From an optimization exercise on the open Yosys and OpenROAD flow, aimed at small area; shortcuts taken in it are not production practice.
Where RTL was checked, it was by simulation tests only, not by an equivalence proof against the original.
The series may have gaps, and a smaller design here may also do less where the tests do not look.
Function not checked in run 11: the RTL went through the layout flow alone.
Power is estimated from default activity; no workload was simulated.

### standard.sh
#!/bin/bash
# synth_recipe.tcl (not shown) runs the flow's synth.tcl, then flattens the netlist and writes it again
# the make line also repeats each setting of config.mk as NAME=value (left out here)
make -C /OpenROAD-flow-scripts/flow DESIGN_CONFIG=/design/flow/config.mk WORK_HOME=/design/flow/orfs CLKGATE_MAP_FILE= SYNTH_SCRIPT=/design/flow/synth_recipe.tcl "${@:-finish}"
### flow/run.sh
#!/bin/bash
# Layout: the standard flow (standard.sh) unchanged, except that
#  - the port buffers are sky130_fd_sc_hd__buf_1 (buffer_ports -buffer_cell);
#  - clock tree synthesis inserts no dummy loads (-dont_use_dummy_load).
# Each step's output goes to its own log file here.
set -euo pipefail
bash standard.sh synth > run_synth.log 2>&1
cat >> config.mk <<'CFG'
export BUFFER_PORTS_ARGS = -buffer_cell sky130_fd_sc_hd__buf_1
export CTS_ARGS = -sink_clustering_enable -repair_clock_nets -buf_list sky130_fd_sc_hd__clkbuf_8 -sink_clustering_size 14 -sink_clustering_max_diameter 60 -dont_use_dummy_load
CFG
bash standard.sh finish > run_layout.log 2>&1
### config.mk
export PLATFORM = sky130hd
export DESIGN_NAME = risc_cpu
export DESIGN_NICKNAME = risc_cpu
export VERILOG_FILES = /design/flow/design.v
export SDC_FILE = /design/flow/constraint.sdc
export NUM_CORES = 4
export LEC_CHECK = 0
export CAP_MARGIN = 20
export CORE_MARGIN = 2
export CORE_UTILIZATION = 40
export CTS_BUF_LIST = sky130_fd_sc_hd__clkbuf_8
export CTS_CLUSTER_DIAMETER = 60
export CTS_CLUSTER_SIZE = 14
export PLACE_DENSITY = 0.6
export SLEW_MARGIN = 20
export SYNTH_HIERARCHICAL = 1
export BUFFER_PORTS_ARGS = -buffer_cell sky130_fd_sc_hd__buf_1
export CTS_ARGS = -sink_clustering_enable -repair_clock_nets -buf_list sky130_fd_sc_hd__clkbuf_8 -sink_clustering_size 14 -sink_clustering_max_diameter 60 -dont_use_dummy_load
### design.v
module alu_dp(
input [31:0]an,
input [31:0]b,
input sub,
input s_a,input s_a_n,
input s_l,input s_l_n,
input s_or,input s_or_n,
output [31:0]r,
output co
);
wire [32:0]c;             
assign c[0]=sub;
genvar i;
generate for(i=0;i<32;i=i+1) begin:bt
  wire xn;                
  g_xnor2 ux(.a(b[i]),.b(sub),.y(xn));
  if(i%2==0) begin:e
    wire p,g,sn,ln;
    g_xor2 up(.a(an[i]),.b(xn),.y(p));
    g_nor2 ug(.a(an[i]),.b(xn),.y(g));
    g_a21oi uc(.a1(p),.a2(c[i]),.b1(g),.y(c[i+1]));
    g_xnor2 us(.a(p),.b(c[i]),.y(sn));
    g_a21oi ul(.a1(p),.a2(s_or),.b1(g),.y(ln));
    g_o22ai ur(.a1(sn),.a2(s_a_n),.b1(ln),.b2(s_l_n),.y(r[i]));
  end else begin:o
    wire pn,gn,s,l;
    g_xnor2 up(.a(an[i]),.b(xn),.y(pn));
    g_or2 ug(.a(an[i]),.b(xn),.y(gn));
    g_o21ai uc(.a1(pn),.a2(c[i]),.b1(gn),.y(c[i+1]));
    g_xor2 us(.a(pn),.b(c[i]),.y(s));
    g_o21ai ul(.a1(pn),.a2(s_or_n),.b1(gn),.y(l));
    g_ao22 ur(.a(s),.sa(s_a),.b(l),.sb(s_l),.y(r[i]));
  end
end endgenerate
assign co=c[32];
endmodule
module add30(
input [29:0]a,
input [15:0]imm,
output [29:0]s
);
wire [29:0]bb={{14{imm[15]}},imm};
wire [30:0]c;             
g_ha u0(.a(a[0]),.b(bb[0]),.s(s[0]),.co(c[1]));
genvar i;
generate for(i=1;i<30;i=i+1) begin:b
  if(i%2==1) begin:t
    wire p,gn;
    g_xor2 up(.a(a[i]),.b(bb[i]),.y(p));
    g_nand2 ug(.a(a[i]),.b(bb[i]),.y(gn));
    g_a21boi uc(.a1(p),.a2(c[i]),.b1n(gn),.y(c[i+1]));
    g_xor2 us(.a(p),.b(c[i]),.y(s[i]));
  end else begin:n
    wire pn,gn;
    g_xnor2 up(.a(a[i]),.b(bb[i]),.y(pn));
    g_nand2 ug(.a(a[i]),.b(bb[i]),.y(gn));
    g_o21ai uc(.a1(pn),.a2(c[i]),.b1(gn),.y(c[i+1]));
    g_xor2 us(.a(pn),.b(c[i]),.y(s[i]));
  end
end endgenerate
endmodule
module inc32(
input [31:0]a,
output [31:0]s
);
wire [31:0]c;
assign s[0]=~a[0];
assign c[1]=a[0];
genvar i;
generate for(i=1;i<31;i=i+1) begin:b
  g_ha u(.a(a[i]),.b(c[i]),.s(s[i]),.co(c[i+1]));
end endgenerate
g_xor2 ut(.a(a[31]),.b(c[31]),.y(s[31]));
endmodule
module g_ao22(input a,input sa,input b,input sb,output y);
assign y=(a&sa)|(b&sb);
endmodule
module g_aoi222(input a,input sa,input b,input sb,input c,input sc,output y);
assign y=~((a&sa)|(b&sb)|(c&sc));
endmodule
module g_a21boi(input a1,input a2,input b1n,output y);
assign y=~((a1&a2)|~b1n);
endmodule
module g_a21oi(input a1,input a2,input b1,output y);
assign y=~((a1&a2)|b1);
endmodule
module g_o21ai(input a1,input a2,input b1,output y);
assign y=~((a1|a2)&b1);
endmodule
module g_o22ai(input a1,input a2,input b1,input b2,output y);
assign y=~((a1|a2)&(b1|b2));
endmodule
module g_xor2(input a,input b,output y);
assign y=a^b;
endmodule
module g_xnor2(input a,input b,output y);
assign y=~(a^b);
endmodule
module g_nor2(input a,input b,output y);
assign y=~(a|b);
endmodule
module g_nand2(input a,input b,output y);
assign y=~(a&b);
endmodule
module g_or2(input a,input b,output y);
assign y=a|b;
endmodule
module g_inv(input a,output y);
assign y=~a;
endmodule
module g_ha(input a,input b,output s,output co);
assign s=a^b;
assign co=a&b;
endmodule
module rf_wmux(input s,input sn,input a,input b,output y);
assign y=(s&a)|(sn&b);
endmodule
module rf_aoi222(input a0,input s0,input a1,input s1,input a2,input s2,output y);
assign y=~((a0&s0)|(a1&s1)|(a2&s2));
endmodule
module rf_or11n(input [10:0]n,output y);
assign y=~&n;
endmodule
module rf_rd33(input [32:0]x,input [32:0]s,output y);
wire [10:0]n;
genvar k;
generate for(k=0;k<11;k=k+1) begin:g
  rf_aoi222 a(.a0(x[3*k]),.s0(s[3*k]),.a1(x[3*k+1]),.s1(s[3*k+1]),.a2(x[3*k+2]),.s2(s[3*k+2]),.y(n[k]));
end endgenerate
rf_or11n o(.n(n),.y(y));
endmodule
module risc_cpu(
input clk,
input rst,
output [31:0]imem_addr,
input [31:0]imem_data,
output [31:0]dmem_addr,
output [31:0]dmem_wdata,
output dmem_we,
output dmem_re,
input [31:0]dmem_rdata
);
reg [31:0]pc;             
reg [31:0]ir;             
reg e_regwrite,e_memwrite,e_memread,e_regdst,e_alusrc;
reg e_fa_m,e_fa_x,e_fa_r,e_sb_m,e_sb_x,e_sb_r,e_sfw;  
reg [2:0]e_op;
reg [31:0]e_a,e_b;
reg [15:0]e_imm;
reg [4:0]e_rt;
reg x_regwrite,x_memwrite,x_memread;
reg [31:0]x_res,x_wd;
reg [4:0]x_rd;
reg m_regwrite;
reg [31:0]m_data;
reg [4:0]m_rd;
wire c0=ir[26],c1=ir[27],c2=ir[28],c3=ir[29],c5=ir[31];
wire d_jump=c1&~c0;
wire d_memread=c0&c1&~c3;
wire d_memwrite=c0&c1&c3;
wire d_alusrc=c0&c1;
wire d_regwrite=~((c5^c1)|c3|c2);
wire d_regdst=~c1;
wire [1:0]aluop={~c5&~c2,c2};
wire [5:0]fn=ir[5:0];
wire [2:0]d_op;
assign d_op[0]=aluop[1]&~aluop[0]&((fn[3]&~fn[2]&fn[1]&~fn[0])|(fn[2]&~fn[3]&fn[0]&~fn[1]));
assign d_op[1]=~aluop[1]|(aluop[1]&~aluop[0]&(fn[1]|~fn[3])&~fn[2]&~fn[0]);
assign d_op[2]=(~aluop[1]&aluop[0])|(~aluop[0]&aluop[1]&~fn[2]&fn[1]&~fn[0]);
wire [4:0]rs=ir[25:21],rt=ir[20:16];
wire [4:0]e_rd=e_imm[15:11];
wire stall=(e_memread&((e_rt==rt)|(e_rt==rs)))|(d_memwrite&((e_rd==rt)|(e_rd==rs)));
wire rf_we=m_regwrite&~rst;
wire [31:0]rd1,rd2;
wire [31:0]q[0:31];
wire [31:0]s1,s2;
wire byp1=m_regwrite&(m_rd==rs);    
wire byp2=m_regwrite&(m_rd==rt);
genvar i,j;
generate for(i=0;i<32;i=i+1) begin:r
  reg [31:0]v;
  wire wen=rf_we&(m_rd==i);
  wire wn=~wen;
  wire [31:0]d;
  for(j=0;j<32;j=j+1) begin:b
    rf_wmux m(.s(wen),.sn(wn),.a(m_data[j]),.b(v[j]),.y(d[j]));
  end
  always@(posedge clk) v<=d;
  assign q[i]=v;
  assign s1[i]=~byp1&(rs==i);
  assign s2[i]=~byp2&(rt==i);
end endgenerate
generate for(j=0;j<32;j=j+1) begin:c
  wire [32:0]x;
  for(i=0;i<32;i=i+1) begin:e
    assign x[i]=q[i][j];
  end
  assign x[32]=m_data[j];
  rf_rd33 p1(.x(x),.s({byp1,s1}),.y(rd1[j]));
  rf_rd33 p2(.x(x),.s({byp2,s2}),.y(rd2[j]));
end endgenerate
wire flush=(rd1==rd2)&c2;
wire pcsrc=flush|d_jump;
wire [31:0]inc,npc;
wire [29:0]pcb;
inc32 ui(.a(pc),.s(inc));
add30 ub(.a(pc[31:2]),.imm(ir[15:0]),.s(pcb));
wire s_inc=~pcsrc;
wire s_br=pcsrc&c2;
wire s_j=pcsrc&~c2;
wire [31:0]jt={2'b00,pc[31:28],ir[23:0],2'b00};
genvar k;
generate for(k=0;k<32;k=k+1) begin:n
  if(k<2) begin:lo
    g_ao22 u(.a(inc[k]),.sa(s_inc),.b(pc[k]),.sb(s_br),.y(npc[k]));
  end else if(k>=30) begin:hi
    g_ao22 u(.a(inc[k]),.sa(s_inc),.b(pcb[k-2]),.sb(s_br),.y(npc[k]));
  end else begin:mid
    wire nn;
    g_aoi222 u(.a(inc[k]),.sa(s_inc),.b(pcb[k-2]),.sb(s_br),.c(jt[k]),.sc(s_j),.y(nn));
    g_inv v(.a(nn),.y(npc[k]));
  end
end endgenerate
assign imem_addr=npc;
wire f_hold=~rst&stall&~flush;
wire f_ldpc=~rst&~(stall&~flush);
wire f_ldir=~rst&~stall&~flush;
wire [31:0]pc_d,ir_d;
generate for(k=0;k<32;k=k+1) begin:f
  g_ao22 up(.a(pc[k]),.sa(f_hold),.b(npc[k]),.sb(f_ldpc),.y(pc_d[k]));
  g_ao22 ui(.a(ir[k]),.sa(f_hold),.b(imem_data[k]),.sb(f_ldir),.y(ir_d[k]));
end endgenerate
always@(posedge clk) begin pc<=pc_d; ir<=ir_d; end
always@(posedge clk)
  if(rst) begin
    e_regwrite<=0; e_memwrite<=0; e_memread<=0; e_regdst<=0; e_rt<=0;
  end else begin
    e_regwrite<=d_regwrite&~stall;
    e_memwrite<=d_memwrite&~stall;
    e_memread<=d_memread&~stall;
    e_regdst<=d_regdst&~stall;
    e_rt<=rt;
  end
always@(posedge clk) begin
  e_alusrc<=alusrc_d;
  e_op<=stall?3'b010:d_op;
  e_a<=rd1;
  e_b<=rd2;
  e_imm<=ir[15:0];
end
wire [4:0]dest=e_regdst?e_rd:e_rt;
wire fa_m_d=x_regwrite&(x_rd!=0)&(x_rd==rs);
wire fa_x_d=~fa_m_d&e_regwrite&(dest!=0)&(dest==rs);
wire fb_m_d=x_regwrite&(x_rd!=0)&(x_rd==rt);
wire fb_x_d=~fb_m_d&e_regwrite&(dest!=0)&(dest==rt);
wire alusrc_d=d_alusrc&~stall;
always@(posedge clk) begin
  e_fa_m<=fa_m_d;
  e_fa_x<=fa_x_d;
  e_fa_r<=~fa_m_d&~fa_x_d;
  e_sb_m<=fb_m_d&~alusrc_d;
  e_sb_x<=fb_x_d&~alusrc_d;
  e_sb_r<=~fb_m_d&~fb_x_d&~alusrc_d;
  e_sfw<=(rt==x_rd);
end
wire [31:0]da_n,db;
wire kn=~(e_imm[15]&e_alusrc);
generate for(k=0;k<32;k=k+1) begin:x
  wire t,u;
  g_aoi222 ua(.a(m_data[k]),.sa(e_fa_m),.b(x_res[k]),.sb(e_fa_x),.c(e_a[k]),.sc(e_fa_r),.y(da_n[k]));
  g_aoi222 ub(.a(m_data[k]),.sa(e_sb_m),.b(x_res[k]),.sb(e_sb_x),.c(e_b[k]),.sc(e_sb_r),.y(t));
  if(k<16) begin:lo
    g_nand2 uc(.a(e_imm[k]),.b(e_alusrc),.y(u));
  end else begin:hi
    assign u=kn;
  end
  g_nand2 ud(.a(t),.b(u),.y(db[k]));
end endgenerate
wire sub=e_op[2];
wire s_a=e_op[1]&~e_op[0];
wire s_l=~e_op[2]&~e_op[1];
wire s_or=~e_op[2]&~e_op[1]&e_op[0];
wire s_slt=&e_op;
wire [31:0]ar;
wire co;
alu_dp ua(.an(da_n),.b(db),.sub(sub),.s_a(s_a),.s_a_n(~s_a),.s_l(s_l),.s_l_n(~s_l),
  .s_or(s_or),.s_or_n(~s_or),.r(ar),.co(co));
wire [31:0]result={ar[31:1],ar[0]|(s_slt&~co)};
wire [31:0]wdata;
generate for(k=0;k<32;k=k+1) begin:w
  g_ao22 u(.a(m_data[k]),.sa(e_sfw),.b(e_b[k]),.sb(~e_sfw),.y(wdata[k]));
end endgenerate
always@(posedge clk)
  if(rst) begin x_regwrite<=0; x_memwrite<=0; x_memread<=0; end
  else begin x_regwrite<=e_regwrite; x_memwrite<=e_memwrite; x_memread<=e_memread; end
always@(posedge clk) begin
  x_res<=result;
  x_wd<=wdata;
  x_rd<=dest;
end
assign dmem_addr=x_res;
assign dmem_wdata=x_wd;
assign dmem_we=x_memwrite;
assign dmem_re=x_memread;
always@(posedge clk)
  if(rst) m_regwrite<=0;
  else m_regwrite<=x_regwrite;
wire [31:0]m_data_d;
generate for(k=0;k<32;k=k+1) begin:m
  g_ao22 u(.a(dmem_rdata[k]),.sa(x_memread),.b(x_res[k]),.sb(~x_memread),.y(m_data_d[k]));
end endgenerate
always@(posedge clk) begin
  m_data<=m_data_d;
  m_rd<=x_rd;
end
endmodule
### constraint.sdc
create_clock -name core_clock -period 10.0 [get_ports {clk}]
set_input_delay 2.0000 -clock core_clock [delete_from_list [all_inputs] [get_ports {clk}]]
set_output_delay 2.0000 -clock core_clock [all_outputs]
set_load 0.01 [all_outputs]
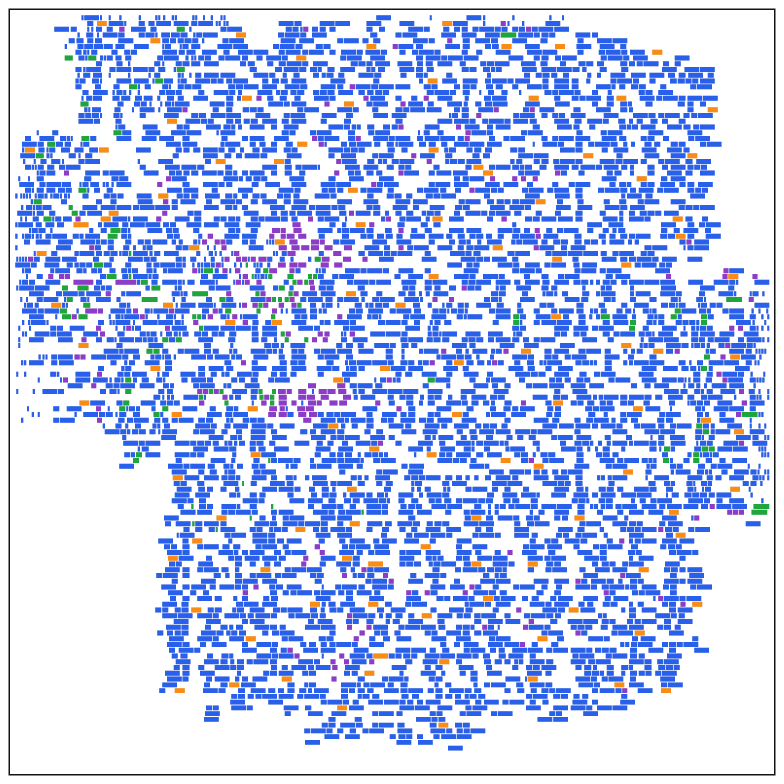
(run_1/drive_strength.png)
legend:
  purple:
    size: drive 3 to 4
    cells: 265
  blue:
    size: drive 1 or less
    cells: 4304
  green:
    size: drive 2
    cells: 116
  orange:
    size: drive 6 and up
    cells: 116
Non-CTS buffers: 379
Final Cell Area: 57400 sq um
final worst slack: 267 ps
Area Overhead vs Synth: 12.4%

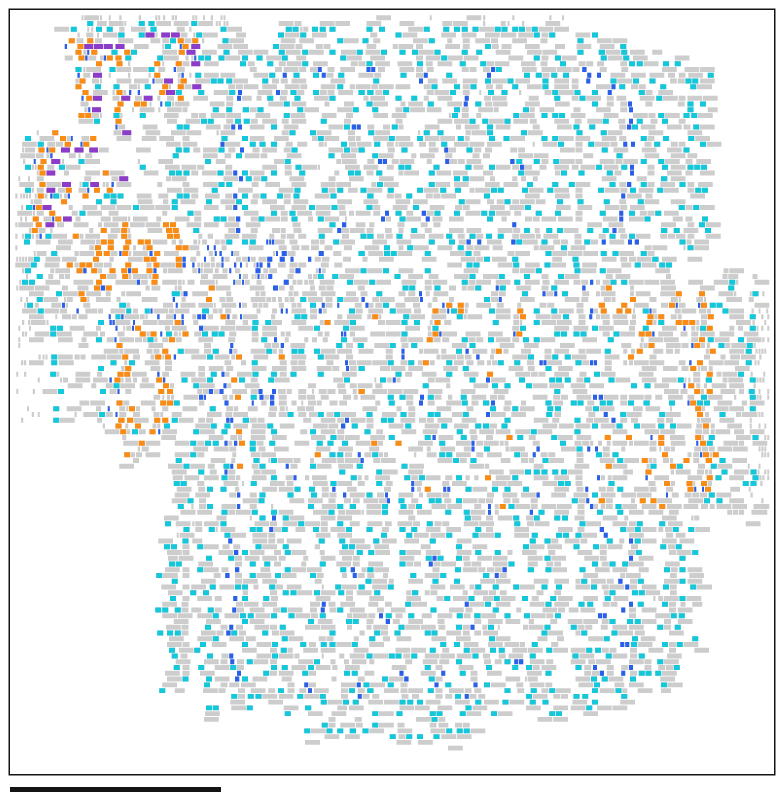
(run_1/gate_families.png)
Scale bar: 100 um.
legend:
  orange:
    family: XOR/XNOR gates
    cells: 238
    most_used: xor2_1
  blue:
    family: NAND gates
    cells: 338
    most_used: nand4_1
    where: all over the die
  purple:
    family: adder and majority cells
    cells: 31
    most_used: ha_1
    where: top left
  cyan:
    family: AND-OR and OR-AND gates
    cells: 1177
    most_used: a22o_1
    where: all over the die
commonest non-fill, non-tap cell in the layout: dfxtp_1
fraction of area in multi-input gates: 43.9%
non-filler cells, final: 6482

==> results.toml, run 1 <==
[run_status]
status = "timing/DRC/antenna clean"

[critical_path]
cp_cell_sequence = "xor2_1 > nor4_1 > nand3_1 > inv_2 > or3_2 > nor2_4 > buf_4 > a222oi_1 > nand4_1 > or3_1 > xor2_1 > nor3_1 > nand3_1 > nor3_2 > buf_4 > a21oi_2 > buf_4 > a222oi_1 > inv_1 > buf_1"
slowest_stage = "nor3_1"
cp-endpoint = "imem_addr[6]"
cp.arrival_ps = 7730
worst-path-max-fanout = 26
worst-setup-path-type = "reg2out"
reg2reg_to = "x_res[0]$_DFF_P_"
critical-path-max-stage-delay_ps = 580
cp-end-kind = "output pin"
r2r_setup_slack_ps = 510
crit_top_cell = "buf_4"
cp.depth = 20
start_kind = "flip-flop"
cp_top_family = "simple AND/OR/NAND/NOR gates"
r2r_cells = 40
reg2reg_from = "e_sb_r$_DFF_P_"
cp-startpoint = "m_rd[3]$_DFF_P_"
crit_buf_inv = 6
cp.required_ps = 8000

[cells_and_area]
multi_input_area_sq_um = 25200
largest_register_ffs = 1024
clk_share_pct = 2.71
drive_gt1_share_pct = 10.4
final_cell_mix = "dfxtp_1, a22o_1, a222oi_1, buf_4, buf_1"
seq_area_sq_um = 26000
seq_area_share_pct = 45.3
layout.nets = 4900
final_core_util_pct = 45.1
inverters = 76
largest_register = "r.v"
clock_buffer_count = 113
fillCellCount = 11824
multi_input_gates = 2936
n_antenna_cell = 19
design.seq.count = 1297
dominant_cells = "sequential cells"
buf_share_pct = 3.96

[detailed_routing]
via_per_inst = 7.70
routedWlPerCell_um = 37.4
ant_nets = 0
wl_met3_um = 38500
top_layer_used = "met5"
wl_met2_um = 95000
drc_errors = 0
wl_met1_um = 91600
drt_iter0_drc = 11546
first_pass_iters = 17

[floorplanning]
die_area_sq_um = 131000
ios = 164
coreArea_sq_um = 127000
nWellTaps = 1662
initial_core_util_pct = 40.2
rows = 131

[clock_network]
cts.htree.levels = 3
clk_pin_slew_ps = 90
cts_root_buffer = "clkbuf_8"
cts_resized = 0
cts_setup_buffers = 0
clock_path_buffers = 3
clock_latency_ps = 920
cts_tree = "yes"
hold_buffers = 0
clock_sink_count = 1297
cts-buffers-inserted = 113

[power_and_ir_drop]
p_switching_w = 0.00447
power-top-group = "sequential cells"
power.density_nw_per_um2 = 208
switching_share_pct = 37.5
seq-power_w = 0.00599
seq_power_share_pct = 50.1
cellLeakagePower_nw = 21.4
finalPower_w = 0.0119
clkPwrFrac_pct = 23.3
p_comb_w = 0.00317
pg_clk_w = 0.00279
p_int_w = 0.00747
power_frac_comb_pct = 26.5
vdd_drop_max_mv = 0.150

[yosys]
yosys_register_bits = 1297
synth_cell_types = 49
synth_top_cell_by_area = "dfxtp_1"
synthesis.area_sq_um = 51100
synth-adder-area-share_pct = 0.760
synth_top_family_by_area = "compound AO/OA/AOI/OAI gates"
synthXorXnorAreaFrac_pct = 4.08
yosys.cell_count.top_type = "dfxtp_1"
syn-num-nets = 4431
synthTopCellsByCount = "dfxtp_1, a22o_1, a222oi_1"
ys_warn_count = 7
synth_area_leaders = "dfxtp_1, a22o_1, a222oi_1"
synth_top_area_share_pct = 50.8
syn_avg_cell_area_sq_um = 11.8
synthArstFlopShare_pct = 0
synth_cells = 4334
synth_compound_area_share_pct = 37.5
yosys.area_share.simple_pct = 5.90
synth_seq_area_share_pct = 50.8
synth_flop_cell = "dfxtp_1"
synth_edf_count = 0
muxShareOfSynthArea_pct = 0.123

[sta]
fmax_ghz = 0.103
slew_headroom_pct = 16.9
period_share_pct = 97.3
clock-skew-final_ps = 121
rsz0062_at_grt = "false"
final.setup.tns_ps = 0
setup_violations = 0
final_max_slew_viol_count = 0
tightest_slew_ps = 1240
period_minus_slack_ps = 9730
hold_ws_ps = 372
hold_viol = 0

[placement]
dp.cells = 6350
post-place-ws_ps = 1190
postPlaceCellArea_sq_um = 55800
place.gp.congestion = 1.01
place_hpwl_um = 147000

[grt]
use_met2_pct = 47.9
gr-usage-all-layers_pct = 35.2
overflow = 0
top_usage_layer = "met2"
grt_pass1_vias = 46843
antenna_found_initial = 18
grt_max_degree = 64
grt_pass1_wl_um = 338000
grt_use_met3_pct = 14.6

[hold_path]
min_to = "e_imm[7]$_DFF_P_"
hold_path_startpoint = "ir[7]$_DFF_P_"
hold_class = "reg2reg"
hold_depth = 0

[flow_run]
cap_violations = 0
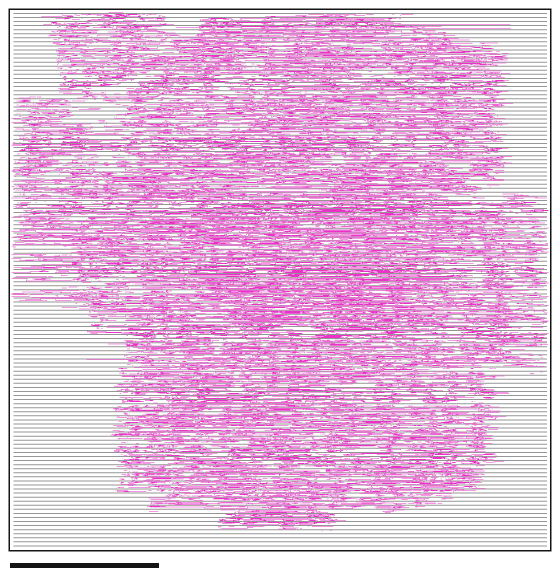
(run_1/met1.png)
Scale bar: 100 um. Supply wires on this layer in gray.
nets with wire on the layer: 4690
wire length on this layer: 91.6 mm
longest straight run: 132 um
share of all routed wire: 38%
routed wire length: 243000 um
via count: 49896
met1 Use GR: 45.7%

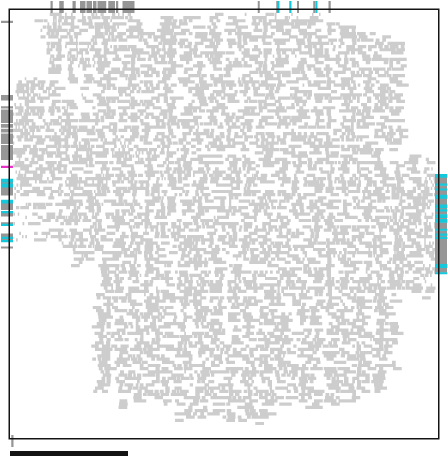
(run_1/pins.png)
Scale bar: 100 um. Pins as bars across the die edge, other pins in gray.
legend:
  cyan:
    port: dmem_rdata
    pins: 32
    direction: input
    edge: 19 right, 10 left, 3 top
  magenta:
    port: dmem_we
    pins: 1
    direction: output
    edge: left
all pins by edge: 62 right, 60 left, 41 top, 1 bottom
Die Ht: 361 um
# port buffers: 162
width of the die: 361 um

==> run 2: changes to the inputs <==
--- a/design.v
+++ b/design.v
@@ -176,4 +176,8 @@
 wire [31:0]s1,s2;
-wire byp1=m_regwrite&(m_rd==rs);    
-wire byp2=m_regwrite&(m_rd==rt);
+reg byp1,byp2;
+wire [31:0]ir_d;
+always@(posedge clk) begin
+  byp1<=~rst&x_regwrite&(x_rd==ir_d[25:21]);
+  byp2<=~rst&x_regwrite&(x_rd==ir_d[20:16]);
+end
 genvar i,j;
@@ -227,3 +231,3 @@
 wire f_ldir=~rst&~stall&~flush;
-wire [31:0]pc_d,ir_d;
+wire [31:0]pc_d;
 generate for(k=0;k<32;k=k+1) begin:f
--- a/flow/run.sh
+++ b/flow/run.sh
@@ -9,3 +9,3 @@
 export BUFFER_PORTS_ARGS = -buffer_cell sky130_fd_sc_hd__buf_1
-export CTS_ARGS = -sink_clustering_enable -repair_clock_nets -buf_list sky130_fd_sc_hd__clkbuf_8 -sink_clustering_size 14 -sink_clustering_max_diameter 60 -dont_use_dummy_load
+export CTS_ARGS = -sink_clustering_enable -repair_clock_nets -buf_list sky130_fd_sc_hd__clkbuf_8 -sink_clustering_size 16 -sink_clustering_max_diameter 65 -dont_use_dummy_load
 CFG
--- a/config.mk
+++ b/config.mk
@@ -11,4 +11,4 @@
 export CTS_BUF_LIST = sky130_fd_sc_hd__clkbuf_8
-export CTS_CLUSTER_DIAMETER = 60
-export CTS_CLUSTER_SIZE = 14
+export CTS_CLUSTER_DIAMETER = 65
+export CTS_CLUSTER_SIZE = 16
 export PLACE_DENSITY = 0.6
@@ -17,2 +17,2 @@
 export BUFFER_PORTS_ARGS = -buffer_cell sky130_fd_sc_hd__buf_1
-export CTS_ARGS = -sink_clustering_enable -repair_clock_nets -buf_list sky130_fd_sc_hd__clkbuf_8 -sink_clustering_size 14 -sink_clustering_max_diameter 60 -dont_use_dummy_load
+export CTS_ARGS = -sink_clustering_enable -repair_clock_nets -buf_list sky130_fd_sc_hd__clkbuf_8 -sink_clustering_size 16 -sink_clustering_max_diameter 65 -dont_use_dummy_load
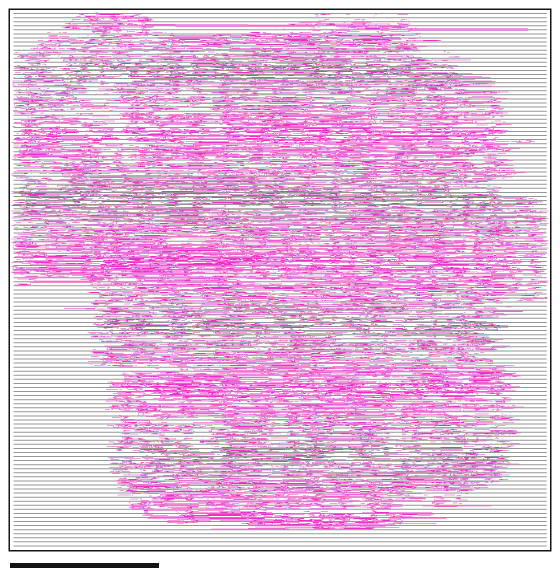
(run_2/met1.png)
Scale bar: 100 um. Supply wires on this layer in gray.
wire length on this layer: 89.6 mm
nets with wire on the layer: 4683
share of all routed wire: 39%
longest straight run: 102 um
routed wire length: 232000 um
via count: 48783
met1 Use GR: 45.3%

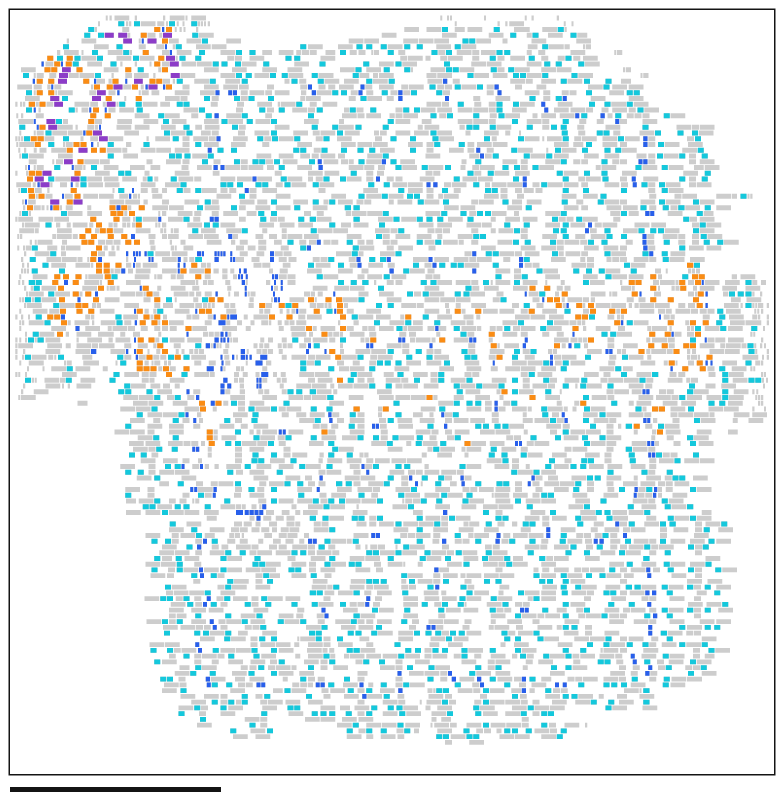
(run_2/gate_families.png)
Scale bar: 100 um.
legend:
  blue:
    family: NAND gates
    cells: 347
    most_used: nand4_1
    where: all over the die
  orange:
    family: XOR/XNOR gates
    cells: 238
    most_used: xor2_1
  purple:
    family: adder and majority cells
    cells: 31
    most_used: ha_1
    where: top left
  cyan:
    family: AND-OR and OR-AND gates
    cells: 1174
    most_used: a22o_1
    where: all over the die
non-filler cells, final: 6467
fraction of area in multi-input gates: 44.0%

==> run 2 against run 1 <==
Total power fell by 0.99%; global-route usage shrank 1.7 points; via count fell by 2.2%; critical endpoint is now imem_addr[15].
==> results.toml, run 2 <==
[critical_path]
cp-endpoint = "imem_addr[15]"
r2r_setup_slack_ps = 950
critical-path-max-stage-delay_ps = 910
cp.arrival_ps = 7570
start_kind = "flip-flop"
crit_top_cell = "buf_4"
crit_buf_inv = 5
worst-path-max-fanout = 18
cp.depth = 16
reg2reg_from = "e_sb_m$_DFF_P_"
cp.required_ps = 8000
slowest_stage = "nor4_1"
cp-end-kind = "output pin"
cp_top_family = "simple AND/OR/NAND/NOR gates"
reg2reg_to = "x_res[0]$_DFF_P_"
r2r_cells = 38

[detailed_routing]
ant_nets = 0
wl_met1_um = 89600
wl_met3_um = 32700
via_per_inst = 7.54
wl_met2_um = 94200
first_pass_iters = 12

[sta]
final_max_slew_viol_count = 0
rsz0062_at_grt = "false"
slew_headroom_pct = 19.9
hold_ws_ps = 421
period_share_pct = 95.7
worst_slack_ps = 431
period_minus_slack_ps = 9570
clock-skew-final_ps = 122
setup_violations = 0

[run_status]
status = "timing/DRC/antenna clean"

[yosys]
synth_seq_area_share_pct = 50.9
synthArstFlopShare_pct = 0
yosys_register_bits = 1299
synth_top_cell_by_area = "dfxtp_1"
yosys.area_share.simple_pct = 6.00
ys_warn_count = 7
synth_edf_count = 0
muxShareOfSynthArea_pct = 0.0979
synth_top_area_share_pct = 50.9
syn_avg_cell_area_sq_um = 11.7
synth-adder-area-share_pct = 0.759
synth_top_family_by_area = "compound AO/OA/AOI/OAI gates"
synth_area_leaders = "dfxtp_1, a22o_1, a222oi_1"
synth_cell_types = 49
synthesis.area_sq_um = 51100
synth_flop_cell = "dfxtp_1"
synthTopCellsByCount = "dfxtp_1, a22o_1, a222oi_1"

[cells_and_area]
buf_share_pct = 3.78
fin_area_sq_um = 57200
dominant_cells = "sequential cells"
largest_register_ffs = 1024
layout.nets = 4897
n_all_buffers = 364
design.seq.count = 1299
drive_gt1_share_pct = 9.65
largest_register = "r.v"
clock_buffer_count = 107
inverters = 75
multi_input_gates = 2953
multi_input_area_sq_um = 25200
final_core_util_pct = 45.0

[power_and_ir_drop]
switching_share_pct = 37.6
p_switching_w = 0.00445
power.density_nw_per_um2 = 207
power-top-group = "sequential cells"
p_comb_w = 0.00293
p_int_w = 0.00738
pg_clk_w = 0.00271
clkPwrFrac_pct = 22.9
vdd_drop_max_mv = 0.197
seq-power_w = 0.00619

[grt]
grt_use_met3_pct = 9.91
gr-usage-all-layers_pct = 33.5
antenna_found_initial = 14
top_usage_layer = "met2"
grt_pass1_wl_um = 326000
grt_pass1_vias = 45723
overflow = 0

[placement]
postPlaceCellArea_sq_um = 55700
place.gp.congestion = 0.948
dp.cells = 6353
port_buffers = 162
place_hpwl_um = 141000
post-place-ws_ps = 1480

[floorplanning]
dieHeight_um = 361
die_area_sq_um = 131000
rows = 131
ios = 164
nWellTaps = 1662
die_x_um = 361

[clock_network]
cts_tree = "yes"
clk_pin_slew_ps = 100
clock_path_buffers = 3
clock_latency_ps = 830
cts_resized = 0
cts_setup_buffers = 0
clock_sink_count = 1299
cts.htree.levels = 3

[hold_path]
hold_path_startpoint = "ir[14]$_DFF_P_"
min_to = "e_imm[14]$_DFF_P_"
hold_class = "reg2reg"

[flow_run]
cap_violations = 0
==> run 3: changes to the inputs <==
--- a/config.mk
+++ b/config.mk
@@ -13,3 +13,3 @@
 export CTS_CLUSTER_SIZE = 16
-export PLACE_DENSITY = 0.6
+export PLACE_DENSITY = 0.75
 export SLEW_MARGIN = 20
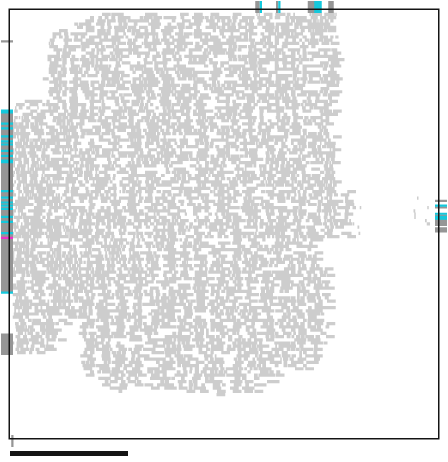
(run_3/pins.png)
Scale bar: 100 um. Pins as bars across the die edge, other pins in gray.
legend:
  magenta:
    port: dmem_we
    pins: 1
    direction: output
    edge: left
  cyan:
    port: dmem_rdata
    pins: 32
    direction: input
    edge: 20 left, 8 top, 4 right
all pins by edge: 128 left, 21 top, 14 right, 1 bottom
Die Ht: 361 um
width of the die: 361 um

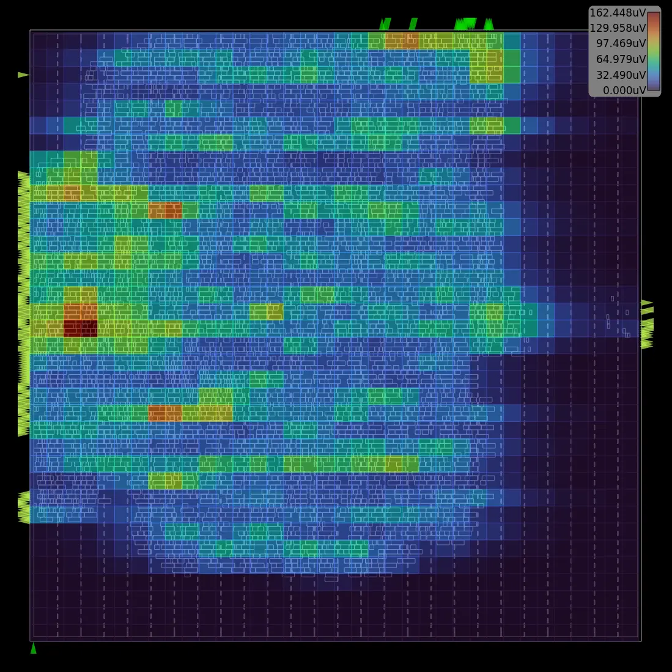
(run_3/final_ir_drop.png)
Psw: 0.00439 W
Cell Pwr Density: 205 nW/um^2
Tot Pwr: 0.0116 W
Internal: 0.00725 W

==> run 3 against run 2 <==
Still clean on timing, DRC and antenna; die area unchanged; synthesized area is the same; total power fell by 1.6%; sequential power fell by 1%; clock power decreased by 7%; sequential share of layout area increased by 0.29 points; clock skew down 28 ps; global-route usage fell by 1.2 points; critical path depth did not move; non-clock buffer count down 8; flip-flop and latch count is the same; hold slack better by 3.9 ps; highest routed layer unchanged.
==> results.toml, run 3 <==
[grt]
top_usage_layer = "met2"
overflow = 0
antenna_found_initial = 26
gr-usage-met1_pct = 38.8
use_met2_pct = 45.1

[floorplanning]
rows = 131
ios = 164
coreArea_sq_um = 127000
die_area_sq_um = 131000

[cells_and_area]
drive_gt1_share_pct = 8.81
multi_input_area_share_pct = 44.1
n_all_buffers = 356
final_common_cell = "dfxtp_1"
clk_share_pct = 2.25
dominant_cells = "sequential cells"
n_antenna_cell = 12
multi_input_gates = 2953
fillCellCount = 11693
clock_buffer_count = 93
largest_register_ffs = 1024

[detailed_routing]
ant_nets = 0
top_layer_used = "met5"
via_per_inst = 7.77

[yosys]
synth_top_family_by_area = "compound AO/OA/AOI/OAI gates"
synthXorXnorAreaFrac_pct = 4.08
synthesis.area_sq_um = 51100
synth_seq_area_share_pct = 50.9
synth_top_area_share_pct = 50.9
synth_compound_area_share_pct = 37.3
synth_top_cell_by_area = "dfxtp_1"
yosys.cell_count.top_type = "dfxtp_1"
synth_cell_types = 49
synth_area_leaders = "dfxtp_1, a22o_1, a222oi_1"

[flow_run]
cap_violations = 0

[clock_network]
cts_setup_buffers = 0
clk_pin_slew_ps = 100
cts_tree = "yes"
clock_latency_ps = 810
clock_path_buffers = 3
cts_resized = 0

[critical_path]
reg2reg_to = "x_res[0]$_DFF_P_"
cp.arrival_ps = 7680
r2r_setup_slack_ps = 870
cp-startpoint = "ir[23]$_DFF_P_"
worst-setup-path-type = "reg2out"
slowest_stage = "nor4_2"
cp.required_ps = 8000
worst-path-max-fanout = 32
cp_cell_sequence = "nor2_1 > nand2_1 > nor2_4 > buf_4 > a222oi_1 > nand4_1 > or3_1 > xor2_1 > nor4_2 > nand4_1 > nor3_1 > nor2_2 > buf_4 > a222oi_1 > inv_1 > buf_1"
cp-endpoint = "imem_addr[14]"
critical-path-max-stage-delay_ps = 960

[power_and_ir_drop]
seq_power_share_pct = 52.4
vdd_drop_max_mv = 0.193
switching_share_pct = 37.7
power-top-group = "sequential cells"
cellLeakagePower_nw = 21.1

[placement]
place.gp.congestion = 1.06
port_buffers = 162
post-place-ws_ps = 1470
place_hpwl_um = 133000
dp.cells = 6345

[sta]
period_share_pct = 96.8
final.setup.tns_ps = 0
hold_ws_ps = 425
clock-skew-final_ps = 94.0
hold_viol = 0
worst_slack_ps = 322
setup_violations = 0

[run_status]
status = "timing/DRC/antenna clean"

[hold_path]
hold_depth = 0
==> run 4: changes to the inputs <==
--- a/config.mk
+++ b/config.mk
@@ -13,3 +13,3 @@
 export CTS_CLUSTER_SIZE = 16
-export PLACE_DENSITY = 0.75
+export PLACE_DENSITY = 0.8
 export SLEW_MARGIN = 20
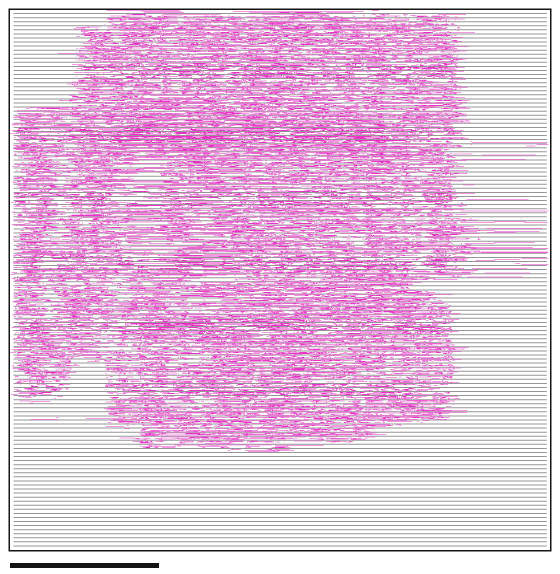
(run_4/met1.png)
Scale bar: 100 um. Supply wires on this layer in gray.
nets with wire on the layer: 4656
main direction: horizontal
via count: 50072
met1 Use GR: 39.1%
routed wire length: 221000 um

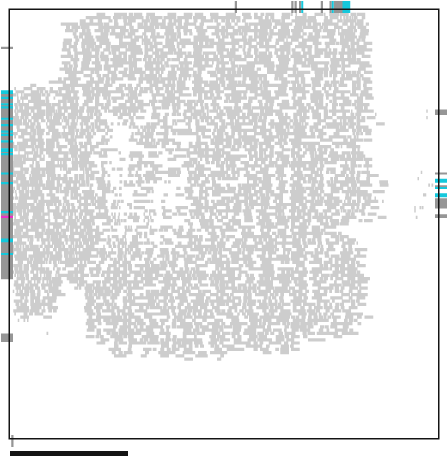
(run_4/pins.png)
Scale bar: 100 um. Pins as bars across the die edge, other pins in gray.
legend:
  magenta:
    port: dmem_we
    pins: 1
    direction: output
    edge: left
  cyan:
    port: dmem_rdata
    pins: 32
    direction: input
    edge: 19 left, 8 top, 5 right
all pins by edge: 123 left, 22 top, 18 right, 1 bottom

==> run 4 against run 3 <==
First-iteration DRC count increased by 3.7%; largest cell class unchanged; sequential share of layout area about the same; cell area about the same; clock-buffer cell count increased by 3; largest power group unchanged; highest routed layer unchanged; hold slack got worse by 0.88 ps; via count about the same.
==> results.toml, run 4 <==
[critical_path]
worst-setup-path-type = "reg2out"
cp_top_family = "adder cells"
cp-startpoint = "pc[1]$_DFF_P_"
r2r_setup_slack_ps = 1090
cp-end-kind = "output pin"
r2r_cells = 39
cp.depth = 33
cp.required_ps = 8000
reg2reg_from = "e_sb_m$_DFF_P_"
cp-endpoint = "imem_addr[31]"
reg2reg_to = "x_res[0]$_DFF_P_"
critical-path-max-stage-delay_ps = 340
crit_top_cell = "ha_1"
worst-path-max-fanout = 3
start_kind = "flip-flop"
cp.arrival_ps = 7380

[power_and_ir_drop]
cellLeakagePower_nw = 21.1
vdd_drop_max_mv = 0.204
clkPwrFrac_pct = 21.9
pg_clk_w = 0.00255
p_int_w = 0.00728
finalPower_w = 0.0116
power_frac_comb_pct = 25.4
p_comb_w = 0.00295
power-top-group = "sequential cells"
seq-power_w = 0.00612
seq_power_share_pct = 52.7

[cells_and_area]
inverters = 75
n_antenna_cell = 4
layout.cells.non_filler = 6437
layout.nets = 4870
area_growth_syn_to_layout_pct = 11.0
multi_input_area_sq_um = 25000
clock_buffer_count = 96
n_all_buffers = 348
final_cell_mix = "dfxtp_1, a22o_1, a222oi_1, buf_4, buf_1"
final_common_cell = "dfxtp_1"
final_core_util_pct = 44.6
fillCellCount = 11591
drive_gt1_share_pct = 8.76
seq_area_share_pct = 45.8
seq_area_sq_um = 26000
clk_share_pct = 2.33
largest_register_ffs = 1024
multi_input_gates = 2953
dominant_cells = "sequential cells"

[grt]
use_met2_pct = 44.3
grt_use_met3_pct = 12.7
gr-usage-all-layers_pct = 31.8
grt_pass1_wl_um = 315000
grt_pass1_vias = 47780
grt_max_degree = 64
overflow = 0
antenna_found_initial = 7

[yosys]
synthesis.area_sq_um = 51100
synthXorXnorAreaFrac_pct = 4.08
synth_top_family_by_area = "compound AO/OA/AOI/OAI gates"
synth_top_area_share_pct = 50.9
synth_compound_area_share_pct = 37.3
synth_cells = 4356
synthArstFlopShare_pct = 0
syn_avg_cell_area_sq_um = 11.7
synthTopCellsByCount = "dfxtp_1, a22o_1, a222oi_1"
synth-adder-area-share_pct = 0.759
yosys_register_bits = 1299
synth_seq_area_share_pct = 50.9
muxShareOfSynthArea_pct = 0.0979
synth_top_cell_by_area = "dfxtp_1"
syn-num-nets = 4453
ys_warn_count = 7
yosys.cell_count.top_type = "dfxtp_1"
synth_flop_cell = "dfxtp_1"
synth_edf_count = 0
synth_area_leaders = "dfxtp_1, a22o_1, a222oi_1"
synth_cell_types = 49

[run_status]
status = "timing/DRC/antenna clean"

[placement]
postPlaceCellArea_sq_um = 55400
dp.cells = 6335
place.gp.congestion = 1.04
post-place-ws_ps = 1510
port_buffers = 162
place_hpwl_um = 130000

[sta]
period_share_pct = 93.8
period_minus_slack_ps = 9380
final.setup.tns_ps = 0
final_max_slew_viol_count = 0
worst_slack_ps = 620
hold_viol = 0
setup_violations = 0
hold_ws_ps = 424
slew_headroom_pct = 17.5

[detailed_routing]
wl_met1_um = 77200
top_layer_used = "met5"
wl_met2_um = 87800
drc_errors = 0
ant_nets = 0
routedWlPerCell_um = 34.4
wl_met3_um = 37300
via_per_inst = 7.78
first_pass_iters = 17

[clock_network]
clock_sink_count = 1299
cts_tree = "yes"
cts_root_buffer = "clkbuf_8"
cts-buffers-inserted = 96
hold_buffers = 0
cts_setup_buffers = 0
cts_resized = 0
cts.htree.levels = 3
clock_latency_ps = 830
clock_path_buffers = 3
clk_pin_slew_ps = 110

[floorplanning]
rows = 131
initial_core_util_pct = 40.2
nWellTaps = 1662
dieHeight_um = 361
die_x_um = 361
ios = 164
coreArea_sq_um = 127000
die_area_sq_um = 131000

[hold_path]
hold_path_startpoint = "ir[14]$_DFF_P_"
min_to = "e_imm[14]$_DFF_P_"
hold_depth = 0

[flow_run]
cap_violations = 0
==> run 5: changes to the inputs <==
--- a/config.mk
+++ b/config.mk
@@ -13,3 +13,3 @@
 export CTS_CLUSTER_SIZE = 16
-export PLACE_DENSITY = 0.8
+export PLACE_DENSITY = 0.9
 export SLEW_MARGIN = 20
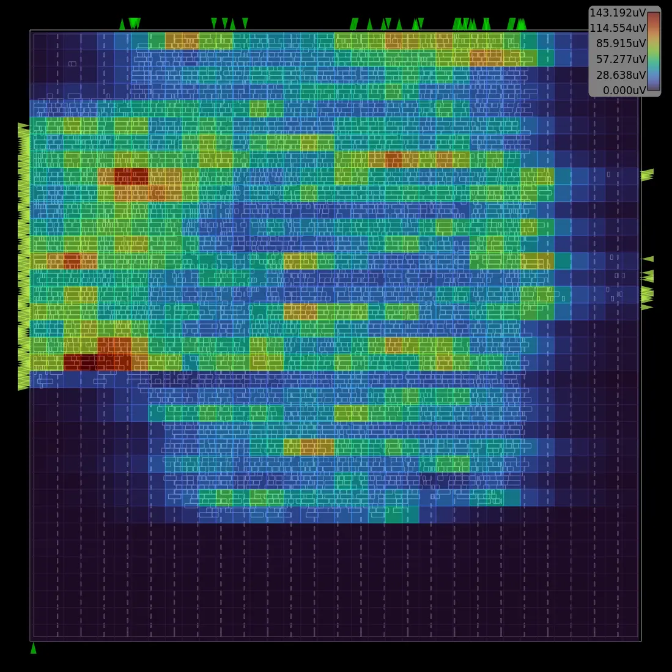
(run_5/final_ir_drop.png)
Tot Pwr: 0.0116 W
Internal: 0.00724 W
Cell Pwr Density: 205 nW/um^2

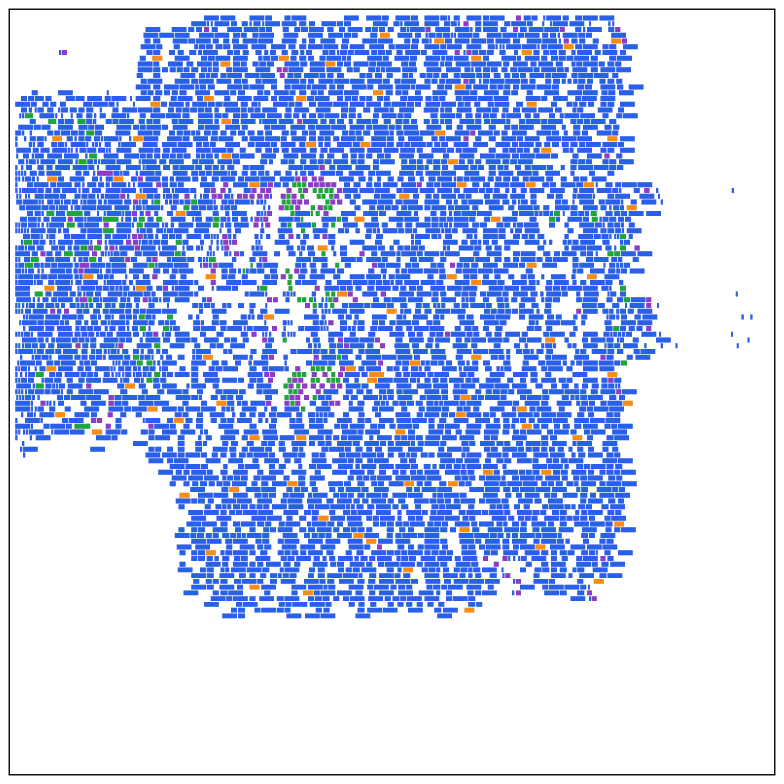
(run_5/drive_strength.png)
legend:
  purple:
    size: drive 3 to 4
    cells: 190
  blue:
    size: drive 1 or less
    cells: 4358
  green:
    size: drive 2
    cells: 128
  orange:
    size: drive 6 and up
    cells: 93
Non-CTS buffers: 350
Area Overhead vs Synth: 10.7%
Final Cell Area: 56600 sq um
final worst slack: 463 ps

==> run 5 against run 4 <==
Via count up 3.3%; critical path depth unchanged; register-to-register slack worse by 630 ps; clock skew up 54 ps; flip-flop and latch count unchanged; clock power down 2%; total power about the same; cell area down 0.35%; synthesized cell count unchanged.
==> results.toml, run 5 <==
[sta]
rsz0062_at_grt = "false"
fmax_ghz = 0.105
slew_headroom_pct = 22.2
final.setup.tns_ps = 0
final_max_slew_viol_count = 0
period_share_pct = 95.4
period_minus_slack_ps = 9540
setup_violations = 0
tightest_slew_ps = 1170
hold_viol = 0
clock-skew-final_ps = 169

[clock_network]
cts_root_buffer = "clkbuf_8"
clock_path_buffers = 3
cts_tree = "yes"
clk_pin_slew_ps = 100
cts.htree.levels = 3
hold_buffers = 0
clock_sink_count = 1299

[critical_path]
crit_buf_inv = 1
cp.arrival_ps = 7540
cp-startpoint = "pc[1]$_DFF_P_"
reg2reg_to = "x_res[0]$_DFF_P_"
critical-path-max-stage-delay_ps = 340
cp.required_ps = 8000
reg2reg_from = "m_data[0]$_DFF_P_"
cp_top_family = "adder cells"
r2r_setup_slack_ps = 460
slowest_stage = "dfxtp_1"
cp.depth = 33
worst-setup-path-type = "reg2out"
cp-endpoint = "imem_addr[31]"
cp-end-kind = "output pin"
crit_top_cell = "ha_1"

[power_and_ir_drop]
power-top-group = "sequential cells"
power_frac_comb_pct = 26.1
pg_clk_w = 0.00250
clkPwrFrac_pct = 21.5
cellLeakagePower_nw = 21.0
switching_share_pct = 37.7

[yosys]
yosys.cell_count.top_type = "dfxtp_1"
synth_top_cell_by_area = "dfxtp_1"
synth_edf_count = 0
synth_area_leaders = "dfxtp_1, a22o_1, a222oi_1"
synth_seq_area_share_pct = 50.9
synthTopCellsByCount = "dfxtp_1, a22o_1, a222oi_1"
synth_top_family_by_area = "compound AO/OA/AOI/OAI gates"
syn_avg_cell_area_sq_um = 11.7
synthArstFlopShare_pct = 0
yosys_register_bits = 1299
synth_top_area_share_pct = 50.9
synth_flop_cell = "dfxtp_1"
synth-adder-area-share_pct = 0.759
muxShareOfSynthArea_pct = 0.0979
synth_compound_area_share_pct = 37.3
ys_warn_count = 7
yosys.area_share.simple_pct = 6.00
synth_cells = 4356
synthXorXnorAreaFrac_pct = 4.08
syn-num-nets = 4453
synth_cell_types = 49

[detailed_routing]
wl_met1_um = 73700
drt_iter0_drc = 14956
drc_errors = 0
wirelength_um = 226000
via_per_inst = 8.03
first_pass_iters = 17
wl_met2_um = 88600
routedWlPerCell_um = 35.1
top_layer_used = "met5"

[floorplanning]
ios = 164
die_x_um = 361
initial_core_util_pct = 40.2
coreArea_sq_um = 127000
rows = 131

[hold_path]
hold_path_startpoint = "ir[4]$_DFF_P_"
hold_depth = 0
hold_class = "reg2reg"
min_to = "e_imm[4]$_DFF_P_"

[placement]
port_buffers = 162
post-place-ws_ps = 1060
place.gp.congestion = 1.03
dp.cells = 6339

[cells_and_area]
multi_input_area_share_pct = 44.0
drive_gt1_share_pct = 8.62
seq_area_sq_um = 26000
layout.cells.non_filler = 6438
fillCellCount = 11604
seq_area_share_pct = 46.0
multi_input_area_sq_um = 24900
layout.nets = 4868
inverters = 75
final_common_cell = "dfxtp_1"
clock_buffer_count = 92
final_cell_mix = "dfxtp_1, a22o_1, a222oi_1, buf_4, buf_1"
dominant_cells = "sequential cells"

[grt]
grt_max_degree = 64
grt_pass1_wl_um = 322000
grt_pass1_vias = 48973
antenna_found_initial = 19
overflow = 0
grt_use_met3_pct = 15.1
top_usage_layer = "met2"
gr-usage-met1_pct = 38.9

[run_status]
status = "timing/DRC/antenna clean"

[flow_run]
cap_violations = 0
==> run 6: changes to the inputs <==
--- a/config.mk
+++ b/config.mk
@@ -7,3 +7,3 @@
 export LEC_CHECK = 0
-export CAP_MARGIN = 20
+export CAP_MARGIN = 5
 export CORE_MARGIN = 2
@@ -13,4 +13,4 @@
 export CTS_CLUSTER_SIZE = 16
-export PLACE_DENSITY = 0.9
-export SLEW_MARGIN = 20
+export PLACE_DENSITY = 0.75
+export SLEW_MARGIN = 5
 export SYNTH_HIERARCHICAL = 1
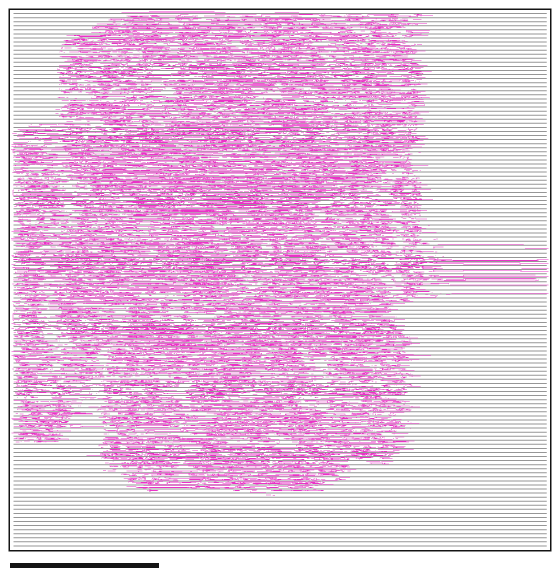
(run_6/met1.png)
Scale bar: 100 um. Supply wires on this layer in gray.
share of all routed wire: 34%
wire length on this layer: 76.9 mm
longest straight run: 75.9 um
routed wire length: 225000 um
via count: 50116
met1 Use GR: 38.8%

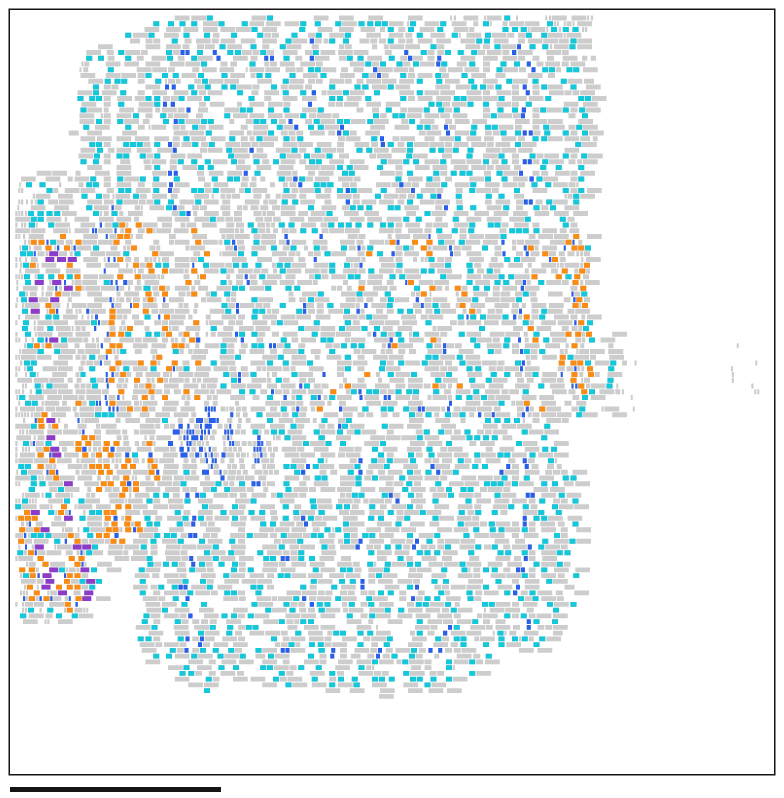
(run_6/gate_families.png)
Scale bar: 100 um.
legend:
  orange:
    family: XOR/XNOR gates
    cells: 238
    most_used: xor2_1
  blue:
    family: NAND gates
    cells: 347
    most_used: nand4_1
  purple:
    family: adder and majority cells
    cells: 31
    most_used: ha_1
  cyan:
    family: AND-OR and OR-AND gates
    cells: 1174
    most_used: a22o_1
non-filler cells, final: 6449
fraction of area in multi-input gates: 44.1%

==> run 6 against run 5 <==
Still clean; die area unchanged; combinational power about the same; wire length down 0.50%; synthesized cell count unchanged; critical path type unchanged; largest cell class unchanged.
==> results.toml, run 6 <==
[run_status]
status = "timing/DRC/antenna clean"

[grt]
grt_pass1_wl_um = 319000
grt_use_met3_pct = 14.0
grt_max_degree = 64

[critical_path]
reg2reg_to = "x_res[0]$_DFF_P_"
worst-setup-path-type = "reg2out"
cp-end-kind = "output pin"
cp_top_family = "simple AND/OR/NAND/NOR gates"
cp.depth = 15
crit_buf_inv = 4

[sta]
tightest_slew_ps = 1330
rsz0062_at_grt = "false"
fmax_ghz = 0.103
hold_viol = 0
clock-skew-final_ps = 90.1
hold_ws_ps = 429
final_max_slew_viol_count = 0

[clock_network]
cts_resized = 0
clk_pin_slew_ps = 100
cts.htree.levels = 3
cts_tree = "yes"
cts_setup_buffers = 0
clock_path_buffers = 3

[cells_and_area]
dominant_cells = "sequential cells"
multi_input_area_sq_um = 25100
final_cell_mix = "dfxtp_1, a22o_1, a222oi_1, buf_4, buf_1"
area_growth_syn_to_layout_pct = 11.1
fin_area_sq_um = 56800
largest_register = "r.v"
n_all_buffers = 356
layout.nets = 4875
largest_register_ffs = 1024
fillCellCount = 11693

[power_and_ir_drop]
power.density_nw_per_um2 = 205
p_comb_w = 0.00302
seq-power_w = 0.00610
vdd_drop_max_mv = 0.193
seq_power_share_pct = 52.5
power_frac_comb_pct = 26.0
pg_clk_w = 0.00250
power-top-group = "sequential cells"
switching_share_pct = 37.6
clkPwrFrac_pct = 21.5
cellLeakagePower_nw = 21.1

[yosys]
yosys.area_share.simple_pct = 6.00
synth_top_family_by_area = "compound AO/OA/AOI/OAI gates"
yosys_register_bits = 1299
synth-adder-area-share_pct = 0.759
synth_edf_count = 0
syn-num-nets = 4453
synthArstFlopShare_pct = 0
synthTopCellsByCount = "dfxtp_1, a22o_1, a222oi_1"
synth_cells = 4356
synth_top_area_share_pct = 50.9

[detailed_routing]
top_layer_used = "met5"
wl_met1_um = 76900
via_per_inst = 7.77

[placement]
postPlaceCellArea_sq_um = 55500
post-place-ws_ps = 1470

[hold_path]
min_to = "e_imm[9]$_DFF_P_"
hold_class = "reg2reg"
hold_path_startpoint = "ir[9]$_DFF_P_"

[floorplanning]
coreArea_sq_um = 127000
==> run 7: changes to the inputs <==
--- a/design.v
+++ b/design.v
@@ -17,3 +17,3 @@
   if(i%2==0) begin:e
-    wire p,g,sn,ln;
+    wire p,g,s,rn;
     g_xor2 up(.a(an[i]),.b(xn),.y(p));
@@ -21,5 +21,5 @@
     g_a21oi uc(.a1(p),.a2(c[i]),.b1(g),.y(c[i+1]));
-    g_xnor2 us(.a(p),.b(c[i]),.y(sn));
-    g_a21oi ul(.a1(p),.a2(s_or),.b1(g),.y(ln));
-    g_o22ai ur(.a1(sn),.a2(s_a_n),.b1(ln),.b2(s_l_n),.y(r[i]));
+    g_xor2 us(.a(p),.b(c[i]),.y(s));
+    g_aoi222 ur(.a(s),.sa(s_a),.b(g),.sb(s_l),.c(p),.sc(s_or),.y(rn));
+    g_inv ui(.a(rn),.y(r[i]));
   end else begin:o
--- a/config.mk
+++ b/config.mk
@@ -7,3 +7,3 @@
 export LEC_CHECK = 0
-export CAP_MARGIN = 5
+export CAP_MARGIN = 20
 export CORE_MARGIN = 2
@@ -13,4 +13,4 @@
 export CTS_CLUSTER_SIZE = 16
-export PLACE_DENSITY = 0.75
-export SLEW_MARGIN = 5
+export PLACE_DENSITY = 0.8
+export SLEW_MARGIN = 20
 export SYNTH_HIERARCHICAL = 1
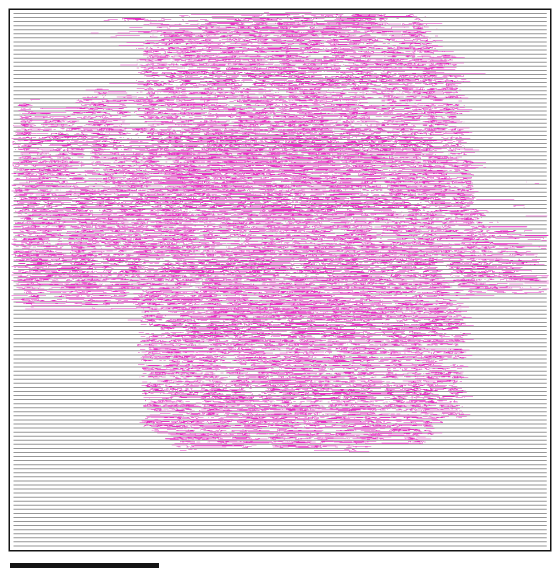
(run_7/met1.png)
Scale bar: 100 um. Supply wires on this layer in gray.
longest straight run: 76.4 um
wire length on this layer: 73.0 mm
routed wire length: 217000 um
met1 Use GR: 37.5%
via count: 50407

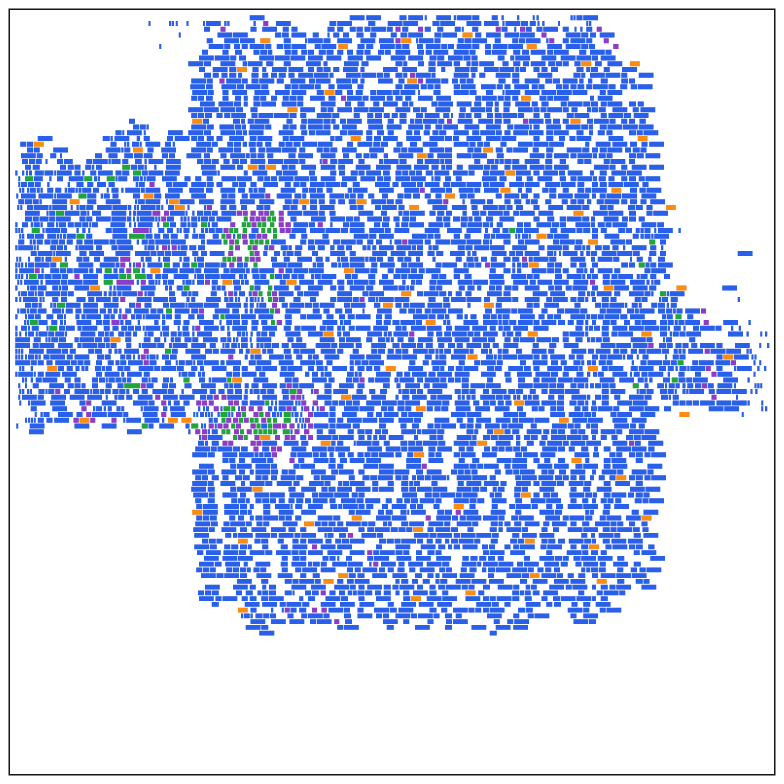
(run_7/drive_strength.png)
legend:
  purple:
    size: drive 3 to 4
    cells: 192
  orange:
    size: drive 6 and up
    cells: 94
  blue:
    size: drive 1 or less
    cells: 4371
  green:
    size: drive 2
    cells: 111
Area Overhead vs Synth: 10.8%
Non-CTS buffers: 348
final worst slack: 650 ps
Final Cell Area: 56600 sq um

==> run 7 against run 6 <==
Sequential power fell by 2%; hold slack worse by 17 ps; synthesized area about the same; total power shrank 1.2%; clock power about the same; combinational power is 2% lower; cell area fell by 0.39%; clock-buffer cell count increased by 1; final cell count decreased by 0.12%; non-clock buffer count is 8 lower; critical path type unchanged; largest power group unchanged.
==> results.toml, run 7 <==
[critical_path]
cp.depth = 33
reg2reg_from = "e_sb_m$_DFF_P_"
r2r_cells = 39
crit_top_cell = "ha_1"
cp-end-kind = "output pin"
cp-startpoint = "pc[1]$_DFF_P_"
cp.required_ps = 8000
worst-path-max-fanout = 3
cp-endpoint = "imem_addr[31]"
cp_top_family = "adder cells"
r2r_setup_slack_ps = 760
crit_buf_inv = 1
slowest_stage = "dfxtp_1"
worst-setup-path-type = "reg2out"
cp.arrival_ps = 7350
reg2reg_to = "x_res[0]$_DFF_P_"
critical-path-max-stage-delay_ps = 340
start_kind = "flip-flop"

[cells_and_area]
multi_input_gates = 2937
multi_input_area_sq_um = 24800
dominant_cells = "sequential cells"
final_common_cell = "dfxtp_1"
fillCellCount = 11595
clk_share_pct = 2.29
largest_register = "r.v"
layout.cells.non_filler = 6441
multi_input_area_share_pct = 43.9
inverters = 90
buf_share_pct = 3.54
seq_area_share_pct = 46.0
final_core_util_pct = 44.5
layout.nets = 4867
largest_register_ffs = 1024
drive_gt1_share_pct = 8.33
n_antenna_cell = 11
final_cell_mix = "dfxtp_1, a22o_1, a222oi_1, buf_4, buf_1"
design.seq.count = 1299
clock_buffer_count = 94
seq_area_sq_um = 26000

[power_and_ir_drop]
p_comb_w = 0.00296
cellLeakagePower_nw = 21.3
finalPower_w = 0.0115
seq-power_w = 0.00600
power_frac_comb_pct = 25.7
p_switching_w = 0.00422
seq_power_share_pct = 52.3
p_int_w = 0.00726
vdd_drop_max_mv = 0.178
clkPwrFrac_pct = 22.0
switching_share_pct = 36.8
pg_clk_w = 0.00253
power-top-group = "sequential cells"
power.density_nw_per_um2 = 203

[hold_path]
min_to = "e_imm[4]$_DFF_P_"
hold_path_startpoint = "ir[4]$_DFF_P_"
hold_depth = 0
hold_class = "reg2reg"

[grt]
grt_max_degree = 64
grt_use_met3_pct = 14.3
use_met2_pct = 42.4
overflow = 0
gr-usage-all-layers_pct = 31.1
top_usage_layer = "met2"
grt_pass1_vias = 48376
grt_pass1_wl_um = 311000
antenna_found_initial = 21

[placement]
port_buffers = 162
place.gp.congestion = 1.07
place_hpwl_um = 124000
dp.cells = 6336
post-place-ws_ps = 1480
postPlaceCellArea_sq_um = 55300

[detailed_routing]
routedWlPerCell_um = 33.6
top_layer_used = "met5"
drc_errors = 0
first_pass_iters = 15
ant_nets = 0
drt_iter0_drc = 12947
wl_met3_um = 39800
wl_met1_um = 73000
wl_met2_um = 84500
via_per_inst = 7.83

[floorplanning]
ios = 164
die_area_sq_um = 131000
die_x_um = 361
dieHeight_um = 361
nWellTaps = 1662
coreArea_sq_um = 127000
initial_core_util_pct = 40.2
rows = 131

[sta]
slew_headroom_pct = 18.5
tightest_slew_ps = 1220
rsz0062_at_grt = "false"
final_max_slew_viol_count = 0
clock-skew-final_ps = 151
period_share_pct = 93.5
final.setup.tns_ps = 0
hold_ws_ps = 411
period_minus_slack_ps = 9350
setup_violations = 0
fmax_ghz = 0.107
hold_viol = 0

[clock_network]
clk_pin_slew_ps = 100
cts_resized = 0
cts_setup_buffers = 0
cts-buffers-inserted = 94
clock_path_buffers = 3
cts_root_buffer = "clkbuf_8"
cts.htree.levels = 3
hold_buffers = 0
cts_tree = "yes"
clock_sink_count = 1299
clock_latency_ps = 860

[flow_run]
cap_violations = 0

[yosys]
ys_warn_count = 7
synthesis.area_sq_um = 51100
syn-num-nets = 4452
synth_cells = 4355
syn_avg_cell_area_sq_um = 11.7

[run_status]
status = "timing/DRC/antenna clean"
==> run 8: changes to the inputs <==
--- a/design.v
+++ b/design.v
@@ -10,4 +10,7 @@
 );
-wire [32:0]c;             
+wire [32:0]c;
+wire [31:0]pq,gq,gx;
+wire [8:0]cl;             
 assign c[0]=sub;
+assign cl[0]=sub;
 genvar i;
@@ -17,16 +20,24 @@
   if(i%2==0) begin:e
-    wire p,g,s,rn;
-    g_xor2 up(.a(an[i]),.b(xn),.y(p));
-    g_nor2 ug(.a(an[i]),.b(xn),.y(g));
-    g_a21oi uc(.a1(p),.a2(c[i]),.b1(g),.y(c[i+1]));
-    g_xor2 us(.a(p),.b(c[i]),.y(s));
-    g_aoi222 ur(.a(s),.sa(s_a),.b(g),.sb(s_l),.c(p),.sc(s_or),.y(rn));
-    g_inv ui(.a(rn),.y(r[i]));
+    wire sn,ln;
+    g_xor2 up(.a(an[i]),.b(xn),.y(pq[i]));
+    g_nor2 ug(.a(an[i]),.b(xn),.y(gq[i]));
+    g_a21oi uc(.a1(pq[i]),.a2(c[i]),.b1(gq[i]),.y(c[i+1]));
+    g_xnor2 us(.a(pq[i]),.b(c[i]),.y(sn));
+    g_a21oi ul(.a1(pq[i]),.a2(s_or),.b1(gq[i]),.y(ln));
+    g_o22ai ur(.a1(sn),.a2(s_a_n),.b1(ln),.b2(s_l_n),.y(r[i]));
+    if(i>=4) begin:k
+      g_or2 uh(.a(an[i]),.b(xn),.y(gx[i]));
+    end else begin:z
+      assign gx[i]=1'b0;
+    end
   end else begin:o
-    wire pn,gn,s,l;
-    g_xnor2 up(.a(an[i]),.b(xn),.y(pn));
-    g_or2 ug(.a(an[i]),.b(xn),.y(gn));
-    g_o21ai uc(.a1(pn),.a2(c[i]),.b1(gn),.y(c[i+1]));
-    g_xor2 us(.a(pn),.b(c[i]),.y(s));
-    g_o21ai ul(.a1(pn),.a2(s_or_n),.b1(gn),.y(l));
+    wire s,l;
+    g_xnor2 up(.a(an[i]),.b(xn),.y(pq[i]));
+    g_or2 ug(.a(an[i]),.b(xn),.y(gq[i]));
+    assign gx[i]=1'b0;
+    if(i%4!=3) begin:u
+      g_o21ai uc(.a1(pq[i]),.a2(c[i]),.b1(gq[i]),.y(c[i+1]));
+    end
+    g_xor2 us(.a(pq[i]),.b(c[i]),.y(s));
+    g_o21ai ul(.a1(pq[i]),.a2(s_or_n),.b1(gq[i]),.y(l));
     g_ao22 ur(.a(s),.sa(s_a),.b(l),.sb(s_l),.y(r[i]));
@@ -34,3 +45,18 @@
 end endgenerate
-assign co=c[32];
+g_o21ai ub0(.a1(pq[3]),.a2(c[3]),.b1(gq[3]),.y(cl[1]));
+genvar k;
+generate for(k=1;k<8;k=k+1) begin:la
+  wire g01,g23,p01,p23,gg,pp;
+  g_o21ai u1(.a1(pq[4*k+1]),.a2(gx[4*k]),.b1(gq[4*k+1]),.y(g01));
+  g_nor2b u2(.a(pq[4*k+1]),.bn(pq[4*k]),.y(p01));
+  g_o21ai u3(.a1(pq[4*k+3]),.a2(gx[4*k+2]),.b1(gq[4*k+3]),.y(g23));
+  g_nor2b u4(.a(pq[4*k+3]),.bn(pq[4*k+2]),.y(p23));
+  g_a21o u5(.a1(p23),.a2(g01),.b1(g23),.y(gg));
+  g_and2 u6(.a(p23),.b(p01),.y(pp));
+  g_a21o u7(.a1(pp),.a2(cl[k]),.b1(gg),.y(cl[k+1]));
+end endgenerate
+generate for(k=1;k<=8;k=k+1) begin:cb
+  assign c[4*k]=cl[k];
+end endgenerate
+assign co=cl[8];
 endmodule
@@ -114,2 +140,11 @@
 endmodule
+module g_a21o(input a1,input a2,input b1,output y);
+assign y=(a1&a2)|b1;
+endmodule
+module g_and2(input a,input b,output y);
+assign y=a&b;
+endmodule
+module g_nor2b(input a,input bn,output y);
+assign y=~(a|~bn);
+endmodule
 module rf_wmux(input s,input sn,input a,input b,output y);
--- a/flow/run.sh
+++ b/flow/run.sh
@@ -9,3 +9,3 @@
 export BUFFER_PORTS_ARGS = -buffer_cell sky130_fd_sc_hd__buf_1
-export CTS_ARGS = -sink_clustering_enable -repair_clock_nets -buf_list sky130_fd_sc_hd__clkbuf_8 -sink_clustering_size 16 -sink_clustering_max_diameter 65 -dont_use_dummy_load
+export CTS_ARGS = -sink_clustering_enable -repair_clock_nets -buf_list sky130_fd_sc_hd__clkbuf_8 -sink_clustering_size 14 -sink_clustering_max_diameter 60 -dont_use_dummy_load
 CFG
==> config.mk (replaced) <==
export PLATFORM = sky130hd
export DESIGN_NAME = risc_cpu
export DESIGN_NICKNAME = risc_cpu
export VERILOG_FILES = /design/flow/design.v
export SDC_FILE = /design/flow/constraint.sdc
export NUM_CORES = 4
export LEC_CHECK = 0
export CAP_MARGIN = 20
export CORE_MARGIN = 2
export CORE_UTILIZATION = 40
export CTS_BUF_LIST = sky130_fd_sc_hd__clkbuf_8
export CTS_CLUSTER_DIAMETER = 60
export CTS_CLUSTER_SIZE = 14
export PLACE_DENSITY = 0.6
export SLEW_MARGIN = 20
export SYNTH_HIERARCHICAL = 1
export BUFFER_PORTS_ARGS = -buffer_cell sky130_fd_sc_hd__buf_1
export CTS_ARGS = -sink_clustering_enable -repair_clock_nets -buf_list sky130_fd_sc_hd__clkbuf_8 -sink_clustering_size 14 -sink_clustering_max_diameter 60 -dont_use_dummy_load
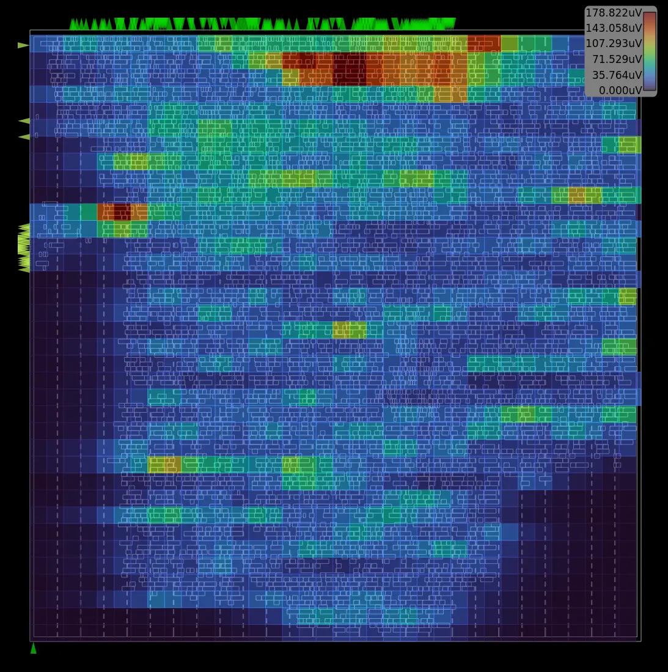
(run_8/final_ir_drop.png)
Internal: 0.00749 W
Cell Pwr Density: 209 nW/um^2
Psw: 0.00457 W
Tot Pwr: 0.0121 W

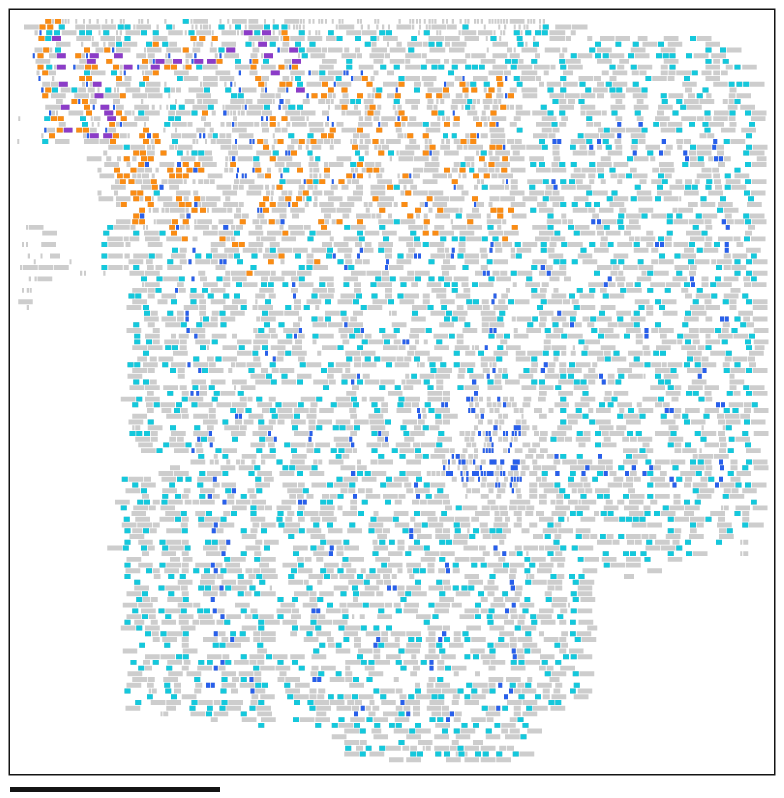
(run_8/gate_families.png)
Scale bar: 100 um.
legend:
  orange:
    family: XOR/XNOR gates
    cells: 238
    most_used: xor2_1
  purple:
    family: adder and majority cells
    cells: 31
    most_used: ha_1
    where: top left
  blue:
    family: NAND gates
    cells: 347
    most_used: nand4_1
  cyan:
    family: AND-OR and OR-AND gates
    cells: 1188
    most_used: a22o_1
    where: all over the die
non-filler cells, final: 6532
fraction of area in multi-input gates: 44.3%

==> run 8 against run 7 <==
Flip-flop and latch count unchanged; core utilization grew 0.73 points; first-iteration DRC count decreased by 11%; highest routed layer unchanged; wire length increased by 9.0%; synthesized cell count rose by 1.3%; critical path type unchanged; still clean on timing, DRC and antenna; sequential power up 0.7%; register-to-register slack improved by 2300 ps; cell area increased by 2.0%; total power up 5.1%.
==> results.toml, run 8 <==
[grt]
grt_pass1_vias = 45781
antenna_found_initial = 28
top_usage_layer = "met2"
grt_max_degree = 38
gr-usage-all-layers_pct = 34.0
gr-usage-met1_pct = 42.9
overflow = 0
grt_use_met3_pct = 11.1
use_met2_pct = 49.7
grt_pass1_wl_um = 331000

[placement]
dp.cells = 6404
place.gp.congestion = 0.956
post-place-ws_ps = 1630
port_buffers = 162
postPlaceCellArea_sq_um = 56100
place_hpwl_um = 144000

[critical_path]
cp.arrival_ps = 7420
critical-path-max-stage-delay_ps = 340
cp-endpoint = "imem_addr[31]"
reg2reg_from = "ir[22]$_DFF_P_"
r2r_cells = 16
worst-setup-path-type = "reg2out"
start_kind = "flip-flop"
r2r_setup_slack_ps = 3090
worst-path-max-fanout = 4
slowest_stage = "dfxtp_1"
reg2reg_to = "byp2$_DFF_P_"
cp-end-kind = "output pin"
cp.required_ps = 8000
crit_buf_inv = 1
cp_top_family = "adder cells"
cp.depth = 33
cp-startpoint = "pc[0]$_DFF_P_"
crit_top_cell = "ha_1"

[yosys]
synthArstFlopShare_pct = 0
synth_area_leaders = "dfxtp_1, a22o_1, a222oi_1"
synth_cell_types = 51
yosys.cell_count.top_type = "dfxtp_1"
synth_flop_cell = "dfxtp_1"
synth_compound_area_share_pct = 37.3
synthTopCellsByCount = "dfxtp_1, a22o_1, a222oi_1"
muxShareOfSynthArea_pct = 0.0970
synthesis.area_sq_um = 51600
synthXorXnorAreaFrac_pct = 4.04
synth_top_family_by_area = "compound AO/OA/AOI/OAI gates"
yosys.area_share.simple_pct = 6.57
syn_avg_cell_area_sq_um = 11.7
syn-num-nets = 4509
synth-adder-area-share_pct = 0.752
synth_edf_count = 0
synth_top_cell_by_area = "dfxtp_1"
synth_cells = 4412
ys_warn_count = 7
synth_seq_area_share_pct = 50.4
yosys_register_bits = 1299
synth_top_area_share_pct = 50.4

[sta]
tightest_slew_ps = 1140
final.setup.tns_ps = 0
final_max_slew_viol_count = 0
period_share_pct = 94.2
setup_violations = 0
hold_viol = 0
rsz0062_at_grt = "false"
period_minus_slack_ps = 9420
clock-skew-final_ps = 101
hold_ws_ps = 419
fmax_ghz = 0.106
worst_slack_ps = 584
slew_headroom_pct = 23.7

[cells_and_area]
dominant_cells = "sequential cells"
multi_input_gates = 3009
clock_buffer_count = 116
largest_register = "r.v"
layout.nets = 4958
seq_area_share_pct = 45.1
final_cell_mix = "dfxtp_1, a22o_1, a222oi_1, buf_4, buf_1"
fillCellCount = 11874
buf_share_pct = 3.66
design.seq.count = 1299
largest_register_ffs = 1024
n_all_buffers = 360
fin_area_sq_um = 57700
multi_input_area_sq_um = 25600
final_common_cell = "dfxtp_1"
inverters = 75
clk_share_pct = 2.77
seq_area_sq_um = 26000
final_core_util_pct = 45.2
n_antenna_cell = 11
area_growth_syn_to_layout_pct = 11.9
drive_gt1_share_pct = 9.88

[power_and_ir_drop]
clkPwrFrac_pct = 23.3
seq-power_w = 0.00604
vdd_drop_max_mv = 0.187
power-top-group = "sequential cells"
switching_share_pct = 37.9
p_comb_w = 0.00321
power_frac_comb_pct = 26.6
seq_power_share_pct = 50.1
pg_clk_w = 0.00281
cellLeakagePower_nw = 21.6

[detailed_routing]
ant_nets = 0
wl_met3_um = 32800
top_layer_used = "met5"
wl_met2_um = 98900
drc_errors = 0
drt_iter0_drc = 11494
via_per_inst = 7.52
routedWlPerCell_um = 36.2
first_pass_iters = 14
wl_met1_um = 87400
num_vias = 49131
wirelength_um = 236000

[clock_network]
clock_latency_ps = 910
cts_setup_buffers = 0
cts_resized = 0
clk_pin_slew_ps = 90
hold_buffers = 0
cts.htree.levels = 3
cts_tree = "yes"
cts_root_buffer = "clkbuf_8"
clock_sink_count = 1299
cts-buffers-inserted = 116
clock_path_buffers = 3

[floorplanning]
dieHeight_um = 363
rows = 131
ios = 164
die_x_um = 363
die_area_sq_um = 132000
nWellTaps = 1662
initial_core_util_pct = 40.4
coreArea_sq_um = 128000

[hold_path]
hold_class = "reg2reg"
hold_path_startpoint = "ir[8]$_DFF_P_"
hold_depth = 0
min_to = "e_imm[8]$_DFF_P_"

[flow_run]
cap_violations = 0

[run_status]
status = "timing/DRC/antenna clean"
==> run 9: changes to the inputs <==
--- a/flow/run.sh
+++ b/flow/run.sh
@@ -9,3 +9,3 @@
 export BUFFER_PORTS_ARGS = -buffer_cell sky130_fd_sc_hd__buf_1
-export CTS_ARGS = -sink_clustering_enable -repair_clock_nets -buf_list sky130_fd_sc_hd__clkbuf_8 -sink_clustering_size 14 -sink_clustering_max_diameter 60 -dont_use_dummy_load
+export CTS_ARGS = -sink_clustering_enable -repair_clock_nets -buf_list sky130_fd_sc_hd__clkbuf_8 -sink_clustering_size 18 -sink_clustering_max_diameter 70 -dont_use_dummy_load
 CFG
--- a/config.mk
+++ b/config.mk
@@ -11,4 +11,4 @@
 export CTS_BUF_LIST = sky130_fd_sc_hd__clkbuf_8
-export CTS_CLUSTER_DIAMETER = 60
-export CTS_CLUSTER_SIZE = 14
+export CTS_CLUSTER_DIAMETER = 70
+export CTS_CLUSTER_SIZE = 18
 export PLACE_DENSITY = 0.6
@@ -17,2 +17,2 @@
 export BUFFER_PORTS_ARGS = -buffer_cell sky130_fd_sc_hd__buf_1
-export CTS_ARGS = -sink_clustering_enable -repair_clock_nets -buf_list sky130_fd_sc_hd__clkbuf_8 -sink_clustering_size 14 -sink_clustering_max_diameter 60 -dont_use_dummy_load
+export CTS_ARGS = -sink_clustering_enable -repair_clock_nets -buf_list sky130_fd_sc_hd__clkbuf_8 -sink_clustering_size 18 -sink_clustering_max_diameter 70 -dont_use_dummy_load
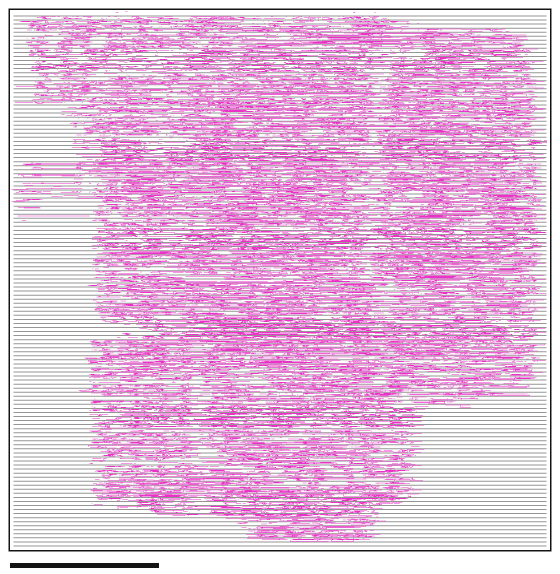
(run_9/met1.png)
Scale bar: 100 um. Supply wires on this layer in gray.
wire length on this layer: 87.6 mm
share of all routed wire: 37%
longest straight run: 123 um
main direction: horizontal
routed wire length: 236000 um
via count: 49110
met1 Use GR: 42.8%

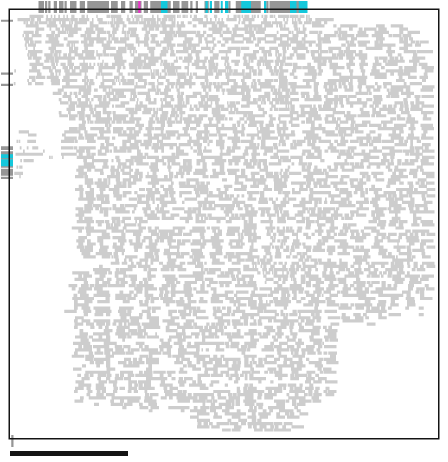
(run_9/pins.png)
Scale bar: 100 um. Pins as bars across the die edge, other pins in gray.
legend:
  cyan:
    port: dmem_rdata
    pins: 32
    direction: input
    edge: 26 top, 6 left
  magenta:
    port: dmem_we
    pins: 1
    direction: output
    edge: top
width of the die: 363 um
Die Ht: 363 um

==> run 9 against run 8 <==
Sequential share of layout area is 0.26 points higher; via count hardly changed; flip-flop and latch count stayed put; clock-buffer cell count is 24 lower; hold slack worse by 8.7 ps; die area stayed put; clock skew is 2.3 ps higher; maximum frequency is 0.22% lower; combinational power hardly changed; register-to-register slack worse by 110 ps.
==> results.toml, run 9 <==
[critical_path]
reg2reg_to = "byp2$_DFF_P_"
worst-setup-path-type = "reg2out"
cp.arrival_ps = 7440
cp_cell_sequence = "nand2b_1 > nor2_4 > buf_4 > a222oi_1 > nand4_1 > or3_1 > xor2_1 > nor4_1 > nand4_1 > nor3_1 > o21a_1 > buf_4 > a222oi_1 > inv_1 > buf_1"
r2r_cells = 16
start_kind = "flip-flop"
cp-endpoint = "imem_addr[23]"
cp.depth = 15
cp-startpoint = "ir[22]$_DFF_P_"
crit_buf_inv = 4
r2r_setup_slack_ps = 2980
slowest_stage = "dfxtp_1"
reg2reg_from = "ir[22]$_DFF_P_"
cp_top_family = "simple AND/OR/NAND/NOR gates"
critical-path-max-stage-delay_ps = 990
worst-path-max-fanout = 32
cp.required_ps = 8000
cp-end-kind = "output pin"

[detailed_routing]
drt_iter0_drc = 11660
wl_met3_um = 32000
via_per_inst = 7.54
wl_met2_um = 99900
ant_nets = 0
wl_met1_um = 87600
first_pass_iters = 13
drc_errors = 0
top_layer_used = "met5"
routedWlPerCell_um = 36.3

[grt]
grt_max_degree = 38
use_met2_pct = 50.0
antenna_found_initial = 30
gr-usage-all-layers_pct = 33.9
grt_use_met3_pct = 11.0
grt_pass1_vias = 45717
grt_pass1_wl_um = 331000
top_usage_layer = "met2"
overflow = 0

[power_and_ir_drop]
power-top-group = "sequential cells"
vdd_drop_max_mv = 0.182
power_frac_comb_pct = 27.3
seq-power_w = 0.00605
clkPwrFrac_pct = 21.5
pg_clk_w = 0.00254
power.density_nw_per_um2 = 206
cellLeakagePower_nw = 21.4
p_switching_w = 0.00452
seq_power_share_pct = 51.2
finalPower_w = 0.0118
p_comb_w = 0.00322
p_int_w = 0.00729
switching_share_pct = 38.3

[yosys]
yosys.area_share.simple_pct = 6.57
muxShareOfSynthArea_pct = 0.0970
ys_warn_count = 7
synthArstFlopShare_pct = 0
synth_area_leaders = "dfxtp_1, a22o_1, a222oi_1"
synthXorXnorAreaFrac_pct = 4.04
synth_seq_area_share_pct = 50.4
synth_cells = 4412
synth_top_area_share_pct = 50.4
synth-adder-area-share_pct = 0.752
yosys.cell_count.top_type = "dfxtp_1"
synthesis.area_sq_um = 51600
synthTopCellsByCount = "dfxtp_1, a22o_1, a222oi_1"
syn-num-nets = 4509
synth_top_cell_by_area = "dfxtp_1"
synth_flop_cell = "dfxtp_1"
synth_cell_types = 51
synth_compound_area_share_pct = 37.3
synth_edf_count = 0
syn_avg_cell_area_sq_um = 11.7
synth_top_family_by_area = "compound AO/OA/AOI/OAI gates"
yosys_register_bits = 1299

[clock_network]
cts-buffers-inserted = 92
cts.htree.levels = 3
clk_pin_slew_ps = 110
clock_sink_count = 1299
hold_buffers = 0
clock_latency_ps = 870
clock_path_buffers = 3
cts_root_buffer = "clkbuf_8"
cts_tree = "yes"
cts_setup_buffers = 0
cts_resized = 0

[cells_and_area]
seq_area_sq_um = 26000
layout.nets = 4934
seq_area_share_pct = 45.4
n_all_buffers = 360
final_common_cell = "dfxtp_1"
fin_area_sq_um = 57400
buf_share_pct = 3.68
multi_input_gates = 3009
area_growth_syn_to_layout_pct = 11.3
drive_gt1_share_pct = 9.43
multi_input_area_sq_um = 25600
layout.cells.non_filler = 6509
final_core_util_pct = 45.0
clock_buffer_count = 92
dominant_cells = "sequential cells"
fillCellCount = 11887
final_cell_mix = "dfxtp_1, a22o_1, a222oi_1, buf_4, buf_1"
clk_share_pct = 2.21
largest_register_ffs = 1024
multi_input_area_share_pct = 44.6
inverters = 75
largest_register = "r.v"
n_antenna_cell = 12
design.seq.count = 1299

[sta]
final.setup.tns_ps = 0
fmax_ghz = 0.106
final_max_slew_viol_count = 0
period_share_pct = 94.4
setup_violations = 0
tightest_slew_ps = 1160
period_minus_slack_ps = 9440
clock-skew-final_ps = 103
worst_slack_ps = 564
slew_headroom_pct = 22.3
hold_ws_ps = 410
hold_viol = 0
rsz0062_at_grt = "false"

[placement]
place_hpwl_um = 144000
port_buffers = 162
dp.cells = 6404
place.gp.congestion = 0.956
post-place-ws_ps = 1630
postPlaceCellArea_sq_um = 56100

[hold_path]
hold_class = "reg2reg"
hold_depth = 0
hold_path_startpoint = "ir[11]$_DFF_P_"
min_to = "e_imm[11]$_DFF_P_"

[floorplanning]
nWellTaps = 1662
die_area_sq_um = 132000
coreArea_sq_um = 128000
initial_core_util_pct = 40.4
ios = 164
rows = 131

[run_status]
status = "timing/DRC/antenna clean"

[flow_run]
cap_violations = 0
==> run 10: changes to the inputs <==
--- a/flow/run.sh
+++ b/flow/run.sh
@@ -3,3 +3,4 @@
 #  - the port buffers are sky130_fd_sc_hd__buf_1 (buffer_ports -buffer_cell);
-#  - clock tree synthesis inserts no dummy loads (-dont_use_dummy_load).
+#  - clock tree synthesis inserts no dummy loads (-dont_use_dummy_load);
+#  - the resizer may change a cell's footprint when it sizes it (MATCH_CELL_FOOTPRINT 0).
 # Each step's output goes to its own log file here.
@@ -11,2 +12,2 @@
 CFG
-bash standard.sh finish > run_layout.log 2>&1
+bash standard.sh MATCH_CELL_FOOTPRINT=0 finish > run_layout.log 2>&1
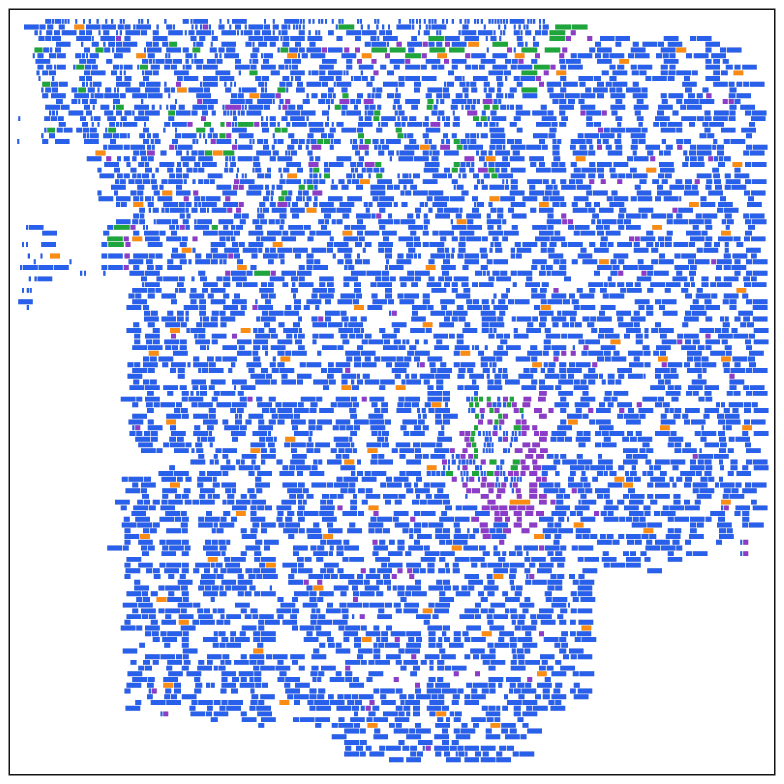
(run_10/drive_strength.png)
legend:
  blue:
    size: drive 1 or less
    cells: 4380
  green:
    size: drive 2
    cells: 101
  orange:
    size: drive 6 and up
    cells: 94
  purple:
    size: drive 3 to 4
    cells: 261
Non-CTS buffers: 361
Area Overhead vs Synth: 11.3%
Final Cell Area: 57400 sq um
final worst slack: 640 ps

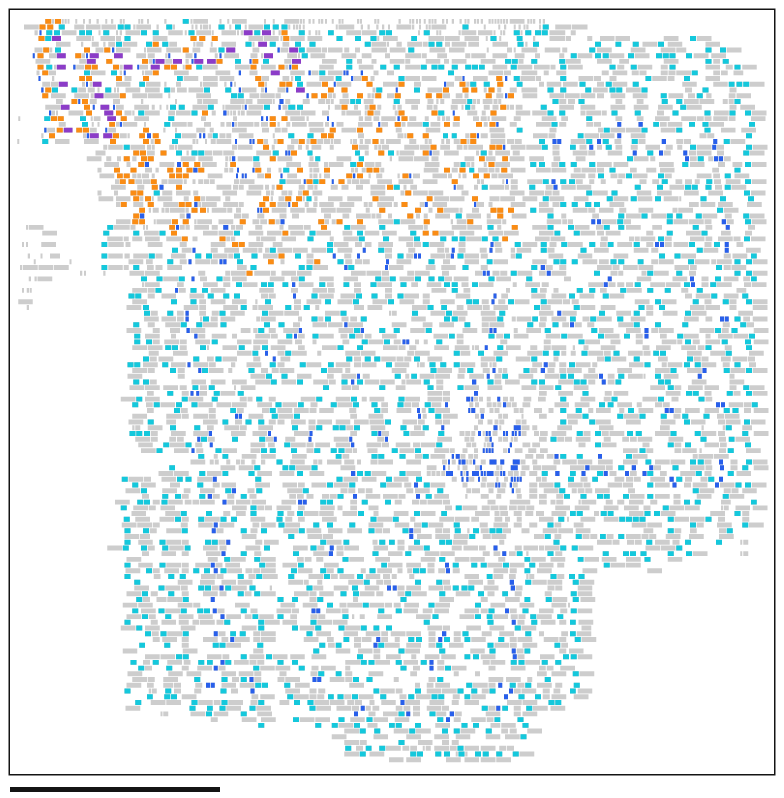
(run_10/gate_families.png)
Scale bar: 100 um.
legend:
  orange:
    family: XOR/XNOR gates
    cells: 238
    most_used: xor2_1
  purple:
    family: adder and majority cells
    cells: 31
    most_used: ha_1
    where: top left
  cyan:
    family: AND-OR and OR-AND gates
    cells: 1188
    most_used: a22o_1
    where: all over the die
  blue:
    family: NAND gates
    cells: 347
    most_used: nand4_1
fraction of area in multi-input gates: 44.6%
non-filler cells, final: 6510

==> run 10 against run 9 <==
Clock skew is 6.1 ps lower; cell area about the same; highest routed layer unchanged; wire length grew 0.13%; sequential power about the same; largest cell class unchanged; setup slack better by 76 ps; hold slack improved by 0.60 ps; synthesized cell count is the same; global-route usage unchanged; final cell count about the same; via count increased by 0.18%.
==> results.toml, run 10 <==
[run_status]
status = "timing/DRC/antenna clean"

[cells_and_area]
n_antenna_cell = 12
layout.nets = 4935
final_common_cell = "dfxtp_1"
drive_gt1_share_pct = 9.43
fillCellCount = 11888
largest_register_ffs = 1024
final_core_util_pct = 45.0
seq_area_share_pct = 45.3
largest_register = "r.v"
buf_share_pct = 3.71
dominant_cells = "sequential cells"
multi_input_area_sq_um = 25600
clk_share_pct = 2.21

[power_and_ir_drop]
seq-power_w = 0.00605
clkPwrFrac_pct = 21.6
power.density_nw_per_um2 = 206
p_int_w = 0.00729
cellLeakagePower_nw = 21.4
pg_clk_w = 0.00255
switching_share_pct = 38.3
finalPower_w = 0.0118

[grt]
use_met2_pct = 50.0
grt_use_met3_pct = 11.0
grt_max_degree = 38
grt_pass1_wl_um = 331000
overflow = 0
gr-usage-all-layers_pct = 33.9
top_usage_layer = "met2"
grt_pass1_vias = 45717

[sta]
rsz0062_at_grt = "false"
slew_headroom_pct = 22.9
setup_violations = 0
clock-skew-final_ps = 97.1
fmax_ghz = 0.107
tightest_slew_ps = 1150
hold_ws_ps = 411
final_max_slew_viol_count = 0
hold_viol = 0
period_minus_slack_ps = 9360

[yosys]
synth_top_family_by_area = "compound AO/OA/AOI/OAI gates"
synthArstFlopShare_pct = 0
ys_warn_count = 7
synth_cells = 4412
syn-num-nets = 4509
synth-adder-area-share_pct = 0.752
yosys_register_bits = 1299
synth_flop_cell = "dfxtp_1"
synth_edf_count = 0
yosys.area_share.simple_pct = 6.57
synth_area_leaders = "dfxtp_1, a22o_1, a222oi_1"
synth_seq_area_share_pct = 50.4
synthXorXnorAreaFrac_pct = 4.04
synthTopCellsByCount = "dfxtp_1, a22o_1, a222oi_1"
muxShareOfSynthArea_pct = 0.0970
syn_avg_cell_area_sq_um = 11.7
synth_compound_area_share_pct = 37.3
synth_cell_types = 51

[hold_path]
hold_path_startpoint = "ir[11]$_DFF_P_"
min_to = "e_imm[11]$_DFF_P_"
hold_class = "reg2reg"

[detailed_routing]
top_layer_used = "met5"
first_pass_iters = 15
wl_met1_um = 87800
drc_errors = 0
drt_iter0_drc = 11796
wl_met3_um = 32000
via_per_inst = 7.56

[critical_path]
critical-path-max-stage-delay_ps = 350
cp.required_ps = 8000
r2r_setup_slack_ps = 3110
worst-setup-path-type = "reg2out"
crit_top_cell = "ha_1"
reg2reg_from = "ir[22]$_DFF_P_"
worst-path-max-fanout = 4
cp.arrival_ps = 7360
cp-endpoint = "imem_addr[31]"
start_kind = "flip-flop"
cp.depth = 33
cp_top_family = "adder cells"
slowest_stage = "dfxtp_1"

[clock_network]
clock_latency_ps = 860
cts_resized = 0
cts.htree.levels = 3
clock_sink_count = 1299
cts_tree = "yes"
cts_setup_buffers = 0
cts-buffers-inserted = 92

[floorplanning]
dieHeight_um = 363
nWellTaps = 1662
die_area_sq_um = 132000
ios = 164
initial_core_util_pct = 40.4
coreArea_sq_um = 128000
die_x_um = 363

[placement]
place_hpwl_um = 144000
dp.cells = 6404
place.gp.congestion = 0.956
postPlaceCellArea_sq_um = 56100
port_buffers = 162
post-place-ws_ps = 1630

[flow_run]
cap_violations = 0
--- run 11 (changed files replaced; the others as in run 10) ---
removed: flow/run.sh
removed: standard.sh
==> design.v <==
`timescale 1ns / 1ps
module ALU(
input [2:0]op,
input [31:0]data1,
input [31:0]data2,
output [31:0] result
);
wire [31:0]add_sub,AND_OR,slt;
wire [31:0]t,s,v;
assign s=data1^{32{op[0]}};
assign v=data2^{32{op[0]}};
assign t=(data2^{32{op[2]}});
assign add_sub=data1+t+op[2];
assign AND_OR=(s&v)^{32{op[0]}};
assign slt=(data1<data2)?1:0;
assign result=(op[1]&(~op[0]))?add_sub:((~op[2])&(~op[1])?AND_OR:(op[2]&op[1]&op[0]?slt:0));
endmodule
`timescale 1ns / 1ps
module ALU_control(
input [1:0]ALU_op,
input [5:0]func,
output [2:0]op
);
assign op[0]=(ALU_op[1]&(~ALU_op[0])&((func[3]&(~func[2])&func[1]&(~func[0]))|(func[2]&(~func[3])&func[0]&(~func[1]))));
assign op[1]=(~ALU_op[1])|((ALU_op[1]&(~ALU_op[0]))&(func[1]|(~func[3]))&((~func[2])&(~func[0])));
assign op[2]=((~ALU_op[1])&ALU_op[0])|((~ALU_op[0])&ALU_op[1]&(~func[2])&func[1]&(~func[0]));
endmodule
`timescale 1ns / 1ps
module control_id(
input [5:0]c_input,
output [1:0]ALU_op,
output reg_dst,
output jump,
output Mem_read,
output Mem_write,
output MemtoReg,
output ALU_src,
output Reg_Write,
output branch
    );
   assign jump=c_input[1]&(~c_input[0]);
   assign branch=c_input[2];
   assign Mem_read=c_input[0]&c_input[1]&(~c_input[3]);
   assign MemtoReg=Mem_read;
   assign Mem_write=c_input[0]&c_input[1]&c_input[3];
   assign ALU_op={((~c_input[5])&(~c_input[2])),c_input[2]};
   assign ALU_src=c_input[0]&c_input[1];
   assign Reg_Write=~((c_input[5]^c_input[1])|c_input[3]|c_input[2]);
   assign reg_dst=~c_input[1];
endmodule
`timescale 1ns / 1ps
module forwarding_unit(
input [4:0]ex_mem_rd,
input [4:0]mem_wb_rd,
input [4:0]id_ex_rt,
input [4:0]id_ex_rs,
input mem_wb_regwrite,
input ex_mem_regwrite,
output  [1:0]fa,
output  [1:0]fb
    );
 wire a,b,c,d;
 assign a=(ex_mem_rd==id_ex_rs)?1:0;
 assign b=(ex_mem_rd==id_ex_rt)?1:0;
 assign c=(mem_wb_rd==id_ex_rs)?1:0;
 assign d=(mem_wb_rd==id_ex_rt)?1:0;
 wire z_a,z_b;
 assign z_a=~(ex_mem_rd==0);
 assign z_b=~(mem_wb_rd==0);
 wire A,B,C,D;
 assign A=ex_mem_regwrite&(z_a)&a;
 assign B=ex_mem_regwrite&(z_a)&b;
 assign C=mem_wb_regwrite&(z_b)&c;
 assign D=mem_wb_regwrite&(z_b)&d;
 assign fa=(C)?2'b01:(A?2'b10:2'b00);
 assign fb=(D)?2'b01:(B?2'b10:2'b00);
endmodule
`timescale 1ns / 1ps
module hazard_detection_unit_id(
input id_ex_Mem_read,
input Mem_write,
input [4:0]id_ex_reg_rd,
input [4:0]id_ex_reg_rt,
input [4:0]if_id_reg_rt,
input [4:0]if_id_reg_rs,
output stall
    );
    wire s1,s2;
    assign s1=(id_ex_Mem_read&((id_ex_reg_rt==if_id_reg_rt)|(id_ex_reg_rt==if_id_reg_rs)));
    assign s2=(Mem_write&&((id_ex_reg_rd==if_id_reg_rt)||(id_ex_reg_rd==if_id_reg_rs)));
    assign stall=(s1|s2)?1:0;
endmodule
`timescale 1ns / 1ps
module register_file(
input clk,
input [4:0]r_reg1,
input [4:0]r_reg2,
input [4:0]w_reg,
input [31:0]w_data,
input Reg_Write,
output  [31:0]r_data1,
output  [31:0]r_data2
    );
    reg [31:0]mem[0:31];
    assign r_data1=(Reg_Write&&(w_reg==r_reg1))?w_data:mem[r_reg1];
    assign r_data2=(Reg_Write&&(w_reg==r_reg2))?w_data:mem[r_reg2];
    always@(posedge clk)
     if(Reg_Write) mem[w_reg]<=w_data;
endmodule
`timescale 1ns / 1ps
module info_fetch(
input stall,
input flush,
input PCsrc,
input clk,
input rst,
input [31:0]pc_b,
output reg[63:0]if_id,
output [31:0]imem_addr,
input [31:0]imem_data
    );
reg [31:0]pc,t_pc;
wire [31:0]ins;
assign imem_addr=t_pc;
assign ins=imem_data;
always@(posedge clk or posedge rst)
begin
  if(rst) begin if_id<=0; pc<=0;  end 
  else if(flush) begin if_id<={pc,32'h00000000}; pc<=t_pc; end
  else if(stall) begin if_id<=if_id; pc<=pc; end
  else begin  if_id<={t_pc,ins}; pc<=t_pc; end 
end 
always@(*)
begin
  if(rst) begin t_pc=0; end
  else if(PCsrc) begin t_pc=pc_b; end
  else begin t_pc=pc+1;  end
end 
endmodule
`timescale 1ns / 1ps
module info_decode(
input [63:0]if_id,
input id_ex_Mem_read,
input [4:0]id_ex_reg_rt,
input [4:0]id_ex_reg_rd,
input mem_wb_reg_write,
input [4:0]w_reg,
input [31:0]w_data,
output stall,
output flush,
output PCsrc,
output reg [129:0]id_ex,
input clk,
input rst,
output [31:0]pc_b
);
wire ALU_src;
wire Reg_Write;
wire branch;
wire reg_dst;
wire jump;
wire Mem_read;
wire Mem_write;
wire MemtoReg;
wire [1:0]ALU_op;
wire [5:0]c_input;
assign c_input=if_id[31:26];
control_id ci(.c_input(c_input),.ALU_op(ALU_op),.ALU_src(ALU_src),.Reg_Write(Reg_Write),
.jump(jump),.branch(branch),.reg_dst(reg_dst),.Mem_read(Mem_read),.Mem_write(Mem_write),.MemtoReg(MemtoReg));
wire [4:0]if_id_reg_rt,if_id_reg_rs;
assign if_id_reg_rt=if_id[20:16];
assign if_id_reg_rs=if_id[25:21];
hazard_detection_unit_id hdu(.id_ex_Mem_read(id_ex_Mem_read),.Mem_write(Mem_write),.id_ex_reg_rd(id_ex_reg_rd),.id_ex_reg_rt(id_ex_reg_rt),
.if_id_reg_rt(if_id_reg_rt),.if_id_reg_rs(if_id_reg_rs),
.stall(stall));
wire  [31:0]r_data1;
wire  [31:0]r_data2;
wire [31:0]sign_extend_offset;
register_file rf(.clk(clk),.r_reg1(if_id_reg_rs),.r_reg2(if_id_reg_rt),.w_reg(w_reg),.w_data(w_data),.Reg_Write(mem_wb_reg_write),
.r_data1(r_data1),.r_data2(r_data2));
assign sign_extend_offset={{16{if_id[15]}},if_id[15:0]};
always@(posedge clk or posedge rst)
begin
if(rst) begin id_ex<=0;  end 
else if(stall) begin id_ex<={{8{1'b0}},r_data1,r_data2,if_id[5:0],sign_extend_offset,if_id[25:21],if_id[20:16],if_id[20:16],if_id[15:11]}; end 
else  begin id_ex<={MemtoReg,Reg_Write,Mem_write,Mem_read,reg_dst,ALU_op,ALU_src,r_data1,r_data2,if_id[5:0],sign_extend_offset,if_id[25:21],if_id[20:16],if_id[20:16],if_id[15:11]}; end 
end 
assign pc_b=(branch)?(if_id[63:32]+(sign_extend_offset<<2)):((jump)?{if_id[63:60],(if_id[25:0]<<2)}:0);
assign flush=((r_data1==r_data2)&branch)?1:0;
assign PCsrc=(((r_data1==r_data2)&branch)|jump)?1:0;
endmodule
`timescale 1ns / 1ps
module execution(
input [129:0]id_ex,
output reg [72:0]ex_mem,
input [4:0]ex_mem_rd,
input [4:0]mem_wb_rd,
input mem_wb_regwrite,
input ex_mem_regwrite,
output id_ex_memread,
input [31:0]ex_mem_data,
input [31:0]mem_wb_data,
output [4:0]id_ex_reg_rt,
output [4:0]id_ex_reg_rd,
input clk,
input rst
);
assign id_ex_reg_rt=id_ex[9:5];
assign id_ex_reg_rd=id_ex[4:0];
wire [2:0]op;
wire [4:0]t_id_ex_rs,t_id_ex_rt;
wire [31:0] result;
wire [31:0]data1,data2p,data2;
wire [1:0]fa; 
wire [1:0]fb;
wire [4:0]dest;
wire [31:0]w_data;
assign t_id_ex_rs=id_ex[19:15];
assign t_id_ex_rt=id_ex[14:10];
ALU_control ac(.ALU_op(id_ex[124:123]),.func(id_ex[57:52]),.op(op));
forwarding_unit fu(.ex_mem_rd(ex_mem_rd),.mem_wb_rd(mem_wb_rd),.id_ex_rs(t_id_ex_rs),
.id_ex_rt(t_id_ex_rt),.mem_wb_regwrite(mem_wb_regwrite),.ex_mem_regwrite(ex_mem_regwrite),
.fa(fa),.fb(fb)
);
assign id_ex_memread=id_ex[126];
assign data1=(fa==2)?ex_mem_data:((fa==1)?mem_wb_data:id_ex[121:90]);
assign data2p=(fb==2)?ex_mem_data:((fb==1)?mem_wb_data:id_ex[89:58]);
assign data2=id_ex[122]?id_ex[51:20]:data2p;
ALU a(.op(op),.data1(data1),.data2(data2),.result(result));
assign dest=id_ex[125]?id_ex[4:0]:id_ex[9:5];
assign w_data=((t_id_ex_rt==mem_wb_rd)&id_ex[127])?mem_wb_data:id_ex[89:58];
always@(posedge clk or posedge rst)
begin
if(rst) ex_mem<=0;
else ex_mem<={id_ex[129:126],result,w_data,dest};
end
endmodule
`timescale 1ns / 1ps
module memory(
input [72:0]ex_mem,
output reg [70:0]mem_wb,
output [4:0]ex_mem_rd,
output [31:0]ex_mem_data,
output ex_mem_regwrite,
output [31:0]dmem_addr,
output [31:0]dmem_wdata,
output dmem_we,
output dmem_re,
input [31:0]dmem_rdata,
input clk,
input rst
    );
assign ex_mem_rd=ex_mem[4:0];
assign ex_mem_data=ex_mem[68:37];
assign ex_mem_regwrite=ex_mem[71];
wire [31:0]t_data1,t_data2,rd_data;
assign t_data1=ex_mem[68:37];
assign t_data2=ex_mem[36:5];
wire write,read;
assign write=ex_mem[70];
assign read=ex_mem[69];
assign dmem_addr=t_data1;
assign dmem_wdata=t_data2;
assign dmem_we=write;
assign dmem_re=read;
assign rd_data=read?dmem_rdata:0;
always@(posedge clk or posedge rst)
begin
if(rst) mem_wb<=0;
else mem_wb<={ex_mem[72:71],rd_data,t_data1,ex_mem_rd};
end   
endmodule
`timescale 1ns / 1ps
module write_back(
input [70:0]mem_wb,
output [4:0]w_reg,
output [31:0]w_data,
output reg_write,
output [31:0]mem_wb_data,
output [4:0]mem_wb_rd
    );
wire [31:0]data1,data2;
assign w_reg=mem_wb[4:0];
assign data1=mem_wb[36:5];
assign data2=mem_wb[68:37];
assign w_data=mem_wb[70]?data2:data1;
assign reg_write=mem_wb[69];
assign mem_wb_data=w_data;  
assign mem_wb_rd=mem_wb[4:0];  
endmodule
`timescale 1ns / 1ps
module risc_cpu(
input clk,
input rst,
output [31:0]imem_addr,
input [31:0]imem_data,
output [31:0]dmem_addr,
output [31:0]dmem_wdata,
output dmem_we,
output dmem_re,
input [31:0]dmem_rdata
);
wire stall,flush,PCsrc;
wire [31:0]pc_b;
wire [63:0]if_id;
wire [129:0]id_ex;
wire [72:0]ex_mem;
wire [70:0]mem_wb;
wire id_ex_memread;
wire [4:0]id_ex_reg_rt,id_ex_reg_rd;
wire [4:0]ex_mem_rd,mem_wb_rd,w_reg;
wire [31:0]ex_mem_data,mem_wb_data,w_data;
wire ex_mem_regwrite,reg_write;
info_fetch f(.stall(stall),.flush(flush),.PCsrc(PCsrc),.clk(clk),.rst(rst),.pc_b(pc_b),
.if_id(if_id),.imem_addr(imem_addr),.imem_data(imem_data));
info_decode d(.if_id(if_id),.id_ex_Mem_read(id_ex_memread),.id_ex_reg_rt(id_ex_reg_rt),
.id_ex_reg_rd(id_ex_reg_rd),.mem_wb_reg_write(reg_write),.w_reg(w_reg),.w_data(w_data),
.stall(stall),.flush(flush),.PCsrc(PCsrc),.id_ex(id_ex),.clk(clk),.rst(rst),.pc_b(pc_b));
execution e(.id_ex(id_ex),.ex_mem(ex_mem),.ex_mem_rd(ex_mem_rd),.mem_wb_rd(mem_wb_rd),
.mem_wb_regwrite(reg_write),.ex_mem_regwrite(ex_mem_regwrite),.id_ex_memread(id_ex_memread),
.ex_mem_data(ex_mem_data),.mem_wb_data(mem_wb_data),.id_ex_reg_rt(id_ex_reg_rt),
.id_ex_reg_rd(id_ex_reg_rd),.clk(clk),.rst(rst));
memory m(.ex_mem(ex_mem),.mem_wb(mem_wb),.ex_mem_rd(ex_mem_rd),.ex_mem_data(ex_mem_data),
.ex_mem_regwrite(ex_mem_regwrite),.dmem_addr(dmem_addr),.dmem_wdata(dmem_wdata),
.dmem_we(dmem_we),.dmem_re(dmem_re),.dmem_rdata(dmem_rdata),.clk(clk),.rst(rst));
write_back w(.mem_wb(mem_wb),.w_reg(w_reg),.w_data(w_data),.reg_write(reg_write),
.mem_wb_data(mem_wb_data),.mem_wb_rd(mem_wb_rd));
endmodule
==> run.sh <==
#!/bin/bash
# synth_recipe.tcl (not shown) runs the flow's synth.tcl, then flattens the netlist and writes it again
# the make line also repeats each setting of config.mk as NAME=value (left out here)
make -C /OpenROAD-flow-scripts/flow DESIGN_CONFIG=/design/flow/config.mk WORK_HOME=/design/flow/orfs CLKGATE_MAP_FILE= SYNTH_SCRIPT=/design/flow/synth_recipe.tcl finish
==> config.mk <==
export PLATFORM = sky130hd
export DESIGN_NAME = risc_cpu
export DESIGN_NICKNAME = risc_cpu
export VERILOG_FILES = /design/flow/design.v
export SDC_FILE = /design/flow/constraint.sdc
export NUM_CORES = 4
export LEC_CHECK = 0
export CAP_MARGIN = 20
export CORE_MARGIN = 2
export CORE_UTILIZATION = 40
export PLACE_DENSITY = 0.6
export SLEW_MARGIN = 20
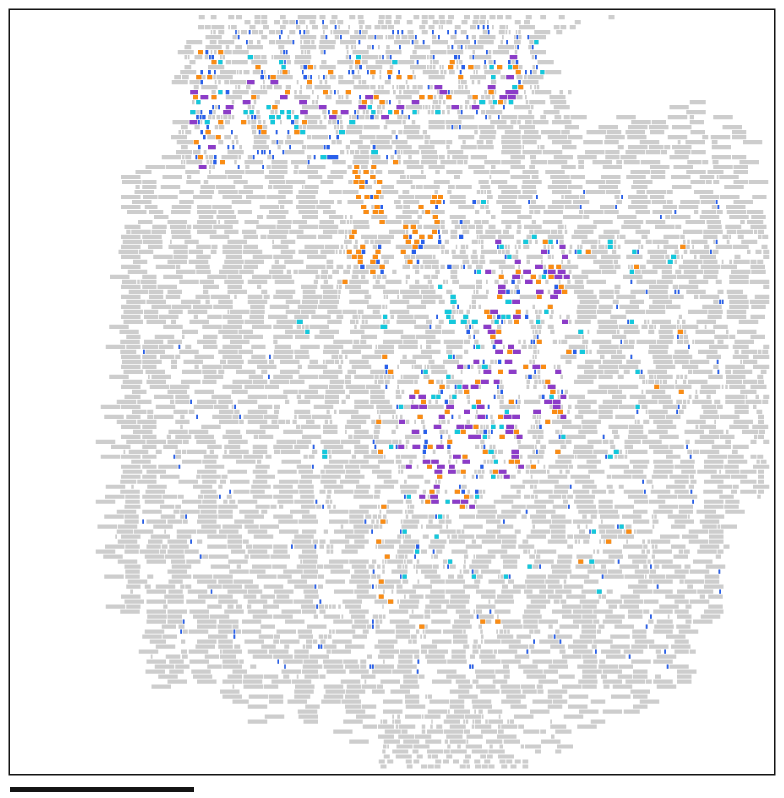
(run_11/gate_families.png)
Scale bar: 100 um.
legend:
  purple:
    family: adder and majority cells
    cells: 122
    most_used: ha_1
  orange:
    family: XOR/XNOR gates
    cells: 193
    most_used: xnor2_1
  cyan:
    family: AND-OR and OR-AND gates
    cells: 121
    most_used: o21a_1
  blue:
    family: NAND gates
    cells: 365
    most_used: nand2_1
commonest non-fill, non-tap cell in the layout: edfxtp_1
fraction of area in multi-input gates: 34.8%
non-filler cells, final: 6888

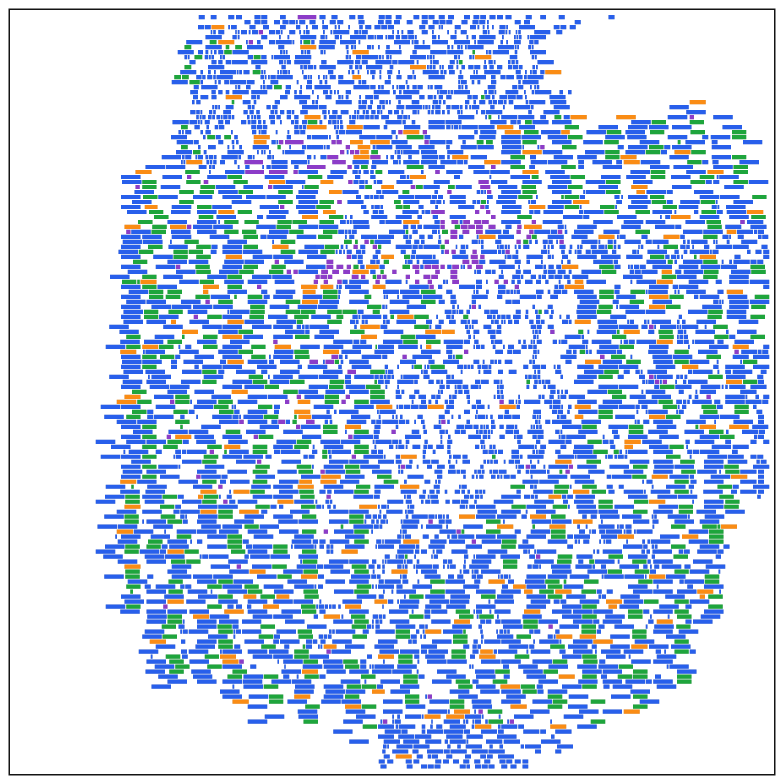
(run_11/drive_strength.png)
legend:
  purple:
    size: drive 3 to 4
    cells: 186
  green:
    size: drive 2
    cells: 633
  orange:
    size: drive 6 and up
    cells: 207
  blue:
    size: drive 1 or less
    cells: 3643
Final Cell Area: 77000 sq um
Non-CTS buffers: 310

==> run 11 against run 10 <==
Still clean; critical path depth down 17; global-route usage is 8.3 points lower; clock skew decreased by 42 ps; total power grew 38%; setup slack gained 170 ps; non-clock buffer count is 51 lower; first-iteration DRC count shrank 56%; clock power grew 110%; largest cell class unchanged; highest routed layer unchanged.
==> results.toml, run 11 <==
[yosys]
syn-num-nets = 4627
synthXorXnorAreaFrac_pct = 2.49
ys_warn_count = 5
synthesis.area_sq_um = 67900
synth_top_family_by_area = "multiplexers"
synth_cell_types = 82
synth_edf_count = 1024
yosys_register_bits = 1359
synth_seq_area_share_pct = 57.6
yosys.area_share.simple_pct = 5.12
synth_area_leaders = "edfxtp_1, mux4_2, dfrtp_1"
synth_compound_area_share_pct = 6.90
synthArstFlopShare_pct = 24.7
synth_top_area_share_pct = 45.3
synth-adder-area-share_pct = 2.16
synth_cells = 4468
yosys.cell_count.top_type = "edfxtp_1"

[detailed_routing]
drt_iter0_drc = 5137
top_layer_used = "met5"
routedWlPerCell_um = 32.4
wl_met3_um = 18300
drc_errors = 0
ant_nets = 0
via_per_inst = 6.22
wl_met1_um = 86000
first_pass_iters = 7
wl_met2_um = 108000

[clock_network]
cts_tree = "yes"
clock_latency_ps = 830
cts-buffers-inserted = 144
cts_setup_buffers = 0
cts_resized = 0
cts_root_buffer = "clkbuf_16"
clock_sink_count = 1359
clk_pin_slew_ps = 60
hold_buffers = 0
clock_path_buffers = 3

[cells_and_area]
layout.nets = 4711
area_growth_syn_to_layout_pct = 13.5
multi_input_gates = 2617
clk_share_pct = 6.25
n_antenna_cell = 1
design.seq.count = 1359
fillCellCount = 14659
largest_register = "d.rf.mem"
clock_buffer_count = 175
seq_area_share_pct = 50.8
dominant_cells = "sequential cells"
final_cell_mix = "edfxtp_1, mux4_2, dfrtp_1, nand2_1, mux2i_1"
buf_share_pct = 3.94
drive_gt1_share_pct = 22.0
multi_input_area_sq_um = 26800
largest_register_ffs = 1024

[critical_path]
cp-endpoint = "imem_addr[23]"
cp_top_family = "simple AND/OR/NAND/NOR gates"
cp-end-kind = "output pin"
cp.arrival_ps = 7190
cp_cell_sequence = "buf_12 > buf_4 > mux4_2 > mux2i_1 > a22oi_1 > a31oi_1 > xor2_1 > nor4_1 > buf_4 > o2111a_1 > nand3_4 > and2_4 > nand2b_1 > o21ai_1 > and2_1 > clkdlybuf4s50_1"
cp-startpoint = "f.if_id[16]$_DFFE_PP0P_"
cp.depth = 16
reg2reg_to = "e.ex_mem[68]$_DFF_PP0_"
critical-path-max-stage-delay_ps = 940
start_kind = "flip-flop"
worst-path-max-fanout = 49
slowest_stage = "dfrtp_4"
reg2reg_from = "m.mem_wb[2]$_DFF_PP0_"
crit_top_cell = "buf_4"
worst-setup-path-type = "reg2out"
crit_buf_inv = 4
cp.required_ps = 8000

[placement]
port_buffers = 162
dp.cells = 6621
place.gp.congestion = 0.932
place_hpwl_um = 137000
post-place-ws_ps = 1710
postPlaceCellArea_sq_um = 72200

[sta]
tightest_slew_ps = 1130
clock-skew-final_ps = 55.4
final_max_slew_viol_count = 0
setup_violations = 0
hold_ws_ps = 358
period_minus_slack_ps = 9190
fmax_ghz = 0.109
period_share_pct = 91.9
hold_viol = 0

[power_and_ir_drop]
p_comb_w = 0.00355
pg_clk_w = 0.00548
finalPower_w = 0.0163
p_int_w = 0.0113
vdd_drop_max_mv = 0.230
power-top-group = "sequential cells"
p_switching_w = 0.00502
power.density_nw_per_um2 = 212
seq_power_share_pct = 44.8
seq-power_w = 0.00731
power_frac_comb_pct = 21.7
clkPwrFrac_pct = 33.5

[hold_path]
hold_depth = 0
min_to = "e.ex_mem[71]$_DFF_PP0_"
hold_class = "reg2reg"

[floorplanning]
nWellTaps = 2218
initial_core_util_pct = 40.2
die_area_sq_um = 173000
coreArea_sq_um = 169000
die_x_um = 416
dieHeight_um = 416
rows = 151

[grt]
use_met2_pct = 42.0
grt_max_degree = 98
grt_pass1_vias = 42582
grt_use_met3_pct = 4.04

[run_status]
status = "timing/DRC/antenna clean"

[what the ideal ports hide]
The results above use ideal ports. As a check the final layouts listed here were re-extracted and re-timed, cells and wires unchanged.
Step 1: set_driving_cell puts a clkbuf_16 on clk and a buf_2 on each other input, an assumption about the parent block.
Step 2 moves the port delays by t, midway between the first and last clock arrival at a register: inputs arrive t later, outputs are due t later. That takes back most of the time a late clock gives input paths.
a / b / c = ideal ports / drivers / drivers and shift; a / b = the first two.
| run | t, ns | setup slack, ns | worst register clock-pin slew, ns | worst slew at a driven data input, ns |
|---|---|---|---|---|
| run 1 | 0.938 | 0.267 / 0.188 / 0.514 | 0.10 / 0.10 | 0.06 |
| run 2 | 0.872 | 0.431 / 0.346 / 0.948 | 0.11 / 0.11 | 0.08 |
| run 3 | 0.833 | 0.322 / 0.250 / 0.874 | 0.12 / 0.12 | 0.06 |
| run 4 | 0.842 | 0.620 / 0.551 / 1.090 | 0.11 / 0.11 | 0.07 |
| run 5 | 0.849 | 0.463 / 0.392 / 0.464 | 0.12 / 0.12 | 0.08 |
| run 6 | 0.834 | 0.331 / 0.259 / 0.891 | 0.11 / 0.11 | 0.06 |
| run 7 | 0.850 | 0.650 / 0.578 / 0.757 | 0.11 / 0.11 | 0.07 |
| run 8 | 0.938 | 0.584 / 0.512 / 1.450 | 0.10 / 0.10 | 0.09 |
| run 9 | 0.903 | 0.564 / 0.479 / 1.382 | 0.12 / 0.12 | 0.08 |
| run 10 | 0.906 | 0.640 / 0.554 / 1.461 | 0.12 / 0.12 | 0.08 |
| run 11 | 0.890 | 0.806 / 0.723 / 1.613 | 0.07 / 0.07 | 0.06 |
After both steps every run listed still meets setup and hold.
